This design comes from an exercise in tuning for small area on the open sky130 flow, not from production work.
Where RTL was checked, it was by simulation tests only, not by an equivalence proof against the original.
Not every run is shown, and edits may drop behaviour that the tests do not exercise.
Function not checked in run 5: the RTL went through the layout flow alone.
Power and IR drop assume default switching activity.

<file path="flow/config.mk">
export PLATFORM = sky130hd
export DESIGN_NAME = gstmcu
export DESIGN_NICKNAME = gstmcu
export VERILOG_FILES = /design/flow/design.v
export SDC_FILE = /design/flow/constraint.sdc
export NUM_CORES = 4
export LEC_CHECK = 0
export CAP_MARGIN = 20
export CORE_MARGIN = 2
export CORE_UTILIZATION = 40
export HOLD_SLACK_MARGIN = 0.1
export SLEW_MARGIN = 20
</file>
<file path="flow/constraint.sdc">
create_clock -name core_clock -period 20.0 [get_ports {clk32}]
set_input_delay 4.0000 -clock core_clock [delete_from_list [all_inputs] [get_ports {clk32}]]
set_output_delay 4.0000 -clock core_clock [all_outputs]
set_load 0.01 [all_outputs]
</file>
<file path="flow/design.v">
module mlatch (
    input clock,
    input s,     
    input r,     
    input g,     
    input  [WIDTH-1:0] d,  
    output reg [WIDTH-1:0] q   
);
parameter WIDTH = 1;
reg [WIDTH-1:0] val_reg;
always @(*) begin
    if (r)
        q = 0;
    else if (s)
        q = 1;
    else if (g)
        q = d;
    else
        q = val_reg;
end
always @(posedge clock) begin
    val_reg <= q;
end
endmodule
module register (
    input clock,
    input s,     
    input r,     
    input c,     
    input [WIDTH-1:0] d,     
    output reg [WIDTH-1:0] q     
);
parameter WIDTH = 1;
reg [WIDTH-1:0] val_reg;
reg c_d;
always @(*) begin
    if (r)
        q = 0;
    else if (s)
        q = 1;
    else
        q = val_reg;
end
always @(negedge clock) begin
    c_d <= c;
    if  (~c_d & c & ~r & ~s)
        val_reg <= d;
    else
        val_reg <= q;
end
endmodule
/*verilator lint_off UNOPTFLAT*/
module clockgen (
	input clk32,
	input resb,
	input porb,
	output clk,
	output mhz8,
	output mhz8_en1,
	output mhz8_en2,
	output mhz4,
	output reg mhz4_en,
	output time0,
	output time1,
	output time2,
	output time3,
	output time4,
	output time5,
	output time6,
	output time7,
	output m2clock,
	output m2clock_en_p,
	output m2clock_en_n,
	output khz500,
	output khz500_en,
	output clk4,
	output latch,
	output time0_t,
	output time1_t,
	output time2_t,
	output time3_t,
	output time4_t,
	output latch_t
);
assign clk          = mhz16_s;
assign mhz8_en1     = ~mhz16_s &  mhz8_sD & ~mhz8_s;
assign mhz8_en2     = ~mhz16_s & ~mhz8_sD &  mhz8_s;
assign mhz8         = mhz8_s;
assign mhz4         = mhz4_s;
assign time0        = time0_s;
assign time1        = time1_s;
assign time2        = time2_s;
assign time3        = time3_s;
assign time4        = time4_s;
assign time5        = time5_s;
assign time6        = time6_s;
assign time7        = time7_s;
assign m2clock      = ~time6_s;
assign m2clock_en_p = ~time5_s &  time6_s;
assign m2clock_en_n =  time5_s & ~time6_s;
assign clk4         = l2_s;
assign latch        = ~latchb_s;
assign time0_t      = time0_u;
assign time1_t      = time1_u;
assign time2_t      = time2_u;
assign time3_t      = time3_u;
assign time4_t      = time4_u;
assign latch_t      = ~latchb_u;
reg mhz16_s;
reg mhz8_sD, mhz8_s;
reg l2_s, l3_s;
reg mhz4_s;
reg time0_s;
reg time1_s;
reg time2_s;
reg time3_s;
reg time4_s;
reg time5_s;  
reg time6_s;
reg time7_s;  
reg latchb_s;
wire rst_all_n = porb & resb;
wire rst_l_n   = ~(porb & ~resb);
always @(posedge clk32, negedge rst_all_n) begin
	if (!rst_all_n) begin
		{ mhz16_s, mhz8_sD, mhz8_s, mhz4_s } <= 0;
	end else begin
		mhz16_s <= ~mhz16_s;
		if ( mhz16_s) mhz8_sD <= ~mhz8_sD;
		if (~mhz16_s) mhz8_s <= mhz8_sD;
		if (~mhz16_s & ~mhz8_s) mhz4_s <= ~l2_s;
	end
end
always @(posedge clk32) begin
	if (rst_all_n) mhz4_en <= mhz16_s & ~mhz8_s & l2_s;
end
always @(posedge clk32, negedge rst_l_n) begin
	if (!rst_l_n) begin
		l2_s <= 0;
		l3_s <= 1;
	end else if (porb) begin
		if ( mhz16_s & ~mhz8_s) l2_s <= ~l2_s;
		if (mhz16_s & ~l2_s & ~mhz8_s) l3_s <= ~l3_s;
	end
end
always @(posedge clk32, negedge porb) begin
	if (!porb) begin
		{ time0_s, time1_s, time2_s, time3_s, time4_s, time5_s, time6_s, time7_s } <= 0;
		latchb_s <= 1;
	end else if (resb) begin
		if (~mhz16_s) time0_s <= ~l3_s;
		if ( mhz16_s) time1_s <= time0_s;
		if (~mhz16_s) time2_s <= time1_s;
		if ( mhz16_s) time3_s <= time2_s;
		if (~mhz16_s) time4_s <= time3_s;
		if ( mhz16_s) time5_s <= time4_s;
		if (~mhz16_s) time6_s <= time5_s;
		if ( mhz16_s) time7_s <= time6_s;
		if (~mhz16_s) latchb_s <= ~(time5_s & ~time1_s);
	end
end
reg time0_u, time1_u, time2_u, time3_u, time4_u, latchb_u;
always @(posedge clk32, negedge porb) begin
	if (!porb) begin
		{ time0_u, time1_u, time2_u, time3_u, time4_u } <= 0;
		latchb_u <= 1;
	end else if (resb) begin
		if (~mhz16_s) time0_u <= ~l2_s;
		if ( mhz16_s) time1_u <= time0_u;
		if (~mhz16_s) time2_u <= time1_u;
		if ( mhz16_s) time3_u <= time2_u;
		if (~mhz16_s) time4_u <= time3_u;
		if (~mhz16_s) latchb_u <= ~(time2_u & ~time0_u);
	end
end
reg [1:0] khz500_cnt;
always @(posedge clk32, negedge porb) begin
	if (!porb)
		khz500_cnt <= 0;
	else if (m2clock_en_p) begin
		khz500_cnt <= khz500_cnt + 1'd1;
	end
end
assign khz500 = khz500_cnt[1];
assign khz500_en = khz500_cnt == 0 && m2clock_en_p;
endmodule
/*verilator lint_off UNOPTFLAT*/
module mcucontrol (
    input clk32,
    input porb,
    input resb,
    input turbo,
    input clk,
    input ias,
    input idev,
    input iram,
    input iuds,
    input ilds,
    input irwz,
    input ixdmab,
    input vmapb,
    input smapb,
    input ideb,
    input hde1,
    input addrselb,
    input time0,
    input time1,
    input lcycsel,
    input cycsel_en,
    input ivsync,
    input sreq,
    input sndon,
    input sfrep,
    input [21:1] snd,
    input [21:1] sft,
    output cmpcycb,
    output ramcycb,
    output refb,
    output frame,
    output reg vidb,
    output viden,
    output vos,
    output sndclk,
    output snden,  
    output sframe,
    output stoff,
    output rdat_n,
    output we_n,
    output wdat_n,
    output cmpcs_n,
    output dcyc_n,
    output sload_n,
    output sint
);
wire c1 = ~(lcycsel & time1);  
wire c1_en_p = lcycsel & time1 & clk;
wire c1_en_n = cycsel_en;
reg c1_rise, c1_fall;
always @(posedge clk32) begin
    c1_rise <= c1_en_p;
    c1_fall <= c1_en_n;
end
assign frame = ~pk005;
assign viden = ~vidb;  
assign refb = pk016 | pk024;
assign vos = ~(vidb & ~snden);
reg pk005,pk016;
always @(posedge clk32, negedge porb) begin
	if (!porb) { pk005, vidb, pk016 } <= { 1'b0, 1'b1, 1'b0 };
	else if (c1_en_p) begin
		pk005 <= ivsync;
		vidb  <= ideb;
		pk016 <= hde1;
	end
end
assign sndclk = ~(addrselb & snden);
assign snden = ~pk016 & pk024;
wire pk061 = (snd == sft) & ~c1;
wire sintsb = sframe;
assign stoff = pk061 & ~sfrep;
reg pk024, pk031;
always @(posedge clk32) begin
    if (!porb) pk031 <= 1'b0;  
    else if (c1_en_p) pk031 <= sndon;
end
mlatch sframe_l(clk32, 1'b0, !pk031, !clk ^ turbo, ~(pk061 & sfrep), sframe);
mlatch sint_l(clk32, !sintsb, 1'b0, c1_fall, 1'b0, sint);
always @(posedge clk32, negedge pk031) begin
    if (!pk031) pk024 <= 0;
    else if (c1_en_p) pk024 <= sreq;
end
mlatch sload_n_l(clk32, !porb, 1'b0, clk, ~(time1 & addrselb & snden), sload_n);  
wire cmap = (~irwz | iuds | ilds) & (~vmapb | ~smapb) & idev & ias;
wire ramsel = (~irwz | ilds | iuds) & ias & iram;
reg ramcyc,cmpcyc;
always @(posedge clk32, negedge cmap) begin
    if (!cmap) cmpcyc <= 0;
    else if(cycsel_en) cmpcyc <= cmap;
end
always @(posedge clk32, negedge ramsel) begin
    if (!ramsel) ramcyc <= 0;
    else if (cycsel_en) ramcyc <= ramsel;
end
wire dcyc;
mlatch dcyc_l(clk32, !porb, 1'b0, clk ^ turbo, !resb | (time1 & addrselb & viden), dcyc);  
assign dcyc_n = ~dcyc;
assign cmpcycb = ~cmpcyc;
assign ramcycb = ~ramcyc;
assign we_n = ~(ramcyc & cmpcycb & ~irwz & ~time0 & ~addrselb);
assign rdat_n = ~((cmpcyc & ramcycb & irwz) | (ramcyc & cmpcycb & irwz));
assign wdat_n = ~(~we_n | (cmpcyc & ramcycb & ~irwz & ~time1 & ~addrselb));
assign cmpcs_n =~((cmpcyc & ramcycb & ~irwz & ~time1 & ~addrselb) | (cmpcyc & ramcycb & irwz & lcycsel & ~time1) | ~resb);
endmodule
module gstmcu (
    input clk32,
    input resb,
    input porb,
    input  FC0,
    input  FC1,
    input  FC2,
    input  AS_N,
    input  RW,
    input  UDS_N,
    input  LDS_N,
    input  VMA_N,
    input  MFPINT_N,
    input  [23:1] A,     
    output reg [23:1] ADDR,  
    input  [15:0] DIN,
    output [15:0] DOUT,
    output OE_L,
    output OE_H,
    output CLK_O,  
    output MHZ8,
    output MHZ8_EN1,
    output MHZ8_EN2,
    output MHZ4,
    output MHZ4_EN,
    output KHZ500,
    output KHZ500_EN,
    input  RDY_N_I,
    output RDY_N_O,
    input  BG_N,
    input  BR_N_I,
    output BR_N_O,
    input  BGACK_N_I,
    output BGACK_N_O,
    output BERR_N,
    output IPL0_N,
    output IPL1_N,
    output IPL2_N,
    input  DTACK_N_I,
    output DTACK_N_O,
    output IACK_N,
    output ROM0_N,
    output ROM1_N,
    output ROM2_N,
    output ROM3_N,
    output ROM4_N,
    output ROM5_N,
    output ROM6_N,
    output ROMP_N,
    output RAM_N,
    output RAS0_N,
    output RAS1_N,
    output CAS0L_N,
    output CAS0H_N,
    output CAS1L_N,
    output CAS1H_N,
    output RAM_LDS,  
    output RAM_UDS,  
    output REF,  
    output VPA_N,
    output MFPCS_N,
    output SNDIR,
    output SNDCS,
    output N6850,
    output FCS_N,
    output RTCCS_N,
    output RTCRD_N,
    output RTCWR_N,
    output LATCH,
    output HSYNC_N,
    output VSYNC_N,
    output reg DE,
    output reg BLANK_N,
    output reg BLANK_H_N,  
    output reg BLANK_V_N,  
    output RDAT_N,
    output WE_N,
    output WDAT_N,
    output CMPCS_N,
    output DCYC_N,
    input  SREQ,
    output SLOAD_N,
    output SINT,
    output BUTTON_N,
    output reg JOYWE_N,
    output JOYRL_N,
    output JOYWL,
    output JOYRH_N,
    input  st,              
    input  extra_ram,       
    input  tos192k,         
    input  turbo,           
    input  viking_at_c0,    
    input  viking_at_e8,    
    output [1:0] bus_cycle  
);
always @(*) begin
    casez ({ addrselb, ixdmab, snden, refb })
        4'b00??: ADDR = dma_reg;  
        4'b01??: ADDR = A;  
        4'b1??0: ADDR = 0;  
        4'b1?11: ADDR = { 2'b0, snd };  
        4'b1?01: ADDR = vid_reg;  
    endcase
end
assign REF = addrselb & ~refb;
wire         ias  = ixdma ? aso : ~AS_N;
wire         irwz = ixdma ? drw : RW;
wire         irwb = ~irwz;
wire         iuds = ixdma ? dso : ~UDS_N;
wire         ilds = ixdma ? dso : ~LDS_N;
wire         ivma = ~VMA_N;
wire         ifc0  = ixdma ? 1'b1 : FC0;
wire         ifc1  = ixdma ? 1'b0 : FC1;
wire         ifc2  = ixdma ? 1'b1 : FC2;
wire         iiack = ias & ifc0 & ifc1 & ifc2;
wire         ifc2z = ifc2;
wire         fcx = ifc0 ^ ifc1;
wire [15:0]  id = DIN;
reg          udenb;
wire         doutb;
assign       OE_H = ~udenb;
assign       OE_L = ~doutb;
wire vclrb = ~(iiack & A[3:1] == 3'b100);
wire hclrb = ~(iiack & A[3:1] == 3'b010);
wire device = ixdmab & ifc2z & fcx;
wire idev = device & A[23:16] == 8'hFF;
assign IACK_N = ~(iiack & A[3:1] == 3'b110);
assign VPA_N = ~((idev & ias & A[15:9] == { 4'hF, 3'b110 }) | ~vclrb | ~hclrb);  
assign MFPCS_N = ~(idev & ias & A[15:6] == { 8'hFA, 2'b00 });   
wire   isndcsb = ~(idev & ias & A[15:8] == 8'h88);              
assign SNDIR   = ~isndcsb & ~irwz;
assign SNDCS   = ~isndcsb & ~A[1];
assign N6850   = idev & ivma & A[15:3] == { 12'hFC0, 1'b0 };   
wire   pifcsb  = ~(idev & ias & ilds & iuds & A[15:2] == { 12'h860, 2'b01 });  
wire   ifcsb   = pifcsb & resb;
assign FCS_N   = ifcsb;
assign RTCCS_N = ~(idev & ias & A[15:5] == { 8'hFC, 3'b001 });  
assign RTCRD_N = ~(irwz & ivma & ilds);
assign RTCWR_N = ~(irwb & ivma & ilds);
wire overlap = |A[15:3];
wire rvec = irwz & ~overlap & ifc2z & fcx & ixdmab;
wire rom = irwz & fcx & ixdmab;
wire irom0 = rom & ias & ~tos192k & A[23:18] == { 4'hE, 2'b10 };  
wire irom1 = rom & ias & ~tos192k & A[23:18] == { 4'hE, 2'b01 };  
wire irom2 = (ias & rvec & A[23:16] == 8'h00) |                  
             (rom & ias & ((~tos192k & A[23:18] == { 4'hE, 2'b00 }) | (tos192k & A[23:18] == { 4'hF, 2'b11 } & A[19:16] != 4'hF)));  
wire irom3 = (rom & ias & ~gamecart & A[23:16] == 8'hFB) | (rom & ias & gamecart & A[23:18] == { 4'hD, 2'b11 });
wire irom4 = (rom & ias & ~gamecart & A[23:16] == 8'hFA) | (rom & ias & gamecart & A[23:18] == { 4'hD, 2'b10 });
wire irom5 = rom & ias & A[23:18] == { 4'hD, 2'b01 };
wire irom6 = rom & ias & A[23:18] == { 4'hD, 2'b00 };
wire romp  = rom & ias & A[23:13] == { 8'hFE, 3'b000 };
wire romxb = ~(irom0 | irom1 | irom2 | irom3 | irom4 | irom6 | irom6 | romp);
assign ROM0_N = ~irom0;
assign ROM1_N = ~irom1;
assign ROM2_N = ~irom2;
assign ROM3_N = ~irom3;
assign ROM4_N = ~irom4;
assign ROM5_N = ~irom5;
assign ROM6_N = ~irom6;
assign ROMP_N = ~romp;
wire viking_c0 = viking_at_c0 && A[23:18] == 6'b110000;  
wire viking_e8 = viking_at_e8 && A[23:19] == 5'b11101;   
wire iram_extra = fcx & extra_ram & ((A[23] ^ A[22]) | (A[23] & A[22] & ~A[21]));
wire system = ifc2z | A[15:11] != 0;
wire irama = |A[21:16];
wire iramb = fcx & ~A[23] & ~A[22];
wire iramaa = irama & iramb;  
wire iramc = overlap & fcx & system;
wire iramab = A[23:16] == 0 & iramc;
wire iram = iramaa | iramab | ~ixdmab | viking_c0 | viking_e8 | iram_extra | ~resb;
assign RAM_N = ~iram;
wire dmadir  = idev & ias & iuds & A[15:1] == { 12'h860, 3'b011 };
wire dmadirb = ~dmadir;
wire mdesel  = idev & ias & A[15:1] == { 12'h826, 3'b000 };  
wire syncsel = idev & ias & A[15:1] == { 12'h820, 3'b101 };  
wire scrlsel = idev & ias & ilds & A[15:1] == { 12'h826, 3'b010 } & ~st;  
wire cartsel = idev & ias & A[15:1] == { 12'h900, 3'b000 } & ~st;
wire butsel  = idev & ias & A[15:1] == { 12'h920, 3'b000 } & ~st;
wire joysel  = idev & ias & A[15:1] == { 12'h920, 3'b001 } & ~st;
wire padsel  = idev & ias & A[15:3] == { 12'h921, 1'b0 } & ~st;
wire pensel  = idev & ias & A[15:2] == { 12'h922, 2'b00 } & ~st;
wire regs    = idev & ias & A[15:12] == 4'h8 & ~A[8] & ~A[11];
wire dma     =  A[9] &  A[10];   
wire video   =  A[9] & ~A[10];   
wire conf    = ~A[9] & ~A[10];   
wire vmapb   = ~(idev & A[15:6] == { 8'h82, 2'b01 });  
wire regrd   = irwz & A[7:4] == 4'h0 & ilds;
wire regwr   = irwb & A[7:4] == 4'h0 & ilds;
wire rconfigb = ~(regs & conf & regrd & A[3:1] == 3'd0);   
wire wconfigb = ~(regs & conf & regwr & A[3:1] == 3'd0);
wire rvidbhb  = ~(regs & video & regrd & A[3:1] == 3'd0);  
wire wvidbhb  = ~(regs & video & regwr & A[3:1] == 3'd0);
wire rvidbmb  = ~(regs & video & regrd & A[3:1] == 3'd1);  
wire wvidbmb  = ~(regs & video & regwr & A[3:1] == 3'd1);
wire rlochb   = ~(regs & video & regrd & A[3:1] == 3'd2);  
wire wlochb   = ~(regs & video & regwr & A[3:1] == 3'd2) | st;
wire rlocmb   = ~(regs & video & regrd & A[3:1] == 3'd3);  
wire wlocmb   = ~(regs & video & regwr & A[3:1] == 3'd3) | st;
wire rloclb   = ~(regs & video & regrd & A[3:1] == 3'd4);  
wire wloclb   = ~(regs & video & regwr & A[3:1] == 3'd4) | st;
wire rvidblb  = ~(regs & video & regrd & A[3:1] == 3'd6) | st;  
wire wvidblb  = ~(regs & video & regwr & A[3:1] == 3'd6) | st;
wire rhoffb   = ~(regs & video & regrd & A[3:1] == 3'd7) | st;  
wire whoffb   = ~(regs & video & regwr & A[3:1] == 3'd7) | st;
wire rdmahb   = ~(regs & dma & regrd & A[3:1] == 3'd4);    
wire wdmah    = ~(regs & dma & regwr & A[3:1] == 3'd4);
wire rdmamb   = ~(regs & dma & regrd & A[3:1] == 3'd5);    
wire wdmam    = ~(regs & dma & regwr & A[3:1] == 3'd5);
wire rdmalb   = ~(regs & dma & regrd & A[3:1] == 3'd6);    
wire wdmal    = ~(regs & dma & regwr & A[3:1] == 3'd6);
wire regxackb = ~((regs & (A[9] | ~A[10]) & (~dma | A[3]) & A[7:4] == 4'h0) | ~srgackb);
wire srgackb = ~(idev & ias & A[15:5] == { 8'h89, 3'b000 }) | st;  
wire sndrgb  = ~(~srgackb & ilds & irwz);
wire smapb   = ~(idev & A[15:5] == { 8'h89, 3'b001 }) | st;        
wire rscntlb = ~(idev & ias & ilds & irwz & A[15:1] == { 12'h890, 3'd0 }) | st;
wire wscntlb = ~(idev & ias & ilds & irwb & A[15:1] == { 12'h890, 3'd0 }) | st;
wire rsfbhb  = ~(idev & ias & ilds & irwz & A[15:1] == { 12'h890, 3'd1 }) | st;
wire wsfbhb  = ~(idev & ias & ilds & irwb & A[15:1] == { 12'h890, 3'd1 }) | st;
wire rsfbmb  = ~(idev & ias & ilds & irwz & A[15:1] == { 12'h890, 3'd2 }) | st;
wire wsfbmb  = ~(idev & ias & ilds & irwb & A[15:1] == { 12'h890, 3'd2 }) | st;
wire rsfblb  = ~(idev & ias & ilds & irwz & A[15:1] == { 12'h890, 3'd3 }) | st;
wire wsfblb  = ~(idev & ias & ilds & irwb & A[15:1] == { 12'h890, 3'd3 }) | st;
wire rsfchb  = ~(idev & ias & ilds & irwz & A[15:1] == { 12'h890, 3'd4 }) | st;
wire rsfcmb  = ~(idev & ias & ilds & irwz & A[15:1] == { 12'h890, 3'd5 }) | st;
wire rsfclb  = ~(idev & ias & ilds & irwz & A[15:1] == { 12'h890, 3'd6 }) | st;
wire rsfthb  = ~(idev & ias & ilds & irwz & A[15:1] == { 12'h890, 3'd7 }) | st;
wire wsfthb  = ~(idev & ias & ilds & irwb & A[15:1] == { 12'h890, 3'd7 }) | st;
wire rsftmb  = ~(idev & ias & ilds & irwz & A[15:1] == { 12'h891, 3'd0 }) | st;
wire wsftmb  = ~(idev & ias & ilds & irwb & A[15:1] == { 12'h891, 3'd0 }) | st;
wire rsftlb  = ~(idev & ias & ilds & irwz & A[15:1] == { 12'h891, 3'd1 }) | st;
wire wsftlb  = ~(idev & ias & ilds & irwb & A[15:1] == { 12'h891, 3'd1 }) | st;
wire padrb = 1;  
wire penrb = 1;  
assign doutb = ~(~sndrgb | ~padrb | ~penrb | (regs & (A[9] | ~A[10]) & (~dma | A[3]) & A[7:4] == 4'h0 & ilds & irwz));
assign DOUT[15:8] = { 6'b111111, idout_h };
assign DOUT[ 7:0] = vid_o & snd_o & dma_o;
assign HSYNC_N = resb & iihsync;
assign VSYNC_N = resb & iivsync;
assign IPL0_N = 1'b1;
assign IPL1_N = MFPINT_N & (hintb | ~vintb);
assign IPL2_N = MFPINT_N & vintb;
wire hintb;
register hintb_r(clk32, ~(resb & porb & hclrb), 1'b0, iihsync, 1'b0, hintb);
wire vintb;
register vintb_r(clk32, ~(resb & porb & vclrb), 1'b0, iivsync, 1'b0, vintb);
reg [6:0] berr_cnt;
assign BERR_N = ~berr_cnt[6];
always @(posedge clk32, negedge porb) begin
    if (!porb) berr_cnt <= 0;
    else if (~ias) berr_cnt <= 0;
    else if (MHZ8_EN1) berr_cnt <= berr_cnt + 1'd1;
end
wire gamecart;
register gamecart_r(clk32, 1'b0, ~(resb & porb), irwb & cartsel & iuds, id[8], gamecart);
wire noscroll;
mlatch noscroll_l(clk32, ~(resb & porb), 1'b0, scrlsel, ~|id[3:0], noscroll);
wire mde1;
register mde1_r(clk32, 1'b0, ~(resb & porb), ~(irwb & mdesel & iuds) ^ st, id[9], mde1);
wire mde0;
register mde0_r(clk32, 1'b0, ~(resb & porb), ~(irwb & mdesel & iuds) ^ st, id[8], mde0);
wire pal;
register pal_r(clk32, 1'b0, ~(resb & porb), ~(irwb & syncsel & iuds), id[9], pal);
wire ntsc = ~pal;
reg drw;
wire porb_resb = porb & resb;
reg dmadirb_d;
always @(posedge clk32) dmadirb_d <= dmadirb;  
always @(posedge clk32, negedge porb_resb) begin : drw_block
	if (!porb_resb) drw <= 1;
	else if (~dmadirb_d & dmadirb) drw <= id[8];
end
wire penr = iuds & ilds & irwz & pensel;
wire padr = ilds & irwz & padsel;
wire butr = ilds & irwz & butsel;
assign BUTTON_N = ~butr;
assign JOYRL_N = ~(joysel & ilds & irwz);
assign JOYWL = joysel & irwb & ilds;
assign JOYRH_N = ~(joysel & iuds & irwz);
always @(posedge clk32) begin
    if (!resb || !JOYRL_N) JOYWE_N <= 1;
    else if (JOYWL) JOYWE_N <= 0;
end
reg [9:8] idout_h;
always @(*) begin
	idout_h = 2'b11;
	if (cartsel & irwz & iuds) idout_h = { 1'b0, gamecart };
	if (syncsel & irwz & iuds) idout_h = { pal, 1'b0 };
	udenb = ~(irwz & iuds & (cartsel | syncsel));
end
reg wloclb_rs, wlocmb_rs, wlochb_rs;
always @(posedge clk32) begin
    if (~porb | ~frame) { wloclb_rs, wlocmb_rs, wlochb_rs } <= 3'b000;
    if (~wloclb) wloclb_rs <= 1'b1;
    if (~wlocmb) wlocmb_rs <= 1'b1;
    if (~wlochb) wlochb_rs <= 1'b1;
end
wire [23:1] vld;
assign vld[23:22] = extra_ram ? ((~wlochb | wlochb_rs)? id[7:6] : lvd[23:22]) : 2'b00;
assign vld[21:16] = (~wlochb | wlochb_rs) ? id[5:0] : lvd[21:16];
assign vld[15: 8] = (~wlocmb | wlocmb_rs) ? id[7:0] : lvd[15: 8];
assign vld[ 7: 1] = (~wloclb | wloclb_rs) ? id[7:1] : lvd[ 7: 1];
wire [7:0] hoff;
mlatch #(.WIDTH(8)) hoff_l(clk32, 1'b0, ~(resb & porb), ~whoffb, id[7:0], hoff);
wire [23:1] lvd;
mlatch #(.WIDTH(7)) lvd_ll(clk32, 1'b0, ~(resb & porb & wvidbmb & wvidbhb), ~wvidblb, id[7:1], lvd[ 7: 1]);
mlatch #(.WIDTH(8)) lvd_ml(clk32, 1'b0, ~(resb & porb), ~wvidbmb, id[7:0], lvd[15: 8]);
mlatch #(.WIDTH(8)) lvd_hl(clk32, 1'b0, ~(resb & porb), ~wvidbhb, id[7:0], lvd[23:16]);
wire [3:0] conf_reg;
mlatch #(.WIDTH(4)) conf_l(clk32, 1'b0, ~porb, ~wconfigb, id[3:0], conf_reg[3:0]);
wire rs2b = ~conf_reg[2];
wire rs3b = ~conf_reg[3];
wire [7:0] vid_o = ~( ({8{~rhoffb}}   & ~hoff)
                    | ({8{~rvidblb}}  & ~{ lvd[7:1], 1'b0 })
                    | ({8{~rvidbmb}}  & ~lvd[15:8])
                    | ({8{~rvidbhb}}  & ~{ extra_ram ? lvd[23:22] : 2'b00, lvd[21:16] })
                    | ({8{~rconfigb}} & ~{ 4'b0000, conf_reg })
                    | ({8{~rloclb}}   & ~{ vid[7:1], 1'b0 })
                    | ({8{~rlocmb}}   & ~vid[15:8])
                    | ({8{~rlochb}}   & ~vid[23:16]) );
wire [21:1] sfb, sft_l;
reg  [21:1] sft;
wire  [3:1] snd_ctrl;
wire sndon;
wire sfrep = snd_ctrl[1];
mlatch #(.WIDTH(7)) sfb_ll(clk32, 1'b0, (~resb & porb), ~wsfblb, id[7:1], sfb[ 7: 1]);
mlatch #(.WIDTH(8)) sfb_ml(clk32, 1'b0, (~resb & porb), ~wsfbmb, id[7:0], sfb[15: 8]);
mlatch #(.WIDTH(6)) sfb_hl(clk32, 1'b0, (~resb & porb), ~wsfbhb, id[5:0], sfb[21:16]);
mlatch #(.WIDTH(3)) sctl_l(clk32, 1'b0, (~resb & porb), ~wscntlb, id[3:1], snd_ctrl);
mlatch #(.WIDTH(1)) sndon_l(clk32, 1'b0, (~resb & porb) | stoff, ~wscntlb, id[0], sndon);
mlatch #(.WIDTH(7)) sft_lll(clk32, 1'b0, (~resb & porb), ~wsftlb, id[7:1], sft_l[ 7: 1]);
mlatch #(.WIDTH(8)) sft_mll(clk32, 1'b0, (~resb & porb), ~wsftmb, id[7:0], sft_l[15: 8]);
mlatch #(.WIDTH(6)) sft_hll(clk32, 1'b0, (~resb & porb), ~wsfthb, id[5:0], sft_l[21:16]);
always @(posedge clk32) if (~porb) sft <= 0; else if (~sframe) sft <= sft_l;
wire [7:0] snd_o = ~( ({8{~rsfblb}}  & ~{ sfb[7:1], 1'b0 })
                    | ({8{~rsfbmb}}  & ~sfb[15:8])
                    | ({8{~rsfbhb}}  & ~{ 2'b00, sfb[21:16] })
                    | ({8{~rscntlb}} & ~{ 4'b0000, snd_ctrl, sndon })
                    | ({8{~rsftlb}}  & ~{ sft[7:1], 1'b0 })
                    | ({8{~rsftmb}}  & ~sft[15:8])
                    | ({8{~rsfthb}}  & ~{ 2'b00, sft[21:16] })
                    | ({8{~rsfclb}}  & ~{ snd[7:1], 1'b0 })
                    | ({8{~rsfcmb}}  & ~snd[15:8])
                    | ({8{~rsfchb}}  & ~{ 2'b00, snd[21:16] }) );
reg sndack;   
reg sndack1;
always @(posedge clk32, posedge isndcsb) begin
	if (isndcsb) { sndack, sndack1 } <= 0;
	else if (MHZ8_EN1) begin
		sndack1 <= ~isndcsb;
		sndack  <= sndack1;
	end
end
assign RDY_N_O = ~aso;
wire   ready = RDY_N_O & RDY_N_I;
wire fcsackb;
register fcsackb_r(clk32, ~(porb & ias), 1'b0, ready, ifcsb, fcsackb);
reg dtack_d;
always @(posedge clk32, negedge porb) begin
	if (!porb) dtack_d <= 0;
	else if (MHZ8_EN2) dtack_d <= dtack & ~DTACK_N_I;
end
reg p8001_s, p8008_s, p8010_s;
wire porb_ixdma = porb & ixdma;
always @(posedge clk32, negedge porb_ixdma) begin
	if (!porb_ixdma) {p8001_s, p8008_s, p8010_s} <= 3'b001;
	else if (MHZ8_EN1) begin
		p8001_s <= p8008_s;
		p8008_s <= p8001_s ^ ~(p8008_s & p8001_s & ~dtack_d);
	end else if (MHZ8_EN2) begin
		p8010_s <= ~(p8001_s & p8008_s);
	end
end
wire   aso   = p8008_s | ~p8010_s;
wire   dso   = (p8008_s & p8001_s) | (p8008_s & drw) | ~p8010_s;
wire   dtack   = sndack | ~ramcycb | ~cmpcycb | ~romxb | ~regxackb | cartsel | syncsel | butr | joysel | padr | penr | ~fcsackb;
assign DTACK_N_O = ~dtack;
wire   ixdmab    = ~ixdma;
wire   br_n      = BR_N_I & BR_N_O;
wire   bgack_n   = BGACK_N_I & BGACK_N_O;
assign BGACK_N_O = ixdmab;
assign BR_N_O    = ~br_o;
reg    ixdma;    
reg    p9033;
reg    br_o;     
wire   p9033_i   = (ready & ~ias) | (p9033 & ias);
wire   ixdma_i   = ixdma | (~ias & ~BG_N);
wire   br_o_i    = (br_n | br_o) & (BG_N | br_o) & p9033 & bgack_n;
always @(posedge clk32, negedge porb_resb) begin
	if (!porb_resb) begin
		p9033 <= 0;
		br_o <= 0;
		ixdma <= 0;
	end else if (MHZ8_EN1) begin
		p9033 <= p9033_i;
		br_o <= br_o_i;
		if (!p9033_i) ixdma <= 0;
	end else if (MHZ8_EN2) begin
		ixdma <= ixdma_i;
	end
end
wire sela = rs2b & rs3b;
wire [3:0] ramaaa = sela ? { ~ADDR[21] & ~ADDR[20], ~ADDR[19], ~ADDR[18], ~ADDR[17] } : { 1'b1, ~ADDR[21], ~ADDR[20], ~ADDR[19] };
wire ram1 = (extra_ram & (~ADDR[23] | ~ADDR[22] | (ADDR[23] & ADDR[22] & ~ADDR[21]))) | viking_c0 | viking_e8 | (rs3b ? &ramaaa : ADDR[21]);
wire ram2 = rs3b ? ramaaa[3] & ramaaa[2] & ramaaa[1] & ~ramaaa[0] : ~ADDR[21];
wire ram1a, ram2a;
wire udsl, ldsl;
mlatch ram1a_l(clk32, 1'b0, !porb, turbo ? MHZ8 : clk4, ram1, ram1a);
mlatch ram2a_l(clk32, 1'b0, !porb, turbo ? MHZ8 : clk4, ram2, ram2a);
mlatch ldsl_l (clk32, 1'b0, !porb, turbo ? MHZ8 : clk4, ilds, ldsl);
mlatch udsl_l (clk32, 1'b0, !porb, turbo ? MHZ8 : clk4, iuds, udsl);
wire rascyc = turbo ? ~time3_t : time0_s;
assign RAS0_N = ~( (rascyc & addrselb & (~refb | (ram1a & vos))) | (~rascyc & ~addrselb & ram1a & ~ramcycb) );
assign RAS1_N = ~( (rascyc & addrselb & (~refb | (ram2a & vos))) | (~rascyc & ~addrselb & ram2a & ~ramcycb) );
assign CAS0L_N = ~( (time2 & ~lcycsel & ram1a & vos) | (~time2 & lcycsel & ram1a & ~ramcycb & ldsl) );
assign CAS0H_N = ~( (time2 & ~lcycsel & ram1a & vos) | (~time2 & lcycsel & ram1a & ~ramcycb & udsl) );
assign CAS1L_N = ~( (time2 & ~lcycsel & ram2a & vos) | (~time2 & lcycsel & ram2a & ~ramcycb & ldsl) );
assign CAS1H_N = ~( (time2 & ~lcycsel & ram2a & vos) | (~time2 & lcycsel & ram2a & ~ramcycb & udsl) );
assign RAM_LDS = (time0 & addrselb & (ram1a | ram2a) & vos) | (~time0 & ~addrselb & (ram1a | ram2a) & ~ramcycb & ldsl);
assign RAM_UDS = (time0 & addrselb & (ram1a | ram2a) & vos) | (~time0 & ~addrselb & (ram1a | ram2a) & ~ramcycb & udsl);
wire clk,clk4,m2clock,m2clock_en_p,m2clock_en_n;
wire time0_s,time1_s,time2_s,time3_s,time4_s,time5_s,time6_s,time7_s;
wire latch_s;
wire time0_t,time1_t,time2_t,time3_t,time4_t,latch_t;
assign bus_cycle = { ~time4_s, ~time0_s };
assign CLK_O = clk;
clockgen clockgen_s (
    .clk32(clk32),
    .clk(clk),
    .resb(resb),
    .porb(porb),
    .mhz8(MHZ8),
    .mhz8_en1(MHZ8_EN1),
    .mhz8_en2(MHZ8_EN2),
    .mhz4(MHZ4),
    .mhz4_en(MHZ4_EN),
    .clk4(clk4),
    .time0(time0_s),
    .time1(time1_s),
    .time2(time2_s),
    .time3(time3_s),
    .time4(time4_s),
    .time5(time5_s),
    .time6(time6_s),
    .time7(time7_s),
    .m2clock(m2clock),
    .m2clock_en_p(m2clock_en_p),
    .m2clock_en_n(m2clock_en_n),
    .khz500(KHZ500),
    .khz500_en(KHZ500_EN),
    .latch(latch_s),
    .time0_t(time0_t),
    .time1_t(time1_t),
    .time2_t(time2_t),
    .time3_t(time3_t),
    .time4_t(time4_t),
    .latch_t(latch_t)
);
assign LATCH = turbo ? latch_t : latch_s;
wire time0 = turbo ? time0_t : time0_s;
wire time1 = turbo ? time1_t : time1_s;
wire time2 = turbo ? time2_t : time2_s;
wire time4 = turbo ? time4_t : time4_s;
wire addrselb = turbo ? ~time4_t : ~time5_s;
wire lcycsel = turbo ? time4_t : time7_s;
wire cycsel_en = turbo ? (time3_t & ~time4_t) : (time6_s & ~time7_s);
wire stoff, sframe;
wire refb,frame,vidb,viden,sndclk_loc,sload_n_loc,snden,vos;
wire cmpcycb, ramcycb;
wire dcyc_n_loc;
mcucontrol mcucontrol (
    .clk32(clk32),
    .porb(porb),
    .resb(resb),
    .turbo(turbo),
    .clk(clk),
    .ias(ias),
    .idev(idev),
    .iram(iram),
    .iuds(iuds),
    .ilds(ilds),
    .irwz(irwz),
    .ixdmab(ixdmab),
    .vmapb(vmapb),
    .smapb(smapb),
    .ivsync(ivsync),
    .ideb(ideb),
    .hde1(hde1),
    .addrselb(addrselb),
    .sreq(SREQ),
    .sndon(sndon),
    .lcycsel(lcycsel),
    .cycsel_en(cycsel_en),
    .time0(time0),
    .time1(time1),
    .frame(frame),
    .refb(refb),
    .vidb(vidb),
    .viden(viden),
    .vos(vos),
    .snd(snd),
    .sft(sft),
    .stoff(stoff),
    .sfrep(sfrep),
    .sframe(sframe),
    .sndclk(sndclk_loc),
    .snden(snden),
    .cmpcycb(cmpcycb),
    .ramcycb(ramcycb),
    .rdat_n(RDAT_N),
    .we_n(WE_N),
    .wdat_n(WDAT_N),
    .cmpcs_n(CMPCS_N),
    .dcyc_n(dcyc_n_loc),
    .sload_n(sload_n_loc),
    .sint(SINT)
);
wire vidclkb = turbo ? ~(time0_s | vidb) : ~(time5_s | vidb);  
assign DCYC_N = dcyc_n_loc | (time5_s & turbo);
wire sndclk = sndclk_loc | (time1_s & turbo);
wire sndclk_en = (turbo ? (~time0_s & ~time7_s) : (addrselb & time4)) & snden;
assign SLOAD_N = sload_n_loc | (time1_s & turbo);
wire interlace = 0;  
wire ihsync = ~(iihsync & resb);
wire ivsync = ~(iivsync & resb);
wire vertclk;
reg  [6:0] hsc;
wire [6:0] hsc_load_val_ste = { mde1 | interlace, 2'b00, mde1, 1'b0, ntsc & ~mde1, ~(ntsc & ~mde1) };
wire [6:0] hsc_load_val_st = mde1 ? 7'h48 : ntsc ? 7'h1 : 7'h0;
reg        hsc_load;  
wire       hsc_reload = hsc == 7'd127;
reg        iihsync;
wire [6:0] ihsync_set = mde1 ? 7'd121 : 7'd101;
wire [6:0] ihsync_res = mde1 ? 7'd127 : 7'd111;
always @(posedge clk32, negedge resb) begin
	if (!resb) begin
		hsc <= 0;
		hsc_load <= 0;
		iihsync <= 1;
	end else if (m2clock_en_p) begin
		hsc <= hsc + 1'd1;
		if (hsc_reload | hsc_load) begin
			hsc_load <= ~hsc_load;
			if (st & ~hsc_load) hsc <= hsc_load_val_st;
			if (~st) hsc <= hsc_load_val_ste;
		end
		if (hsc == ihsync_set) iihsync <= 0;
		if (hsc == ihsync_res) iihsync <= 1;
	end
end
wire ideb = ~DE;
wire cpal = ~mde1 & ~ntsc;
wire cntsc = ~mde1 & ntsc;
reg  [7:0] hdec;
reg        hblank;
wire       hblank_set = (cntsc & hdec == 8'd8 ) |  (cpal & hdec == 8'd9);
wire       hblank_reset = mde1 | hdec == 8'd114;
reg        hde, hde1;
wire       hde_set_ste = (cntsc & hdec == 8'd11) | (cpal & hdec == 8'd12) | (mde1 & hdec == 8'd2);
wire       hde_set_st  = (cntsc & hdec == 8'd15) | (cpal & hdec == 8'd16) | (mde1 & hdec == 8'd3);
wire       hde_reset   = (cntsc & hdec == 8'd95) | (cpal & hdec == 8'd96) | (mde1 & hdec == 8'd43);
reg        hde_set_r1, hde_set_r2, hde_set_r3, hde_set_r4;
always @(posedge clk32, negedge porb) begin
	if (!porb) begin
		hdec <= 0;
		hblank <= 0;
		{ hde_set_r1, hde_set_r2, hde_set_r3, hde_set_r4 } <= 0;
		hde <= 0;
	end else begin
		if ((m2clock_en_p && hsc == ihsync_set) || ihsync) begin
			hdec <= 0;
			hblank <= 0;
			{ hde_set_r1, hde_set_r2, hde_set_r3, hde_set_r4 } <= 0;
			hde <= 0;
		end else
		if (m2clock_en_n) begin
			hdec <= hdec + 1'd1;
			if (hblank_set) hblank <= 1;
			if (hblank_reset) hblank <= 0;
			hde_set_r1 <= hde_set_ste;
			hde_set_r2 <= hde_set_r1;
			hde_set_r3 <= hde_set_r2;
			hde_set_r4 <= hde_set_r3;
			if (hde_reset) hde <= 0;
			else if (~st &&  noscroll && ((~mde1 & hde_set_r4 ) || (mde1 && hde_set_r1))) hde <= 1;
			else if (~st && !noscroll && ((~mde0 & hde_set_ste) || (mde0 && hde_set_r2))) hde <= 1;
			else if ( st && hde_set_st) hde <= 1;
		end
	end
end
always @(posedge clk32, negedge porb) begin
	if (!porb) begin
		BLANK_N <= 1;
		hde1 <= 0;
		DE <= 1;
	end else if (m2clock_en_p) begin
		BLANK_N <= hblank & vblank;
		hde1 <= hde;
		DE <= hde & vde;
	end
end
wire iivsync_a;
wire       vertclk_en = (st ? hsc_reload : hsc_load) & m2clock_en_p;
reg  [8:0] vsc;
wire [8:0] vsc_load_val_ste = { 1'b0, ~mde1, ~mde1, ~mde1 & ntsc, ~mde1 & ntsc, 1'b1, mde1, ~mde1 & ntsc, 1'b0 };
wire [8:0] vsc_load_val_st  = mde1 ? 9'd11 : cpal ? 9'd199 : 9'd249;
reg        vsc_load;
reg        iivsync;
wire [8:0] ivsync_set = mde1 ? 9'd510 : 9'd508;
always @(posedge clk32, negedge resb) begin
	if (!resb) begin
		vsc <= 0;
		vsc_load <= 1;
		iivsync <= 1;
	end else if (vertclk_en) begin
		vsc <= vsc + 1'd1;
		if (~st && (vsc == 9'd511 || vsc_load)) begin
			vsc_load <= ~vsc_load;
			vsc <= vsc_load_val_ste;
			iivsync <= 1;
		end
		if (st && vsc == 9'd511) begin
			vsc <= vsc_load_val_st;
			iivsync <= 1;
		end
		if (vsc == ivsync_set) iivsync <= 0;
	end
end
reg vde, vblank;
reg  [8:0] vdec;
wire       vblank_set =   (cpal & vdec == 9'd24) | (cntsc & vdec == 9'd15);         
wire       vblank_reset = mde1 | (cpal & vdec == 9'd307) | (cntsc & vdec == 9'd257);  
wire       vde_set =      (mde1 & vdec == 9'd35 ) | (cpal & vdec == 9'd62 ) | (cntsc & vdec == 9'd33 );  
wire       vde_reset =    (mde1 & vdec == 9'd435) | (cpal & vdec == 9'd262) | (cntsc & vdec == 9'd233);  
always @(posedge clk32, negedge porb) begin
	if (!porb) begin
		vdec <= 0;
		vde <= 0;
		vblank <= 0;
	end else begin
		if ((vertclk_en & vsc == ivsync_set) | ivsync) begin
			vdec <= 0;
			vde <= 0;
			vblank <= 0;
		end else
		if (m2clock_en_p && hsc == ihsync_res) begin
			vdec <= vdec + 1'd1;
			if (vde_set)   vde <= 1;
			if (vde_reset) vde <= 0;
			if (vblank_set) vblank <= 1;
			if (vblank_reset) vblank <= 0;
		end
	end
end
reg        mde1_l, cpal_l, cntsc_l;
reg        vblank_l, hblank_l;
always @(posedge clk32) begin
	if (ivsync) begin
		mde1_l <= mde1;
		cpal_l <= cpal;
		cntsc_l <= cntsc;
	end
	if (!porb) begin
		vblank_l <= 0;
		hblank_l <= 0;
		BLANK_V_N <= 0;
		BLANK_H_N <= 0;
	end else begin
	if (m2clock_en_p && hsc == ihsync_res) begin
		if ((mde1_l & vdec == 9'd35 ) | (cntsc_l & vdec == 9'd15 ) | (cpal_l & vdec == 9'd24 )) vblank_l <= 1;
		if ((mde1_l & vdec == 9'd435) | (cntsc_l & vdec == 9'd257) | (cpal_l & vdec == 9'd307)) vblank_l <= 0;
	end
	if (m2clock_en_n) begin
		if ((mde1_l & hdec == 8'd3 ) | (cntsc_l & hdec == 8'd8) | (cpal_l & hdec == 8'd9)) hblank_l <= 1;
		if ((mde1_l & hdec == 8'd43) | hdec == 8'd114) hblank_l <= 0;
	end
	if (m2clock_en_p) begin
		BLANK_V_N <= vblank_l;
		BLANK_H_N <= hblank_l;
	end
	end
end
reg  [23:1] vid, vid_reg;
reg vid_r_d, vidclk_d, vidb_d;
reg pf071, pf071_reg;
wire vid_r = pf071 & vidb;
wire vid_xll = wloclb & frame;
wire vid_xlm = wlocmb & frame;
wire vid_xlh = wlochb & frame;
wire vid_rr = ~(!porb | !frame | !wlochb | !wlocmb | !wloclb);
always @(*) begin
	vid = vid_reg + ((~vid_r_d & vid_r) ? {15'd0, hoff} : {22'd0, ~vidclk_d & ~vidclkb});
	if (!vid_xll) vid[ 7: 1] = vld[ 7: 1];
	if (!vid_xlm) vid[15: 8] = vld[15: 8];
	if (!vid_xlh) vid[23:16] = vld[23:16];
	if (!extra_ram) vid[23:22] = 2'b00;
	pf071 = pf071_reg;
	if (!vid_rr) pf071 = 0;
	else if (~vidb_d & vidb) pf071 = 1;
end
always @(posedge clk32) begin
	vid_r_d <= vid_r;
	vidclk_d <= ~vidclkb;
	vid_reg <= porb ? vid : 23'd0;  
	vidb_d <= vidb;
	pf071_reg <= pf071;
end
reg [21:1] snd;
always @(posedge clk32) begin
    if (!(porb & resb)) snd <= 0;
    else if (!sframe) snd <= sfb;  
    else if (sndclk_en) snd <= snd + 1'd1;
end
wire        dmaclk = ~(dso & ixdma);
reg  [23:1] dmaa, dma_reg;
reg         dmaclk_d;
always @(*) begin
	dmaa = dma_reg;
	if (~dmaclk_d & dmaclk) dmaa = dmaa + 1'd1;
	if (!wdmal) dmaa[ 7: 1] = id[7:1];
	if (!wdmam) dmaa[15: 8] = id[7:0];
	if (!wdmah) dmaa[23:16] = id[7:0];
	if (!extra_ram) dmaa[23:22] = 2'b00;
	if (~(resb & porb)) dmaa = 0;
end
always @(posedge clk32) begin
	dmaclk_d <= dmaclk;
	dma_reg <= dmaa;
end
wire [7:0] dma_o = ~( ({8{~rdmalb}} & ~{ dmaa[7:1], 1'b0 })
                    | ({8{~rdmamb}} & ~dmaa[15:8])
                    | ({8{~rdmahb}} & ~dmaa[23:16]) );
endmodule
</file>
<file path="flow/flow/run.sh">
#!/bin/bash
# Layout flow: the standard flow (standard.sh) with
#  - an area-oriented ABC script in synthesis (flow/my_synth.tcl, flow/area.abc),
#  - buf_1 cells as the port buffers,
#  - smaller clock-tree buffers and no CTS dummy loads.
set -euo pipefail
W=$(pwd)
export FLOW_SYNTH_TCL=$W/synth_recipe.tcl
sed "s#SYNTH_SCRIPT=[^ ]*#SYNTH_SCRIPT=$W/flow/my_synth.tcl#" standard.sh > my_standard.sh
grep -q "SYNTH_SCRIPT=$W/flow/my_synth.tcl" my_standard.sh
export BUFFER_PORTS_ARGS="-buffer_cell sky130_fd_sc_hd__buf_1"
export CTS_ARGS="-sink_clustering_enable -repair_clock_nets -dont_use_dummy_load -buf_list sky130_fd_sc_hd__clkbuf_8 -sink_clustering_size 15 -sink_clustering_max_diameter 80"
bash my_standard.sh > standard.log 2>&1
</file>
<file path="flow/flow/area.abc">
&get -n
&st
&dc2
&syn3
&dc2
&deepsyn -T 60
&dch -f
&nf -R 1000 -p -F 8 -A 4 -a
&st
&dch -f
&nf -R 1000 -p -F 8 -A 4 -a
&put
</file>
<file path="flow/flow/my_synth.tcl">
# The standard synthesis (synth_recipe.tcl), with Yosys's abc call given an
# area-oriented ABC script; flip-flop mapping and everything else is unchanged.
set my_abc_script [file join [file dirname [file normalize [info script]]] area.abc]
proc abc {args} {
  set i [lsearch $args -script]
  if {$i >= 0} { set args [lreplace $args $i [expr {$i+1}] -script $::my_abc_script] }
  yosys abc {*}$args
}
source $::env(FLOW_SYNTH_TCL)
</file>
<file path="flow/standard.sh">
#!/bin/bash
# synth_recipe.tcl (not shown) runs the flow's synth.tcl, then flattens the netlist and writes it again
# the make line also repeats each setting of config.mk as NAME=value (left out here)
make -C /OpenROAD-flow-scripts/flow DESIGN_CONFIG=/design/flow/config.mk WORK_HOME=/design/flow/orfs CLKGATE_MAP_FILE= SYNTH_SCRIPT=/design/flow/synth_recipe.tcl "${@:-finish}"
</file>
==> impl_metrics.ini, run 1 <==
[global_routing]
grt_max_degree = 41
grt_pass1_wl_um = 90100
grt_use_total_pct = 28.4
antenna_found_initial = 1
grt_pass1_vias = 14989
grt-ovfl-total = 0

[clocking]
cts_tree = built
htreeDepth = 1
cts_buffers = 26
cts.sink_count = 305
cts-root-buf = clkbuf_8
clk_pin_slew_worst_paths_ps = 30
post_cts.repair.setup_buffers = 0
clock_path_buffers = 3

[setup_path]
crit_path_cell_trace = nand2_1, nand4_1, nor3b_1, o21ai_0, nand2_1, a21oi_1, nand4_1, a2111oi_1, buf_1
endpoint_kind = output pin
cp.required_ps = 16000
worstSetupPathType = flip-flop to output pin
crit_fanout = 3
rr_worst_depth = 11
r2r_end = fcsackb_r.val_reg$_DFF_N_
max_stage_delay_ps = 750
crit_path_start_kind = flip-flop
cp_slowest_cell = a2111oi_1
cp.arrival_ps = 13010
regToRegSetupSlack_ps = 6240
r2r_start = ixdma$_DFFE_PN0P_

[logic_synthesis]
synth_edf_count = 4
ys_top_cells_by_count = nor2_1, dfxtp_1, nand2_1
synth_cells = 1812
synth_most_common_cell = nor2_1
yosys-top-cells-area = dfxtp_1, dfrtp_1, a22o_1, nor2_1, nand2_1
ys_seq_elements = 305
ys_types = 68
async_flop_share_pct = 30.8
yosys_warnings = 11
synth_area_sq_um = 15500
syn_area_per_cell_sq_um = 8.55
synth_top_area_share_pct = 26.8
yosysTopAreaCell = dfxtp_1
seq_area_frac_synth_pct = 42.8
ys.flop_type = dfxtp_1

[timing]
final.setup.tns_ps = 0
setup_viol = 0
drv_slew = 0
hold_viol_final = 0
relSlewSlack_pct = 30.3
worst_pin_slew_ps = 1030
fmax_mhz = 58.9
layout_min_cycle_time_ps = 17010
fin_crit_sh_pct = 85.1
rsz0062_at_grt = no
fin_ws_ps = 2990

[cells_and_area]
final_common_cell = nor2_1
area_delta_synth_final_pct = 12.0
final_cell_mix = nor2_1, dfxtp_1, nand2_1
drive_gt1_share_pct = 3.59
fin_nets = 2126
n_antenna_cell = 0

[placed_design]
hpwlAfterDp_um = 44300
gp_congestion = 0.994
numPortBuffers = 155
dp_slack_ps = 2610

[routing]
vias = 15687
drt-total-wl_um = 58600
ant_nets = 0
drtIter0Drc = 1482
via_per_inst = 6.15
dr.pass1.iters = 5
avgRoutedWirePerCell_um = 23.0
drc = 0

[die]
num_io_pins = 169
initial_core_util_pct = 40.3
dieArea_sq_um = 40300
rows = 72

[pwr]
swShare_pct = 35.5
vdd_ir_drop_max_mv = 0.0610
p_leak_nw = 6.64
seq_power_share_pct = 52.2
p_sw_mw = 0.492
internal_power_mw = 0.896
power_frac_comb_pct = 23.5
power_density_nw_per_um2 = 80.0

[run_status]
status = no timing/DRC/antenna violations

[worst_hold_path]
holdCritStartpoint = hintb_r.val_reg$_SDFF_NP0_
hold_end = hintb_r.val_reg$_SDFF_NP0_
hp-class = flip-flop to flip-flop
holdPathStages = 1

[flow_run]
cap_violations = 0
-- run 1: through the flow --
stage / area, sq um / total power [mW] / hold slack (ps) / utilization, % / instances
after floorplan: 15500 / 0.923 / 0.496 / - / 1818
after global routing: 17300 / 1.46 / 482 / 45.1 / 2552
final: 17300 / 1.39 / 459 / 45.1 / 2552
after global placement: 16900 / 1.05 / 17.7 / 44.0 / 2513
after CTS: 17300 / 1.39 / 455 / 45.1 / 2552
after detailed placement: 16900 / 1.06 / 19.8 / 44.0 / 2513
-- run 1: critical path: cells and delay by family, from the launching register on --
family | cells | cell delay [ps]
AOI/OAI and AO/OA | 3 | 1160
buffers and inverters | 1 | 230
DFF | 1 | 320
and+or+nand+nor | 5 | 660
-- run 1: repair_timing --
item                                   CTS  global route
hold buffers                             1             0
gates resized for setup                  0             0
endpoints found under the hold margin    1             0
-- run 1: power by group through the flow --
stage | clock [mW] | sequential [mW] | combinational [mW]
finish | 0.338 | 0.724 | 0.326
global route | 0.368 | 0.731 | 0.359
CTS | 0.343 | 0.722 | 0.322
detailed placement | 0.00435 | 0.735 | 0.320
global placement | 0.00435 | 0.733 | 0.317
floorplan | 0.00435 | 0.718 | 0.201
-- run 1: worst max path at each step --
stage	slack [ps]	to	start
floorplan	3370	fcsackb_r.val_reg$_DFF_N_	A[22]
global placement	2690	fcsackb_r.val_reg$_DFF_N_	A[23]
detailed placement	2610	fcsackb_r.val_reg$_DFF_N_	A[22]
CTS	2870	DTACK_N_O	gamecart_r.val_reg$_DFF_N_
global route	2330	DOUT[7]	A[23]
finish	2990	DTACK_N_O	gamecart_r.val_reg$_DFF_N_
-- run 1: area by class of cell --
cell class	instances	area, sq um
clock inverters	13	48.8
repair buffers	185	816
fillers	3923	21100
multi-input cells	1418	8520
well taps	518	648
clock buffers	26	358
flip-flops and latches	305	6630
inverters	87	327
-- run 1: metal layers --
metal	vias up	wire length [um]	GRT usage [%]
met3	152	4720	4.50
met1	7603	24900	38.6
li1	7210	-	-
met5	-	18	0
met2	720	26400	45.0
met4	2	2550	11.9
-- run 1: cell families (layout without fill, tap and decap cells) --
group,after synthesis,in the layout,share of synthesized area (%)
xor+xnor,51,51,2.88
flops,305,305,42.8
compound gates,539,539,24.2
buf+inv,95,311,2.47
mux,22,22,1.54
fa+ha+maj,27,27,2.23
simple gates,772,772,23.8
other cells,1,7,0.0242
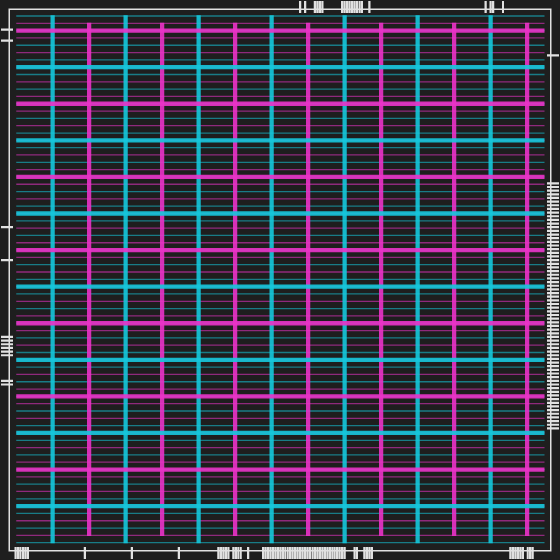
Fig. 1. Floorplan with the power grid (run 1).
Pins as bars on the die edge.
cyan -> VSS
magenta -> VDD
met1 rails = 73
signal pins = 169
core area: 38,500 sq um
die height: 201 um
die width: 201 um

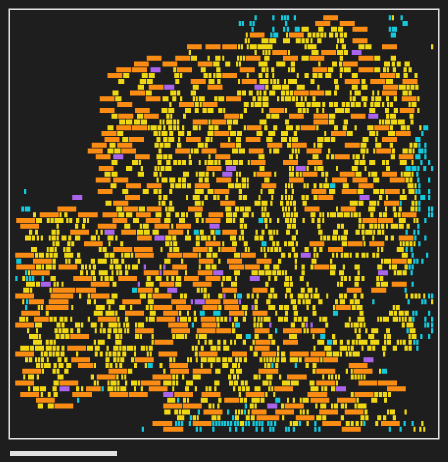
Fig. 2. Placement by cell class (run 1).
Bar = 50 um.
purple -> cells driving clock nets  # cells 39, share of their area 2.4%
cyan -> other buffers and delay cells  # cells 185, share of their area 4.9%
orange -> flip-flops  # cells 305, share of their area 40%
yellow -> all other logic  # cells 1,505, share of their area 53%

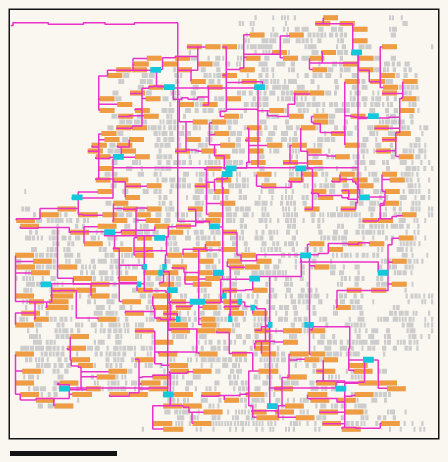
Fig. 3. Clock network drawn from the DEF (run 1).
Bar = 50 um.
orange -> flip-flops  # count 305
magenta -> clock wires  # length 4,060 um
cyan -> cells driving clock nets  # count 39
flops lie = spread over the die
clk_skew: 106 ps
Clock power frac: 24.4%
Clk power: 0.338 mW
Clk Latency, worst-skew pair: 630 ps

==> run 1 -> run 2 <==
--- a/flow/design.v
+++ b/flow/design.v
@@ -974,8 +974,9 @@
 	end
 end
 reg  [23:1] vid, vid_reg;
-reg vid_r_d, vidclk_d, vidb_d;
+reg vidclk_d, vidb_d;
 reg pf071, pf071_reg;
+wire vid_r_d = pf071_reg & vidb_d;
 wire vid_r = pf071 & vidb;
 wire vid_xll = wloclb & frame;
 wire vid_xlm = wlocmb & frame;
@@ -992,7 +993,6 @@
 	else if (~vidb_d & vidb) pf071 = 1;
 end
 always @(posedge clk32) begin
-	vid_r_d <= vid_r;
 	vidclk_d <= ~vidclkb;
 	vid_reg <= porb ? vid : 23'd0;  
 	vidb_d <= vidb;
--- a/flow/config.mk
+++ b/flow/config.mk
@@ -8,5 +8,6 @@
 export CAP_MARGIN = 20
 export CORE_MARGIN = 2
 export CORE_UTILIZATION = 40
+export GPL_TIMING_DRIVEN = 0
 export HOLD_SLACK_MARGIN = 0.1
 export SLEW_MARGIN = 20
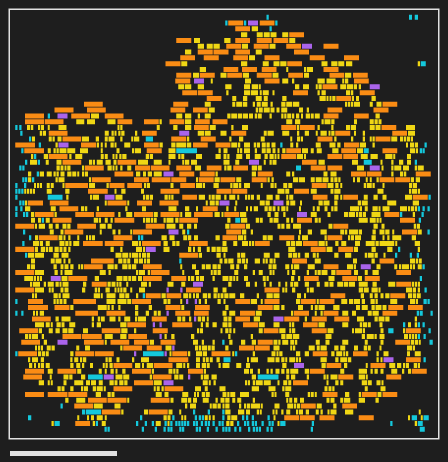
Fig. 4. Placement by cell class (run 2).
Bar = 50 um.
yellow -> all other logic  # cells 1,501, share of their area 53%
cyan -> other buffers and delay cells  # cells 175, share of their area 5.1%
purple -> cells driving clock nets  # cells 38, share of their area 2.4%
orange -> flip-flops  # cells 303, share of their area 39%
Design Area, Final: 17,400 sq um
core area: 38,400 sq um
row count: 72
utilization after layout: 45.2%
Seq area share: 38.0%

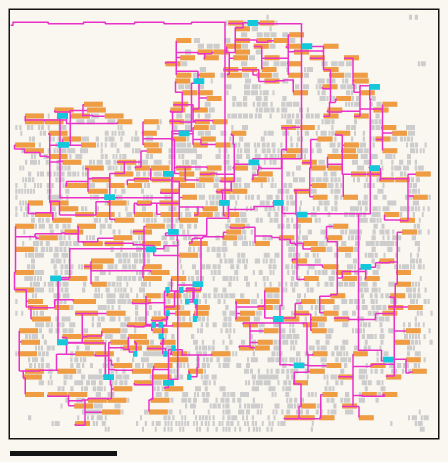
Fig. 5. Clock network drawn from the DEF (run 2).
Bar = 50 um.
cyan -> cells driving clock nets  # count 38
orange -> flip-flops  # count 303
magenta -> clock wires  # length 4,070 um
routed clock nets = 39
Clk Latency, worst-skew pair: 610 ps
Clk power: 0.335 mW

==> run 2 against run 1 <==
  * Combinational power rose by 7.4%
  * Hold slack got worse by 44 ps
  * Sequential cell count fell by 2
  * Cell count fell by 0.59%
  * Register-to-register slack improved by 520 ps
  * Die area fell by 0.20%
  * Worst setup slack improved by 460 ps
==> impl_metrics.ini, run 2 <==
[clocking]
ctsResizeCount = 0
clk_pin_slew_worst_paths_ps = 110
cts_buffers = 25
clock_path_buffers = 3
cts.sink_count = 303

[die]
num_io_pins = 169
dieArea_sq_um = 40200
die_x_um = 201
die_y_um = 201

[logic_synthesis]
ys_types = 70
synth_most_common_cell = nand2_1
ys.flop_type = dfxtp_1
yosys_warnings = 11
ys_top_cells_by_count = nand2_1, dfxtp_1, nor2_1
seq_area_frac_synth_pct = 42.6
async_flop_share_pct = 31.0
synth_edf_count = 4
ys_seq_elements = 303
yosysTopAreaCell = dfxtp_1
synth_area_sq_um = 15500
synth_top_area_share_pct = 26.5

[global_routing]
met3_usage_pct = 4.17
use_met1_pct = 40.1
antenna_found_initial = 4
grt_pass1_vias = 14767

[timing]
final.setup.tns_ps = 0
hold_viol_final = 0
setup_viol = 0
drv_slew = 0

[placed_design]
dpl_cell_area_sq_um = 16900
numPortBuffers = 155
placed_cells = 2497
dp_slack_ps = 2900

[run_status]
status = no timing/DRC/antenna violations

[pwr]
p_leak_nw = 6.55
p_sw_mw = 0.513
p_total_mw = 1.41
power_frac_comb_pct = 24.9

[setup_path]
r2r_end = pal_r.val_reg$_DFF_N_
crit_fanout = 9
regToRegSetupSlack_ps = 6760
r2r_start = ixdma$_DFFE_PN0P_
rr_worst_depth = 10
crit_end = pal_r.val_reg$_DFF_N_
worstSetupPathType = input pin to flip-flop
endpoint_kind = flip-flop

[cells_and_area]
drive_gt1_share_pct = 3.52
area_delta_synth_final_pct = 12.3
fin_nets = 2109
fin_cells = 2537

[routing]
dr.pass1.iters = 6
vias = 15595
ant_nets = 0
drc = 0
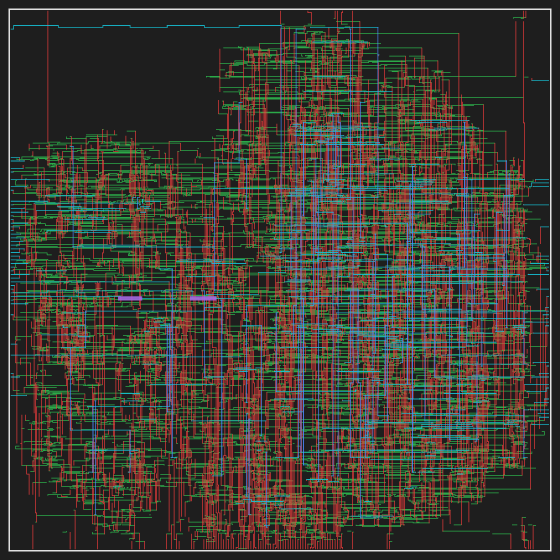
Fig. 6. Signal wires by layer (run 2).
purple -> met5  # wire length 15.6 um
blue -> met4  # wire length 3,260 um
green -> met1  # wire length 25.9 mm
red -> met2  # wire length 26.7 mm
cyan -> met3  # wire length 4,710 um
final WL: 60,600 um
routed len/inst: 23.9 um
total track usage: 29.3%

==> run 2: cell count changes after synthesis, moves of 5 or more <==
cell      before  now
o22ai_1       37   51
o31ai_1       11   20
and3_1        45   39
nand3b_1       6   11
a221o_1        6    1
and2_0        30   25
a22oi_1       27   12
a22o_1        94  103
or2_0          9    3
nand4b_1       1    6
a21o_1        19   12
nor2b_1       39   54
nor2_1       213  171
nand2_1      206  233
==> run 2: layer usage <==
layer / routed length, um / part of all wire [%]
met5: 15 / 0.025
met2: 26700 / 44
met1: 25900 / 43
met3: 4710 / 7.8
met4: 3260 / 5.4
==> run 2: how the worst min path moves through the flow <==
| stage | start | end | slack [ps] | depth (start not counted) |
|---|---|---|---|---|
| 6_report | dmadirb_d$_DFF_P_ | drw$_DFFE_PN1P_ | 410 | 2 |
| 5_1_grt | dmadirb_d$_DFF_P_ | drw$_DFFE_PN1P_ | 440 | 2 |
| 4_1_cts | dmadirb_d$_DFF_P_ | drw$_DFFE_PN1P_ | 410 | 2 |
| 3_5_place_dp | mcucontrol.pk031$_SDFFE_PN0P_ | mcucontrol.pk024$_DFFE_PN0P_ | 10 | 0 |
| 3_3_place_gp | mcucontrol.pk031$_SDFFE_PN0P_ | mcucontrol.pk024$_DFFE_PN0P_ | 10 | 0 |
| 2_1_floorplan | mcucontrol.pk031$_SDFFE_PN0P_ | mcucontrol.pk024$_DFFE_PN0P_ | -5 | 0 |
==> run 2: critical path: stages <==
cell and delay (ps):
buf_1 360, and4_1 280, nand2_1 80, nand4b_1 270
nor2_1 340, nand3_1 180, nor3_1 550, and2_0 440
and3_1 280, a21oi_1 110, nand3_1 90, o21ai_0 70
==> run 2: kinds of logic after synthesis <==
family / after synthesis / synth area share (%)
AO/OA/AOI/OAI: 539 / 24.1
flip-flops: 303 / 42.6
adder cells (fa/ha/maj): 27 / 2.23
AND/OR/NAND/NOR: 764 / 23.8
other: 1 / 0.0243
buffers and inverters: 94 / 2.45
multiplexers: 24 / 1.67
XOR/XNOR: 54 / 3.06
==> run 2: layout make-up <==
| type | instances | area [sq um] |
|---|---|---|
| fillers | 3892 | 21000 |
| multi-input cells | 1415 | 8560 |
| flip-flops and latches | 303 | 6590 |
| repair buffers | 168 | 795 |
| well taps | 518 | 648 |
| clock buffers | 25 | 344 |
| inverters | 86 | 323 |
| plain buffers | 7 | 52.6 |
| clock inverters | 13 | 48.8 |
| diodes | 2 | 5.00 |
==> run 2 -> run 3 <==
--- a/flow/design.v
+++ b/flow/design.v
@@ -527,7 +527,7 @@
 wire penrb = 1;  
 assign doutb = ~(~sndrgb | ~padrb | ~penrb | (regs & (A[9] | ~A[10]) & (~dma | A[3]) & A[7:4] == 4'h0 & ilds & irwz));
 assign DOUT[15:8] = { 6'b111111, idout_h };
-assign DOUT[ 7:0] = vid_o & snd_o & dma_o;
+assign DOUT[ 7:0] = vid_o & snd_o;
 assign HSYNC_N = resb & iihsync;
 assign VSYNC_N = resb & iivsync;
 assign IPL0_N = 1'b1;
@@ -603,14 +603,25 @@
 mlatch #(.WIDTH(4)) conf_l(clk32, 1'b0, ~porb, ~wconfigb, id[3:0], conf_reg[3:0]);
 wire rs2b = ~conf_reg[2];
 wire rs3b = ~conf_reg[3];
-wire [7:0] vid_o = ~( ({8{~rhoffb}}   & ~hoff)
-                    | ({8{~rvidblb}}  & ~{ lvd[7:1], 1'b0 })
-                    | ({8{~rvidbmb}}  & ~lvd[15:8])
-                    | ({8{~rvidbhb}}  & ~{ extra_ram ? lvd[23:22] : 2'b00, lvd[21:16] })
-                    | ({8{~rconfigb}} & ~{ 4'b0000, conf_reg })
-                    | ({8{~rloclb}}   & ~{ vid[7:1], 1'b0 })
-                    | ({8{~rlocmb}}   & ~vid[15:8])
-                    | ({8{~rlochb}}   & ~vid[23:16]) );
+wire       rd_regs = regs & regrd;
+reg  [7:0] vdm_mux;
+always @(*) begin
+	case ({ A[10:9], A[3:1] })
+	5'b01_000: vdm_mux = { extra_ram ? lvd[23:22] : 2'b00, lvd[21:16] };
+	5'b01_001: vdm_mux = lvd[15:8];
+	5'b01_010: vdm_mux = vid[23:16];
+	5'b01_011: vdm_mux = vid[15:8];
+	5'b01_100: vdm_mux = { vid[7:1], 1'b0 };
+	5'b01_110: vdm_mux = st ? 8'hff : { lvd[7:1], 1'b0 };
+	5'b01_111: vdm_mux = st ? 8'hff : hoff;
+	5'b00_000: vdm_mux = { 4'b0000, conf_reg };
+	5'b11_100: vdm_mux = dmaa[23:16];
+	5'b11_101: vdm_mux = dmaa[15:8];
+	5'b11_110: vdm_mux = { dmaa[7:1], 1'b0 };
+	default:   vdm_mux = 8'hff;
+	endcase
+end
+wire [7:0] vid_o = rd_regs ? vdm_mux : 8'hff;
 wire [21:1] sfb, sft_l;
 reg  [21:1] sft;
 wire  [3:1] snd_ctrl;
@@ -625,16 +636,24 @@
 mlatch #(.WIDTH(8)) sft_mll(clk32, 1'b0, (~resb & porb), ~wsftmb, id[7:0], sft_l[15: 8]);
 mlatch #(.WIDTH(6)) sft_hll(clk32, 1'b0, (~resb & porb), ~wsfthb, id[5:0], sft_l[21:16]);
 always @(posedge clk32) if (~porb) sft <= 0; else if (~sframe) sft <= sft_l;
-wire [7:0] snd_o = ~( ({8{~rsfblb}}  & ~{ sfb[7:1], 1'b0 })
-                    | ({8{~rsfbmb}}  & ~sfb[15:8])
-                    | ({8{~rsfbhb}}  & ~{ 2'b00, sfb[21:16] })
-                    | ({8{~rscntlb}} & ~{ 4'b0000, snd_ctrl, sndon })
-                    | ({8{~rsftlb}}  & ~{ sft[7:1], 1'b0 })
-                    | ({8{~rsftmb}}  & ~sft[15:8])
-                    | ({8{~rsfthb}}  & ~{ 2'b00, sft[21:16] })
-                    | ({8{~rsfclb}}  & ~{ snd[7:1], 1'b0 })
-                    | ({8{~rsfcmb}}  & ~snd[15:8])
-                    | ({8{~rsfchb}}  & ~{ 2'b00, snd[21:16] }) );
+wire       rd_snd = idev & ias & ilds & irwz & A[15:5] == { 8'h89, 3'b000 } & ~st;
+reg  [7:0] snd_mux;
+always @(*) begin
+	case (A[4:1])
+	4'd0:    snd_mux = { 4'b0000, snd_ctrl, sndon };
+	4'd1:    snd_mux = { 2'b00, sfb[21:16] };
+	4'd2:    snd_mux = sfb[15:8];
+	4'd3:    snd_mux = { sfb[7:1], 1'b0 };
+	4'd4:    snd_mux = { 2'b00, snd[21:16] };
+	4'd5:    snd_mux = snd[15:8];
+	4'd6:    snd_mux = { snd[7:1], 1'b0 };
+	4'd7:    snd_mux = { 2'b00, sft[21:16] };
+	4'd8:    snd_mux = sft[15:8];
+	4'd9:    snd_mux = { sft[7:1], 1'b0 };
+	default: snd_mux = 8'hff;
+	endcase
+end
+wire [7:0] snd_o = rd_snd ? snd_mux : 8'hff;
 reg sndack;   
 reg sndack1;
 always @(posedge clk32, posedge isndcsb) begin
@@ -1020,7 +1039,4 @@
 	dmaclk_d <= dmaclk;
 	dma_reg <= dmaa;
 end
-wire [7:0] dma_o = ~( ({8{~rdmalb}} & ~{ dmaa[7:1], 1'b0 })
-                    | ({8{~rdmamb}} & ~dmaa[15:8])
-                    | ({8{~rdmahb}} & ~dmaa[23:16]) );
 endmodule
--- a/flow/config.mk
+++ b/flow/config.mk
@@ -5,9 +5,9 @@
 export SDC_FILE = /design/flow/constraint.sdc
 export NUM_CORES = 4
 export LEC_CHECK = 0
-export CAP_MARGIN = 20
+export CAP_MARGIN = 10
 export CORE_MARGIN = 2
 export CORE_UTILIZATION = 40
 export GPL_TIMING_DRIVEN = 0
 export HOLD_SLACK_MARGIN = 0.1
-export SLEW_MARGIN = 20
+export SLEW_MARGIN = 10
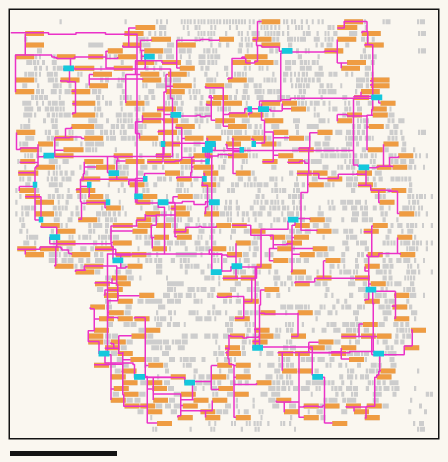
Fig. 7. Clock network drawn from the DEF (run 3).
Bar = 50 um.
cyan -> cells driving clock nets  # count 38
magenta -> clock wires  # length 3,870 um
orange -> flip-flops  # count 303
routed clock nets = 39
clk_skew: 50.6 ps
Clk power: 0.326 mW
Clock power frac: 23.7%

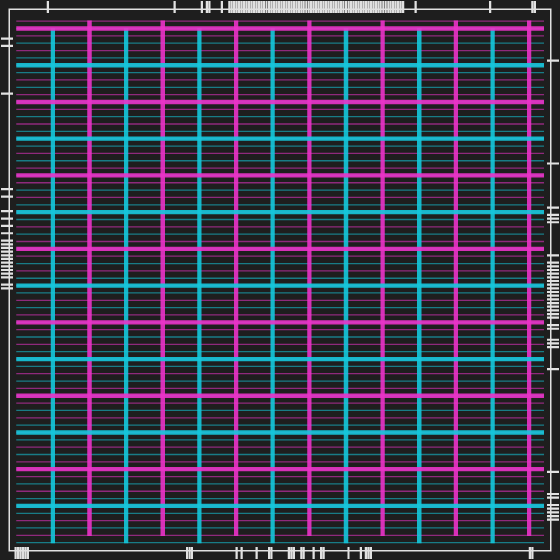
Fig. 8. Floorplan with the power grid (run 3).
Pins as bars on the die edge.
magenta -> VDD
cyan -> VSS
signal pins = 169
met4 straps = 14
met1 rails = 72
Peak VDD IR: 0.0578 mV
die width: 200 um
die height: 200 um
core area: 37,800 sq um

==> run 3 against run 2 <==
  * Hold slack improved by 42 ps
  * Largest power group unchanged
  * Via count decreased by 2.3%
  * Final area decreased by 0.97%
  * Critical endpoint is now DOUT[5]
  * Wire length decreased by 1.6%
  * Critical path depth increased by 23
  * Register-to-register slack improved by 110 ps
  * Highest routed layer unchanged
  * Synthesized cell count decreased by 2.9%
  * Total power decreased by 2.1%
==> impl_metrics.ini, run 3 <==
[run_status]
status = no timing/DRC/antenna violations

[logic_synthesis]
synth_top_area_share_pct = 26.7
synth_edf_count = 4
seq_area_frac_synth_pct = 42.9
ys_seq_elements = 303
yosysTopAreaCell = dfxtp_1
synth_area_sq_um = 15400
synth_most_common_cell = nand2_1
ys_types = 66

[die]
num_io_pins = 169
rows = 71

[setup_path]
r2r_start = p8010_s$_DFFE_PN1P_
max_stage_delay_ps = 990
endpoint_kind = output pin
cp_slowest_cell = nor3_1
crit_top_cell = and3_1
crit_cells = 35
worstPathBufferInverterCount = 3
regToRegSetupSlack_ps = 6870

[timing]
drv_slew = 0
setup_viol = 0

[clocking]
clk_latency_ps = 610
cts.sink_count = 303
ctsResizeCount = 0
clock_path_buffers = 3
clk_pin_slew_worst_paths_ps = 100

[cells_and_area]
n_antenna_cell = 0
finish.utilization_pct = 45.5
fillers = 3771
area_delta_synth_final_pct = 11.9
fin_nets = 2054

[global_routing]
grt_pass1_vias = 14271
grt_use_total_pct = 29.3

[placed_design]
numPortBuffers = 155

[worst_hold_path]
holdCritStartpoint = clockgen_s.latchb_s$_DFFE_PN1P_
holdPathStages = 2

[routing]
dr.pass1.iters = 9
drc = 0

[pwr]
p_sw_mw = 0.490
p_leak_nw = 6.39
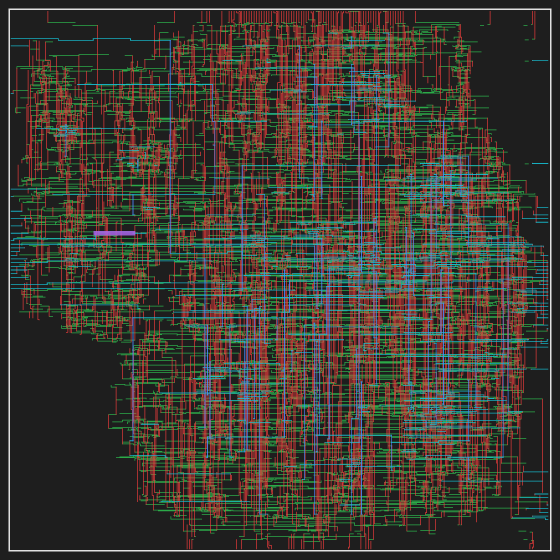
Fig. 9. Signal wires by layer (run 3).
green -> met1  # wire length 24.6 mm
purple -> met5  # wire length 13.8 um
cyan -> met3  # wire length 5,270 um
blue -> met4  # wire length 2,520 um
red -> met2  # wire length 27.3 mm
routed len/inst: 24.1 um
via count: 15,242
final WL: 59,700 um

[run 3: changes by cell type after synthesis, moves of 11 or more]
cell | previous run | this run
o22ai_1 | 51 | 12
a221oi_1 | 5 | 28
a22oi_1 | 12 | 27
nand2_1 | 233 | 218
nor2_1 | 171 | 159
nand3_1 | 59 | 48
o21ai_0 | 101 | 90
[run 3: final cells by class]
cell class	instances	area [sq um]	share of cell area [%]
inverters	83	312	1.81
plain buffers	7	52.6	0.306
clock buffers	25	344	2.00
multi-input cells	1365	8470	49.2
well taps	511	639	3.72
clock inverters	13	48.8	0.284
flip-flops and latches	303	6590	38.3
repair buffers	166	743	4.32
[run 3: layer usage]
| layer | up-vias | GRT usage (%) | wire (um) |
|---|---|---|---|
| met3 | 160 | 4.67 | 5270 |
| met2 | 759 | 47.1 | 27300 |
| li1 | 7002 | - | - |
| met1 | 7319 | 39.2 | 24600 |
| met4 | 2 | 12.1 | 2520 |
| met5 | - | 0 | 13 |
[run 3: kinds of logic after synthesis]
kind of cell	Yosys count	share of synthesized area, %
adder cells (fa/ha/maj)	27	2.25
multiplexers	30	2.33
buffers and inverters	91	2.39
other	1	0.0244
AO/OA/AOI/OAI	529	24.4
AND/OR/NAND/NOR	722	22.8
XOR/XNOR	50	2.85
flip-flops	303	42.9
[run 3: per-stage QoR]
stage	hold WS [ps]	setup slack (ps)	cell area [sq um]	setup TNS, ps
floorplan	0.496	4050	15400	0
global placement	17.9	-1350	16600	-5520
detailed placement	20.0	3050	16800	0
CTS	456	3490	17200	0
global route	469	2870	17200	0
finish	457	3300	17200	0
[run 3: worst max-delay path by stage]
| stage | from | end | slack, ps |
|---|---|---|---|
| after detailed placement | resb | mde1_r.val_reg$_DFF_N_ | 3050 |
| final | A[19] | DOUT[5] | 3300 |
| after global placement | porb | vintb_r.val_reg$_SDFF_NP0_ | -1350 |
| after global routing | A[19] | DOUT[5] | 2870 |
| after floorplan | A[22] | mde0_r.val_reg$_DFF_N_ | 4050 |
| after CTS | A[19] | DOUT[5] | 3490 |
[run 3: worst register-to-register path: stages (launching register included)]
cell and delay (ps):
dfstp_2 560, nand2b_1 100, a21oi_1 900, nand2b_1 340, or2_0 180, nor2_1 100
nand4_1 130, xnor2_1 160, nor2b_1 300, nor2_1 70, a211oi_1 210
==> run 3 -> run 4 <==
==> flow/flow/run.sh (replaced) <==
#!/bin/bash
# Layout flow: the standard flow (standard.sh) with
#  - an area-oriented ABC script in synthesis, best of several seeds (flow/my_synth.tcl, flow/area.abc),
#  - buf_1 cells as the port buffers,
#  - smaller clock-tree buffers and no CTS dummy loads.
set -euo pipefail
W=$(pwd)
export FLOW_SYNTH_TCL=$W/synth_recipe.tcl
sed "s#SYNTH_SCRIPT=[^ ]*#SYNTH_SCRIPT=$W/flow/my_synth.tcl#" standard.sh > my_standard.sh
grep -q "SYNTH_SCRIPT=$W/flow/my_synth.tcl" my_standard.sh
export BUFFER_PORTS_ARGS="-buffer_cell sky130_fd_sc_hd__buf_1"
export CTS_ARGS="-sink_clustering_enable -repair_clock_nets -dont_use_dummy_load -buf_list sky130_fd_sc_hd__clkbuf_4 -sink_clustering_size 9 -sink_clustering_max_diameter 60"
bash my_standard.sh > standard.log 2>&1
==> flow/flow/area.abc (replaced) <==
&get -n
&st
&dc2
&syn3
&dc2
&deepsyn -T 60 -S SEED
&dch -f
&nf -R 1000 -p -F 8 -A 4 -a
&st
&dch -f
&nf -R 1000 -p -F 8 -A 4 -a
&put
==> flow/flow/my_synth.tcl (replaced) <==
# The standard synthesis (synth_recipe.tcl), with Yosys's abc call replaced:
# the combinational logic is mapped with an area-oriented ABC script
# (flow/area.abc) once per deepsyn seed, and the smallest result is kept.
# Flip-flop mapping and everything else is unchanged.
set my_abc_template [file join [file dirname [file normalize [info script]]] area.abc]
set my_abc_seeds {0 1 2 3}
proc abc {args} {
  set i [lsearch $args -script]
  set fh [open $::my_abc_template r]; set tmpl [read $fh]; close $fh
  set lib_args {}
  foreach lib $::env(LIB_FILES) { lappend lib_args -liberty $lib }
  yosys design -save my_pre_abc
  set best_area {}
  set best_seed {}
  foreach seed $::my_abc_seeds {
    yosys design -load my_pre_abc
    set f [file join $::env(OBJECTS_DIR) area_seed$seed.abc]
    set fh [open $f w]; puts -nonewline $fh [string map [list SEED $seed] $tmpl]; close $fh
    yosys abc {*}[lreplace $args $i [expr {$i+1}] -script $f]
    set rep [tee -q -s result.string stat {*}$lib_args]
    regexp {Chip area for module[^:]*:\s*([0-9.]+)} $rep -> area
    puts "MY_ABC seed $seed: area $area"
    if {$best_area eq {} || $area < $best_area} {
      set best_area $area
      set best_seed $seed
      yosys design -save my_best_abc
    }
  }
  yosys design -load my_best_abc
  puts "MY_ABC kept seed $best_seed: area $best_area"
}
source $::env(FLOW_SYNTH_TCL)
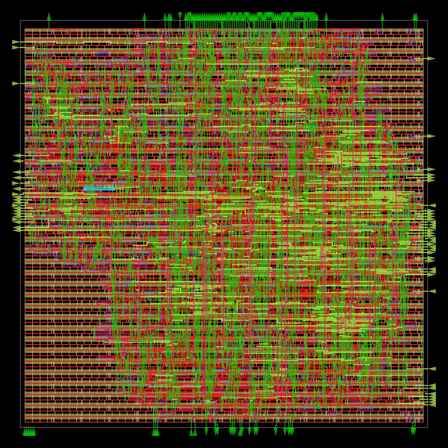
Fig. 10. The routed nets (run 4).
routed wl met3: 5390 um
met1 wire length: 24,900 um

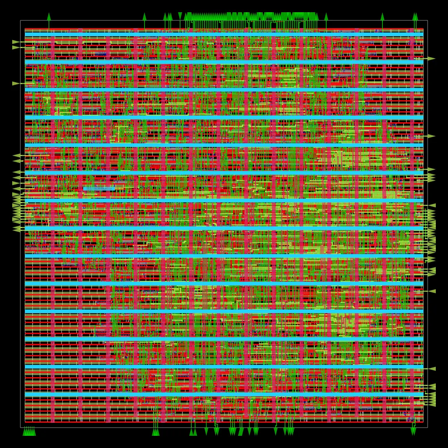
Fig. 11. Finished layout with every layer on (run 4).
DIE AREA: 40,000 sq um
Non-Filler Instances: 2,489
# IOs: 169
row count: 71

==> run 4 against run 3 <==
  * Final area shrank 0.24%
  * Die area is the same
  * Clock power shrank 3%
  * Via count grew 0.65%
  * Sequential cell count is the same
  * Register-to-register slack is essentially flat
  * Largest cell class unchanged
  * Combinational power is essentially flat
  * Clock-buffer cell count grew 15
==> impl_metrics.ini, run 4 <==
[run_status]
status = no timing/DRC/antenna violations

[clocking]
cts_tree = built
clk_pin_slew_worst_paths_ps = 90
ctsResizeCount = 0
post_cts.repair.setup_buffers = 0
htreeDepth = 2
cts.sink_count = 303
cts-root-buf = clkbuf_4
clock_path_buffers = 3

[setup_path]
startpoint = A[19]
crit_path_start_kind = input pin
crit_fanout = 9
worstSetupPathType = input pin to output pin
cp.required_ps = 16000
crit_top_cell = and3_1
regToRegSetupSlack_ps = 6860
endpoint_kind = output pin
cp.arrival_ps = 12710
max_stage_delay_ps = 1020
r2r_start = p8010_s$_DFFE_PN1P_
cp_slowest_cell = nor3_1
rr_worst_depth = 10

[routing]
avgRoutedWirePerCell_um = 24.2
dr.pass1.iters = 10
vias = 15341
drt-total-wl_um = 60200
drc = 0
ant_nets = 0
via_per_inst = 6.16

[timing]
final.setup.tns_ps = 0
setup_viol = 0
rsz0062_at_grt = no
drv_slew = 0
timing.hold.ws_ps = 456
fin_ws_ps = 3290
worst_pin_slew_ps = 1310
relSlewSlack_pct = 12.6
layout_min_cycle_time_ps = 16710
hold_viol_final = 0
fmax_mhz = 59.8

[placed_design]
numPortBuffers = 155
hpwlAfterDp_um = 45200
dp_slack_ps = 3050
gp_congestion = 0.985
dpl_cell_area_sq_um = 16800
placed_cells = 2434

[die]
initial_core_util_pct = 40.7
die_y_um = 200
die_x_um = 200
coreArea_sq_um = 37800

[cells_and_area]
seq_area_sq_um = 6590
area_delta_synth_final_pct = 11.7
fin_nets = 2069
drive_gt1_share_pct = 4.35
design_area_sq_um = 17200
finish.utilization_pct = 45.4
fillers = 3789
multiInputGateArea_sq_um = 8470

[global_routing]
grt.busiest_layer = met2
met3_usage_pct = 5.98
grt_pass1_wl_um = 88900
use_met1_pct = 39.4
grt-ovfl-total = 0
antenna_found_initial = 2
grt_use_total_pct = 29.8
grt_pass1_vias = 14418
grt_max_degree = 45
use_met2_pct = 47.0

[worst_hold_path]
hp-class = flip-flop to flip-flop
hold_end = clockgen_s.latchb_s$_DFFE_PN1P_
holdPathStages = 2
holdCritStartpoint = clockgen_s.latchb_s$_DFFE_PN1P_

[logic_synthesis]
ys_seq_elements = 303
synth_area_sq_um = 15400
synth_top_area_share_pct = 26.7
synth_edf_count = 4
yosysTopAreaCell = dfxtp_1
ys_types = 66
seq_area_frac_synth_pct = 42.9
ys_top_cells_by_count = nand2_1, dfxtp_1, nor2_1
synth_most_common_cell = nand2_1
syn_area_per_cell_sq_um = 8.76

[pwr]
vdd_ir_drop_max_mv = 0.0636
power_density_nw_per_um2 = 79.9
p_total_mw = 1.37
p_leak_nw = 6.40

[flow_run]
cap_violations = 0
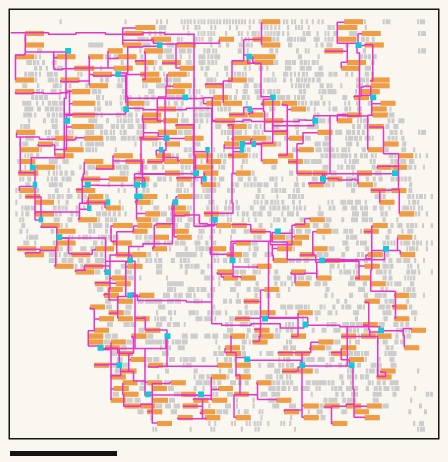
Fig. 12. Clock network drawn from the DEF (run 4).
Bar = 50 um.
orange -> flip-flops  # count 303
cyan -> cells driving clock nets  # count 53
magenta -> clock wires  # length 4,280 um
routed clock nets = 54
flops lie = spread over the die
Clock power frac: 23.1%
Clk Latency, worst-skew pair: 760 ps
clk_skew: 74.8 ps
Clk power: 0.316 mW

## run 4: area by class of cell
| class | instances | area share (%) |
|---|---|---|
| well taps | 511 | 3.73 |
| plain buffers | 7 | 0.306 |
| diodes | 1 | 0.0146 |
| repair buffers | 166 | 4.33 |
| inverters | 83 | 1.82 |
| multi-input cells | 1365 | 49.4 |
| flip-flops and latches | 303 | 38.4 |
| clock buffers | 40 | 1.75 |
| clock inverters | 13 | 0.284 |
## run 4: worst max path at each step
stage,endpoint,depth (start not counted),slack [ps]
global placement,vintb_r.val_reg$_SDFF_NP0_,6,-1350
CTS,DOUT[5],35,3490
finish,DOUT[5],35,3290
global route,DOUT[5],35,2870
detailed placement,mde1_r.val_reg$_DFF_N_,5,3050
floorplan,mde0_r.val_reg$_DFF_N_,11,4050
## run 4: cells by family after synthesis
kind of cell	Yosys count	synth area share [%]
adder cells (fa/ha/maj)	27	2.25
flip-flops	303	42.9
XOR/XNOR	50	2.85
AND/OR/NAND/NOR	722	22.8
multiplexers	30	2.33
other	1	0.0244
AO/OA/AOI/OAI	529	24.4
buffers and inverters	91	2.39
## run 4: worst max-delay path, delay by kind of cell
kind / cells / cell delay, ps
adder cells (fa/ha/maj): 2 / 410
AO/OA/AOI/OAI: 8 / 1860
multiplexers: 1 / 320
AND/OR/NAND/NOR: 21 / 5560
buffers and inverters: 3 / 540
## run 4: metal layers
| layer | part of all wire [%] | up-vias |
|---|---|---|
| met5 | 0.022 | - |
| met4 | 4.5 | 2 |
| met3 | 9.0 | 164 |
| met2 | 45 | 770 |
| met1 | 41 | 7348 |
| li1 | - | 7057 |
## run 4: where the power goes
group / switching [mW] / leakage [nW] / internal, mW
Combinational: 0.224 / 3.29 / 0.110
Clock: 0.220 / 0.204 / 0.0958
Sequential: 0.0560 / 2.90 / 0.664
## run 4: what timing repair did
action | in CTS | in global routing
setup endpoints to repair | 0 | 0
hold endpoints to repair | 1 | 0
hold buffers | 1 | 0
==> run 4 -> run 5 <==
--- a/flow/design.v
+++ b/flow/design.v
@@ -54,10 +54,11 @@
 	input clk32,
 	input resb,
 	input porb,
+	input turbo,
 	output clk,
 	output mhz8,
-	output mhz8_en1,
-	output mhz8_en2,
+	output reg mhz8_en1,
+	output reg mhz8_en2,
 	output mhz4,
 	output reg mhz4_en,
 	output time0,
@@ -74,17 +75,9 @@
 	output khz500,
 	output khz500_en,
 	output clk4,
-	output latch,
-	output time0_t,
-	output time1_t,
-	output time2_t,
-	output time3_t,
-	output time4_t,
-	output latch_t
+	output latch
 );
 assign clk          = mhz16_s;
-assign mhz8_en1     = ~mhz16_s &  mhz8_sD & ~mhz8_s;
-assign mhz8_en2     = ~mhz16_s & ~mhz8_sD &  mhz8_s;
 assign mhz8         = mhz8_s;
 assign mhz4         = mhz4_s;
 assign time0        = time0_s;
@@ -100,12 +93,6 @@
 assign m2clock_en_n =  time5_s & ~time6_s;
 assign clk4         = l2_s;
 assign latch        = ~latchb_s;
-assign time0_t      = time0_u;
-assign time1_t      = time1_u;
-assign time2_t      = time2_u;
-assign time3_t      = time3_u;
-assign time4_t      = time4_u;
-assign latch_t      = ~latchb_u;
 reg mhz16_s;
 reg mhz8_sD, mhz8_s;
 reg l2_s, l3_s;
@@ -123,11 +110,14 @@
 wire rst_l_n   = ~(porb & ~resb);
 always @(posedge clk32, negedge rst_all_n) begin
 	if (!rst_all_n) begin
-		{ mhz16_s, mhz8_sD, mhz8_s, mhz4_s } <= 0;
+		{ mhz16_s, mhz8_sD, mhz8_s, mhz8_en1, mhz8_en2, mhz4_s } <= 0;
 	end else begin
+		{ mhz8_en1, mhz8_en2 } <= 0;
 		mhz16_s <= ~mhz16_s;
 		if ( mhz16_s) mhz8_sD <= ~mhz8_sD;
 		if (~mhz16_s) mhz8_s <= mhz8_sD;
+		if ( mhz16_s & ~mhz8_s) mhz8_en1 <= 1;
+		if ( mhz16_s &  mhz8_s) mhz8_en2 <= 1;
 		if (~mhz16_s & ~mhz8_s) mhz4_s <= ~l2_s;
 	end
 end
@@ -148,7 +138,7 @@
 		{ time0_s, time1_s, time2_s, time3_s, time4_s, time5_s, time6_s, time7_s } <= 0;
 		latchb_s <= 1;
 	end else if (resb) begin
-		if (~mhz16_s) time0_s <= ~l3_s;
+		if (~mhz16_s) time0_s <= turbo ? ~l2_s : ~l3_s;
 		if ( mhz16_s) time1_s <= time0_s;
 		if (~mhz16_s) time2_s <= time1_s;
 		if ( mhz16_s) time3_s <= time2_s;
@@ -156,21 +146,7 @@
 		if ( mhz16_s) time5_s <= time4_s;
 		if (~mhz16_s) time6_s <= time5_s;
 		if ( mhz16_s) time7_s <= time6_s;
-		if (~mhz16_s) latchb_s <= ~(time5_s & ~time1_s);
-	end
-end
-reg time0_u, time1_u, time2_u, time3_u, time4_u, latchb_u;
-always @(posedge clk32, negedge porb) begin
-	if (!porb) begin
-		{ time0_u, time1_u, time2_u, time3_u, time4_u } <= 0;
-		latchb_u <= 1;
-	end else if (resb) begin
-		if (~mhz16_s) time0_u <= ~l2_s;
-		if ( mhz16_s) time1_u <= time0_u;
-		if (~mhz16_s) time2_u <= time1_u;
-		if ( mhz16_s) time3_u <= time2_u;
-		if (~mhz16_s) time4_u <= time3_u;
-		if (~mhz16_s) latchb_u <= ~(time2_u & ~time0_u);
+		if (~mhz16_s) latchb_s <= turbo ? ~(time2_s & ~time0_s) : ~(time5_s & ~time1_s);
 	end
 end
 reg [1:0] khz500_cnt;
@@ -527,7 +503,7 @@
 wire penrb = 1;  
 assign doutb = ~(~sndrgb | ~padrb | ~penrb | (regs & (A[9] | ~A[10]) & (~dma | A[3]) & A[7:4] == 4'h0 & ilds & irwz));
 assign DOUT[15:8] = { 6'b111111, idout_h };
-assign DOUT[ 7:0] = vid_o & snd_o;
+assign DOUT[ 7:0] = vid_o & snd_o & dma_o;
 assign HSYNC_N = resb & iihsync;
 assign VSYNC_N = resb & iivsync;
 assign IPL0_N = 1'b1;
@@ -603,25 +579,18 @@
 mlatch #(.WIDTH(4)) conf_l(clk32, 1'b0, ~porb, ~wconfigb, id[3:0], conf_reg[3:0]);
 wire rs2b = ~conf_reg[2];
 wire rs3b = ~conf_reg[3];
-wire       rd_regs = regs & regrd;
-reg  [7:0] vdm_mux;
+reg [7:0] vid_o;
 always @(*) begin
-	case ({ A[10:9], A[3:1] })
-	5'b01_000: vdm_mux = { extra_ram ? lvd[23:22] : 2'b00, lvd[21:16] };
-	5'b01_001: vdm_mux = lvd[15:8];
-	5'b01_010: vdm_mux = vid[23:16];
-	5'b01_011: vdm_mux = vid[15:8];
-	5'b01_100: vdm_mux = { vid[7:1], 1'b0 };
-	5'b01_110: vdm_mux = st ? 8'hff : { lvd[7:1], 1'b0 };
-	5'b01_111: vdm_mux = st ? 8'hff : hoff;
-	5'b00_000: vdm_mux = { 4'b0000, conf_reg };
-	5'b11_100: vdm_mux = dmaa[23:16];
-	5'b11_101: vdm_mux = dmaa[15:8];
-	5'b11_110: vdm_mux = { dmaa[7:1], 1'b0 };
-	default:   vdm_mux = 8'hff;
-	endcase
+	vid_o = 8'hff;
+	if (~rhoffb)   vid_o = hoff;
+	if (~rvidblb)  vid_o = { lvd[7:1], 1'b0 };
+	if (~rvidbmb)  vid_o = lvd[15:8];
+	if (~rvidbhb)  vid_o = { extra_ram ? lvd[23:22] : 2'b00, lvd[21:16] };
+	if (~rconfigb) vid_o = { 4'b0000, conf_reg };
+	if (~rloclb)   vid_o = { vid[7:1], 1'b0 };
+	if (~rlocmb)   vid_o = vid[15:8];
+	if (~rlochb)   vid_o = vid[23:16];
 end
-wire [7:0] vid_o = rd_regs ? vdm_mux : 8'hff;
 wire [21:1] sfb, sft_l;
 reg  [21:1] sft;
 wire  [3:1] snd_ctrl;
@@ -636,27 +605,23 @@
 mlatch #(.WIDTH(8)) sft_mll(clk32, 1'b0, (~resb & porb), ~wsftmb, id[7:0], sft_l[15: 8]);
 mlatch #(.WIDTH(6)) sft_hll(clk32, 1'b0, (~resb & porb), ~wsfthb, id[5:0], sft_l[21:16]);
 always @(posedge clk32) if (~porb) sft <= 0; else if (~sframe) sft <= sft_l;
-wire       rd_snd = idev & ias & ilds & irwz & A[15:5] == { 8'h89, 3'b000 } & ~st;
-reg  [7:0] snd_mux;
+reg [7:0] snd_o;
 always @(*) begin
-	case (A[4:1])
-	4'd0:    snd_mux = { 4'b0000, snd_ctrl, sndon };
-	4'd1:    snd_mux = { 2'b00, sfb[21:16] };
-	4'd2:    snd_mux = sfb[15:8];
-	4'd3:    snd_mux = { sfb[7:1], 1'b0 };
-	4'd4:    snd_mux = { 2'b00, snd[21:16] };
-	4'd5:    snd_mux = snd[15:8];
-	4'd6:    snd_mux = { snd[7:1], 1'b0 };
-	4'd7:    snd_mux = { 2'b00, sft[21:16] };
-	4'd8:    snd_mux = sft[15:8];
-	4'd9:    snd_mux = { sft[7:1], 1'b0 };
-	default: snd_mux = 8'hff;
-	endcase
+	snd_o = 8'hff;
+	if (~rsfblb)  snd_o = { sfb[7:1], 1'b0 };
+	if (~rsfbmb)  snd_o = sfb[15:8];
+	if (~rsfbhb)  snd_o = { 2'b00, sfb[21:16] };
+	if (~rscntlb) snd_o = { 4'b0000, snd_ctrl, sndon };
+	if (~rsftlb)  snd_o = { sft[7:1], 1'b0 };
+	if (~rsftmb)  snd_o = sft[15:8];
+	if (~rsfthb)  snd_o = { 2'b00, sft[21:16] };
+	if (~rsfclb)  snd_o = { snd[7:1], 1'b0 };
+	if (~rsfcmb)  snd_o = snd[15:8];
+	if (~rsfchb)  snd_o = { 2'b00, snd[21:16] };
 end
-wire [7:0] snd_o = rd_snd ? snd_mux : 8'hff;
 reg sndack;   
-reg sndack1;
 always @(posedge clk32, posedge isndcsb) begin
+	reg sndack1;
 	if (isndcsb) { sndack, sndack1 } <= 0;
 	else if (MHZ8_EN1) begin
 		sndack1 <= ~isndcsb;
@@ -733,7 +698,6 @@
 wire clk,clk4,m2clock,m2clock_en_p,m2clock_en_n;
 wire time0_s,time1_s,time2_s,time3_s,time4_s,time5_s,time6_s,time7_s;
 wire latch_s;
-wire time0_t,time1_t,time2_t,time3_t,time4_t,latch_t;
 assign bus_cycle = { ~time4_s, ~time0_s };
 assign CLK_O = clk;
 clockgen clockgen_s (
@@ -741,6 +705,7 @@
     .clk(clk),
     .resb(resb),
     .porb(porb),
+    .turbo(1'b0),
     .mhz8(MHZ8),
     .mhz8_en1(MHZ8_EN1),
     .mhz8_en2(MHZ8_EN2),
@@ -760,13 +725,35 @@
     .m2clock_en_n(m2clock_en_n),
     .khz500(KHZ500),
     .khz500_en(KHZ500_EN),
-    .latch(latch_s),
-    .time0_t(time0_t),
-    .time1_t(time1_t),
-    .time2_t(time2_t),
-    .time3_t(time3_t),
-    .time4_t(time4_t),
-    .latch_t(latch_t)
+    .latch(latch_s)
+);
+wire clk4_t,time0_t,time1_t,time2_t,time3_t,time4_t,time5_t,time6_t,time7_t,latch_t;
+clockgen clockgen_t (
+    .clk32(clk32),
+    .clk(),
+    .resb(resb),
+    .porb(porb),
+    .turbo(1'b1),
+    .mhz8(),
+    .mhz8_en1(),
+    .mhz8_en2(),
+    .mhz4(),
+    .mhz4_en(),
+    .clk4(),
+    .time0(time0_t),
+    .time1(time1_t),
+    .time2(time2_t),
+    .time3(time3_t),
+    .time4(time4_t),
+    .time5(time5_t),
+    .time6(time6_t),
+    .time7(time7_t),
+    .m2clock(),
+    .m2clock_en_p(),
+    .m2clock_en_n(),
+    .khz500(),
+    .khz500_en(),
+    .latch(latch_t)
 );
 assign LATCH = turbo ? latch_t : latch_s;
 wire time0 = turbo ? time0_t : time0_s;
@@ -993,16 +980,17 @@
 	end
 end
 reg  [23:1] vid, vid_reg;
-reg vidclk_d, vidb_d;
+reg vid_r_d, vidclk_d, vidb_d;
 reg pf071, pf071_reg;
-wire vid_r_d = pf071_reg & vidb_d;
 wire vid_r = pf071 & vidb;
 wire vid_xll = wloclb & frame;
 wire vid_xlm = wlocmb & frame;
 wire vid_xlh = wlochb & frame;
 wire vid_rr = ~(!porb | !frame | !wlochb | !wlocmb | !wloclb);
 always @(*) begin
-	vid = vid_reg + ((~vid_r_d & vid_r) ? {15'd0, hoff} : {22'd0, ~vidclk_d & ~vidclkb});
+	vid = vid_reg;
+	if (~vid_r_d & vid_r) vid = vid + {15'd0, hoff };
+	else if (~vidclk_d & ~vidclkb) vid = vid_reg + 1'd1;
 	if (!vid_xll) vid[ 7: 1] = vld[ 7: 1];
 	if (!vid_xlm) vid[15: 8] = vld[15: 8];
 	if (!vid_xlh) vid[23:16] = vld[23:16];
@@ -1012,6 +1000,7 @@
 	else if (~vidb_d & vidb) pf071 = 1;
 end
 always @(posedge clk32) begin
+	vid_r_d <= vid_r;
 	vidclk_d <= ~vidclkb;
 	vid_reg <= porb ? vid : 23'd0;  
 	vidb_d <= vidb;
@@ -1039,4 +1028,11 @@
 	dmaclk_d <= dmaclk;
 	dma_reg <= dmaa;
 end
+reg [7:0] dma_o;
+always @(*) begin
+	dma_o = 8'hff;
+	if (~rdmalb) dma_o = { dmaa[7:1], 1'b0 };
+	if (~rdmamb) dma_o = dmaa[15:8];
+	if (~rdmahb) dma_o = dmaa[23:16];
+end
 endmodule
==> flow/run.sh (new file) <==
#!/bin/bash
# synth_recipe.tcl (not shown) runs the flow's synth.tcl, then flattens the netlist and writes it again
# the make line also repeats each setting of config.mk as NAME=value (left out here)
make -C /OpenROAD-flow-scripts/flow DESIGN_CONFIG=/design/flow/config.mk WORK_HOME=/design/flow/orfs CLKGATE_MAP_FILE= SYNTH_SCRIPT=/design/flow/synth_recipe.tcl finish
==> flow/config.mk (replaced) <==
export PLATFORM = sky130hd
export DESIGN_NAME = gstmcu
export DESIGN_NICKNAME = gstmcu
export VERILOG_FILES = /design/flow/design.v
export SDC_FILE = /design/flow/constraint.sdc
export NUM_CORES = 4
export LEC_CHECK = 0
export CAP_MARGIN = 20
export CORE_MARGIN = 2
export CORE_UTILIZATION = 40
export HOLD_SLACK_MARGIN = 0.1
export SLEW_MARGIN = 20
removed: flow/flow/run.sh
removed: flow/flow/area.abc
removed: flow/flow/my_synth.tcl
removed: flow/standard.sh
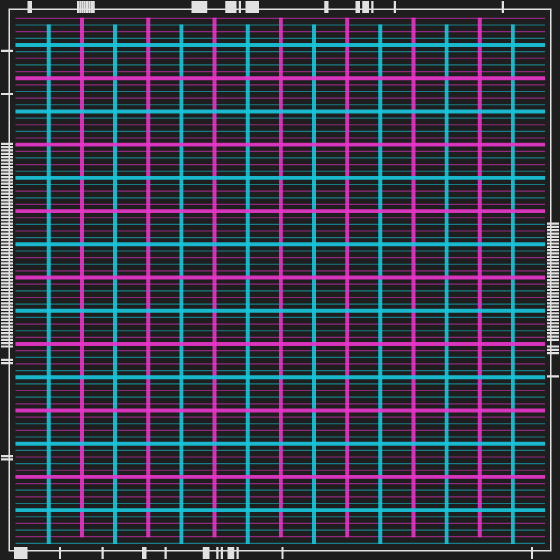
Fig. 13. Floorplan with the power grid (run 5).
Pins as bars on the die edge.
cyan -> VSS
magenta -> VDD
rows = 79
met5 straps = 15
met4 straps = 15
signal pins = 169
met1 rails = 80

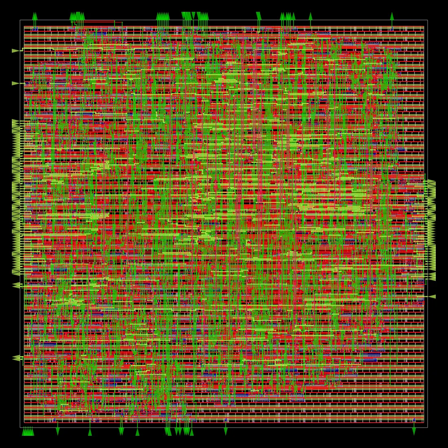
Fig. 14. The routed nets (run 5).
total track usage: 30.4%
WL met2: 33,100 um

==> run 5 against run 4 <==
  * Still clean on timing, DRC and antenna
  * Area after synthesis is 23% higher
  * Worst setup slack worse by 230 ps
  * Sequential power is 4.9% higher
  * Non-clock buffer count is 20 higher
  * Sequential cell count is 8 higher
  * Wire length is 26% higher
  * Total power is 48% higher
  * Clock skew is 14 ps lower
  * Global-route usage is 0.62 points higher
  * Core utilization is 2.3 points higher
  * Via count is 23% higher
==> impl_metrics.ini, run 5 <==
[run_status]
status = no timing/DRC/antenna violations

[global_routing]
antenna_found_initial = 0
grt_pass1_vias = 17670
use_met2_pct = 46.1
grt_pass1_wl_um = 114000
grt.busiest_layer = met2
grt-ovfl-total = 0
use_met1_pct = 43.4
met3_usage_pct = 4.94
grt_max_degree = 65

[clocking]
cts_hold_buf = 1
cts.sink_count = 311
clk_pin_slew_worst_paths_ps = 60
cts_buffers = 37
cts-root-buf = clkbuf_16
cts_tree = built
post_cts.repair.setup_buffers = 0
ctsResizeCount = 0
clock_path_buffers = 3
htreeDepth = 2
clk_latency_ps = 610

[timing]
setup_viol = 0
worst_pin_slew_ps = 1100
final.setup.tns_ps = 0
drv_slew = 0
final.setup_skew_ps = 61.3
rsz0062_at_grt = no
hold_viol_final = 0
relSlewSlack_pct = 26.5

[die]
die_x_um = 221
num_io_pins = 169
die_y_um = 221
dieArea_sq_um = 48900
coreArea_sq_um = 46600
initial_core_util_pct = 40.5
rows = 79

[worst_hold_path]
holdPathStages = 0
hold_end = vidb_d$_DFF_P_
holdCritStartpoint = mcucontrol.vidb$_DFFE_PN1P_
hp-class = flip-flop to flip-flop

[routing]
dr.pass1.iters = 5
drtIter0Drc = 2308
via_per_inst = 6.14
ant_nets = 0
drt-total-wl_um = 75900
avgRoutedWirePerCell_um = 24.8
vias = 18795
drc = 0

[logic_synthesis]
async_flop_share_pct = 32.2
synth_edf_count = 4
synth_area_sq_um = 18800
syn_area_per_cell_sq_um = 8.12
ys_top_cells_by_count = nor2_1, nand2_1, dfxtp_1
ys_types = 99
yosys_warnings = 11
seq_area_frac_synth_pct = 36.0
yosysTopAreaCell = dfxtp_1
yosys-top-cells-area = dfxtp_1, dfrtp_1, mux2i_1, nor2_1, nand2_1
ys.flop_type = dfxtp_1
ys_seq_elements = 311
synth_most_common_cell = nor2_1
synth_top_area_share_pct = 22.0
synth_cells = 2321

[setup_path]
crit_path_cell_trace = clkdlybuf4s50_1, ha_1, nand2_1, nor4_2, nand2_1, nor4_1, a21boi_0, mux2i_1, nand3_1
worstSetupPathType = input pin to flip-flop
cp.arrival_ps = 7400
crit_path_start_kind = input pin
cp.required_ps = 10460
regToRegSetupSlack_ps = 6820
r2r_end = gamecart_r.val_reg$_DFF_N_
max_stage_delay_ps = 720
crit_top_cell = nand2_1
worstPathBufferInverterCount = 1
cp_slowest_cell = nor4_2
endpoint_kind = flip-flop
crit_fanout = 12
rr_worst_depth = 8
r2r_start = ixdma$_DFFE_PN0P_
cp_top_family = simple AND/OR/NAND/NOR gates

[pwr]
p_leak_nw = 8.65
power_density_nw_per_um2 = 91.1
vdd_ir_drop_max_mv = 0.0640

[placed_design]
numPortBuffers = 155
dpl_cell_area_sq_um = 20800
hpwlAfterDp_um = 55900
gp_congestion = 0.985
placed_cells = 2978

[cells_and_area]
drive_gt1_share_pct = 7.54
final_cell_mix = nor2_1, nand2_1, dfxtp_1
final_common_cell = nor2_1
design_area_sq_um = 22200
area_delta_synth_final_pct = 18.0
n_antenna_cell = 0
fin_cells = 3059
fin_nets = 2513

[flow_run]
cap_violations = 0
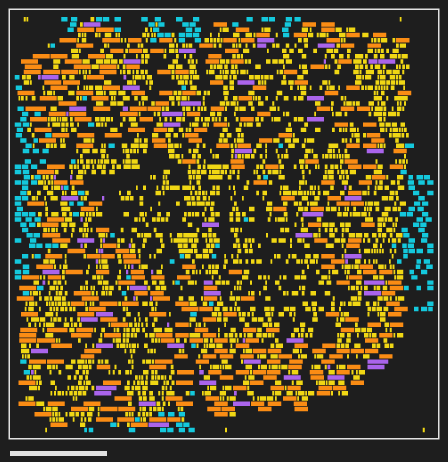
Fig. 15. Placement by cell class (run 5).
Bar = 50 um.
yellow -> all other logic  # cells 1,868, share of their area 54%
cyan -> other buffers and delay cells  # cells 193, share of their area 8.6%
orange -> flip-flops  # cells 311, share of their area 32%
purple -> clock drivers and dummy loads  # cells 80, share of their area 6.3%

-- run 5: worst register-to-register path: stages, from the launching register on --
cell     delay [ps]
dfrtp_2         370
buf_4           550
mux2_2          670
nor2_1          420
nand4_1         160
or3_1           400
nor3_1          260
mux2i_1         210
nor2_1           50
-- run 5: cell type report --
type	count	area, sq um
fillers	4561	24300
multi-input cells	1817	11300
flip-flops and latches	311	6780
repair buffers	193	1840
clock buffers	49	1040
well taps	607	759
clock inverters	31	318
inverters	51	191
-- run 5: how the worst max path moves through the flow --
stage | start | to | slack, ps | cells past startpoint
floorplan | A[22] | fcsackb_r.val_reg$_DFF_N_ | 3840 | 9
global placement | A[22] | fcsackb_r.val_reg$_DFF_N_ | 2610 | 9
detailed placement | A[22] | fcsackb_r.val_reg$_DFF_N_ | 2560 | 9
CTS | A[22] | fcsackb_r.val_reg$_DFF_N_ | 3180 | 9
global route | A[22] | fcsackb_r.val_reg$_DFF_N_ | 2800 | 9
finish | A[22] | fcsackb_r.val_reg$_DFF_N_ | 3060 | 9
-- run 5: metal layers --
layer	wire length, um	share of wire [%]
met1	33900	45
met2	33100	44
met3	6100	8.0
met4	2760	3.6
met5	0	0
-- run 5: through the flow --
| stage | hold slack, ps | worst slack (ps) | power (mW) | utilization [%] |
|---|---|---|---|---|
| final | 448 | 3060 | 2.03 | 47.8 |
| after global routing | 460 | 2800 | 2.11 | 47.8 |
| after CTS | 449 | 3180 | 2.03 | 47.7 |
| after detailed placement | 12.5 | 2560 | 1.28 | 44.8 |
| after global placement | 7.24 | 2610 | 1.27 | 44.8 |
| after floorplan | -3.21 | 3840 | 1.05 | - |
-- run 5: cell families after synthesis --
family | count (synthesis) | synth area share [%]
AO/OA/AOI/OAI | 499 | 17.6
adder cells (fa/ha/maj) | 27 | 1.82
XOR/XNOR | 120 | 5.58
AND/OR/NAND/NOR | 1001 | 25.8
buffers and inverters | 199 | 4.29
multiplexers | 163 | 8.91
other | 1 | 0.0199
flip-flops | 311 | 36.0
-- run 5: power by group --
part	leakage (nW)	internal, mW	switching, mW
registers	3.01	0.681	0.0749
logic	4.93	0.203	0.313
clock network	0.714	0.461	0.292

==> layout pictures side by side <==
Finished layout with every layer on.
picture 1
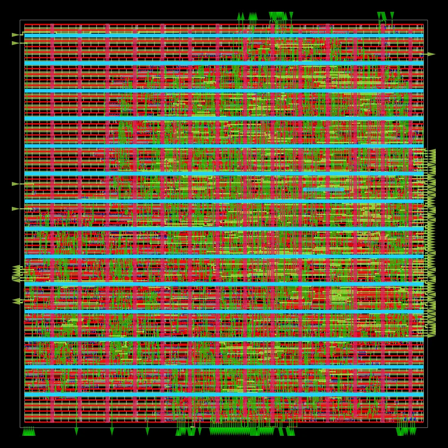
picture 2
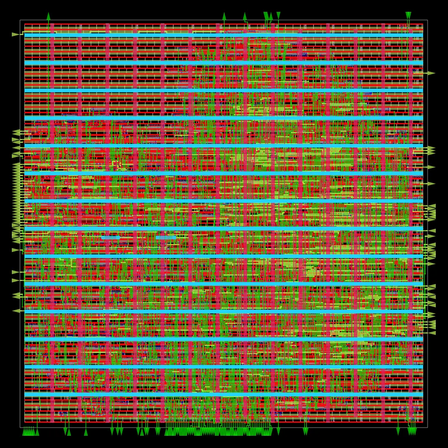
picture 3
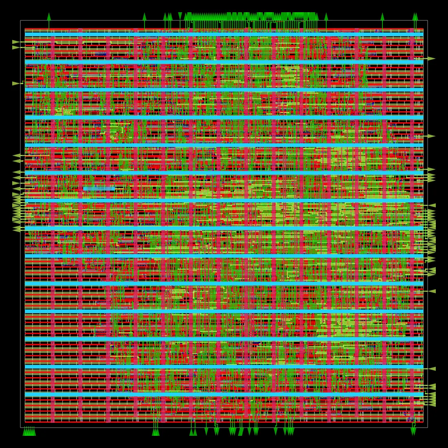
picture 4
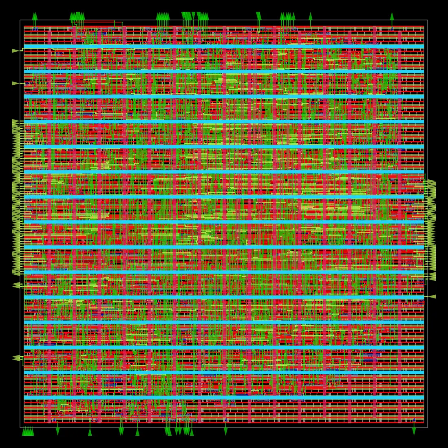
| picture | from |
|---|---|
| picture 1 | run 1 |
| picture 4 | run 5 |
| picture 3 | run 3 |
| picture 2 | run 2 |
- most wire: picture 4


## Gallery

Signal wires by layer.
Plate I
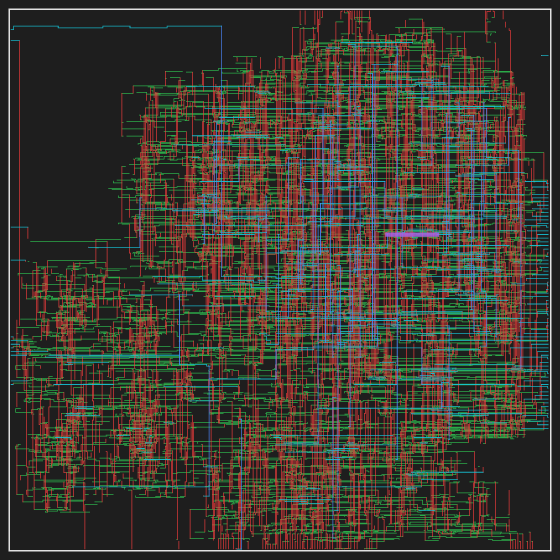
Plate II
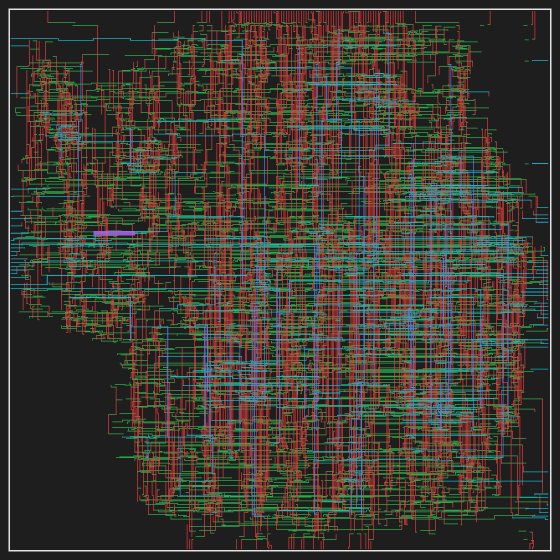
Plate III
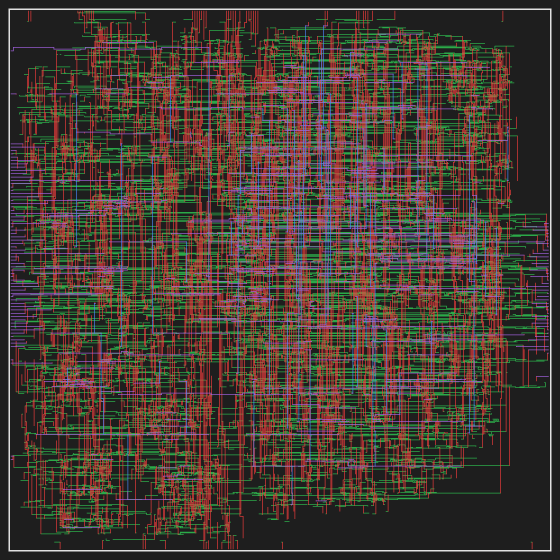
| picture | from |
|---|---|
| Plate II | run 4 |
| Plate III | run 5 |
| Plate I | run 1 |
- most wire: Plate III

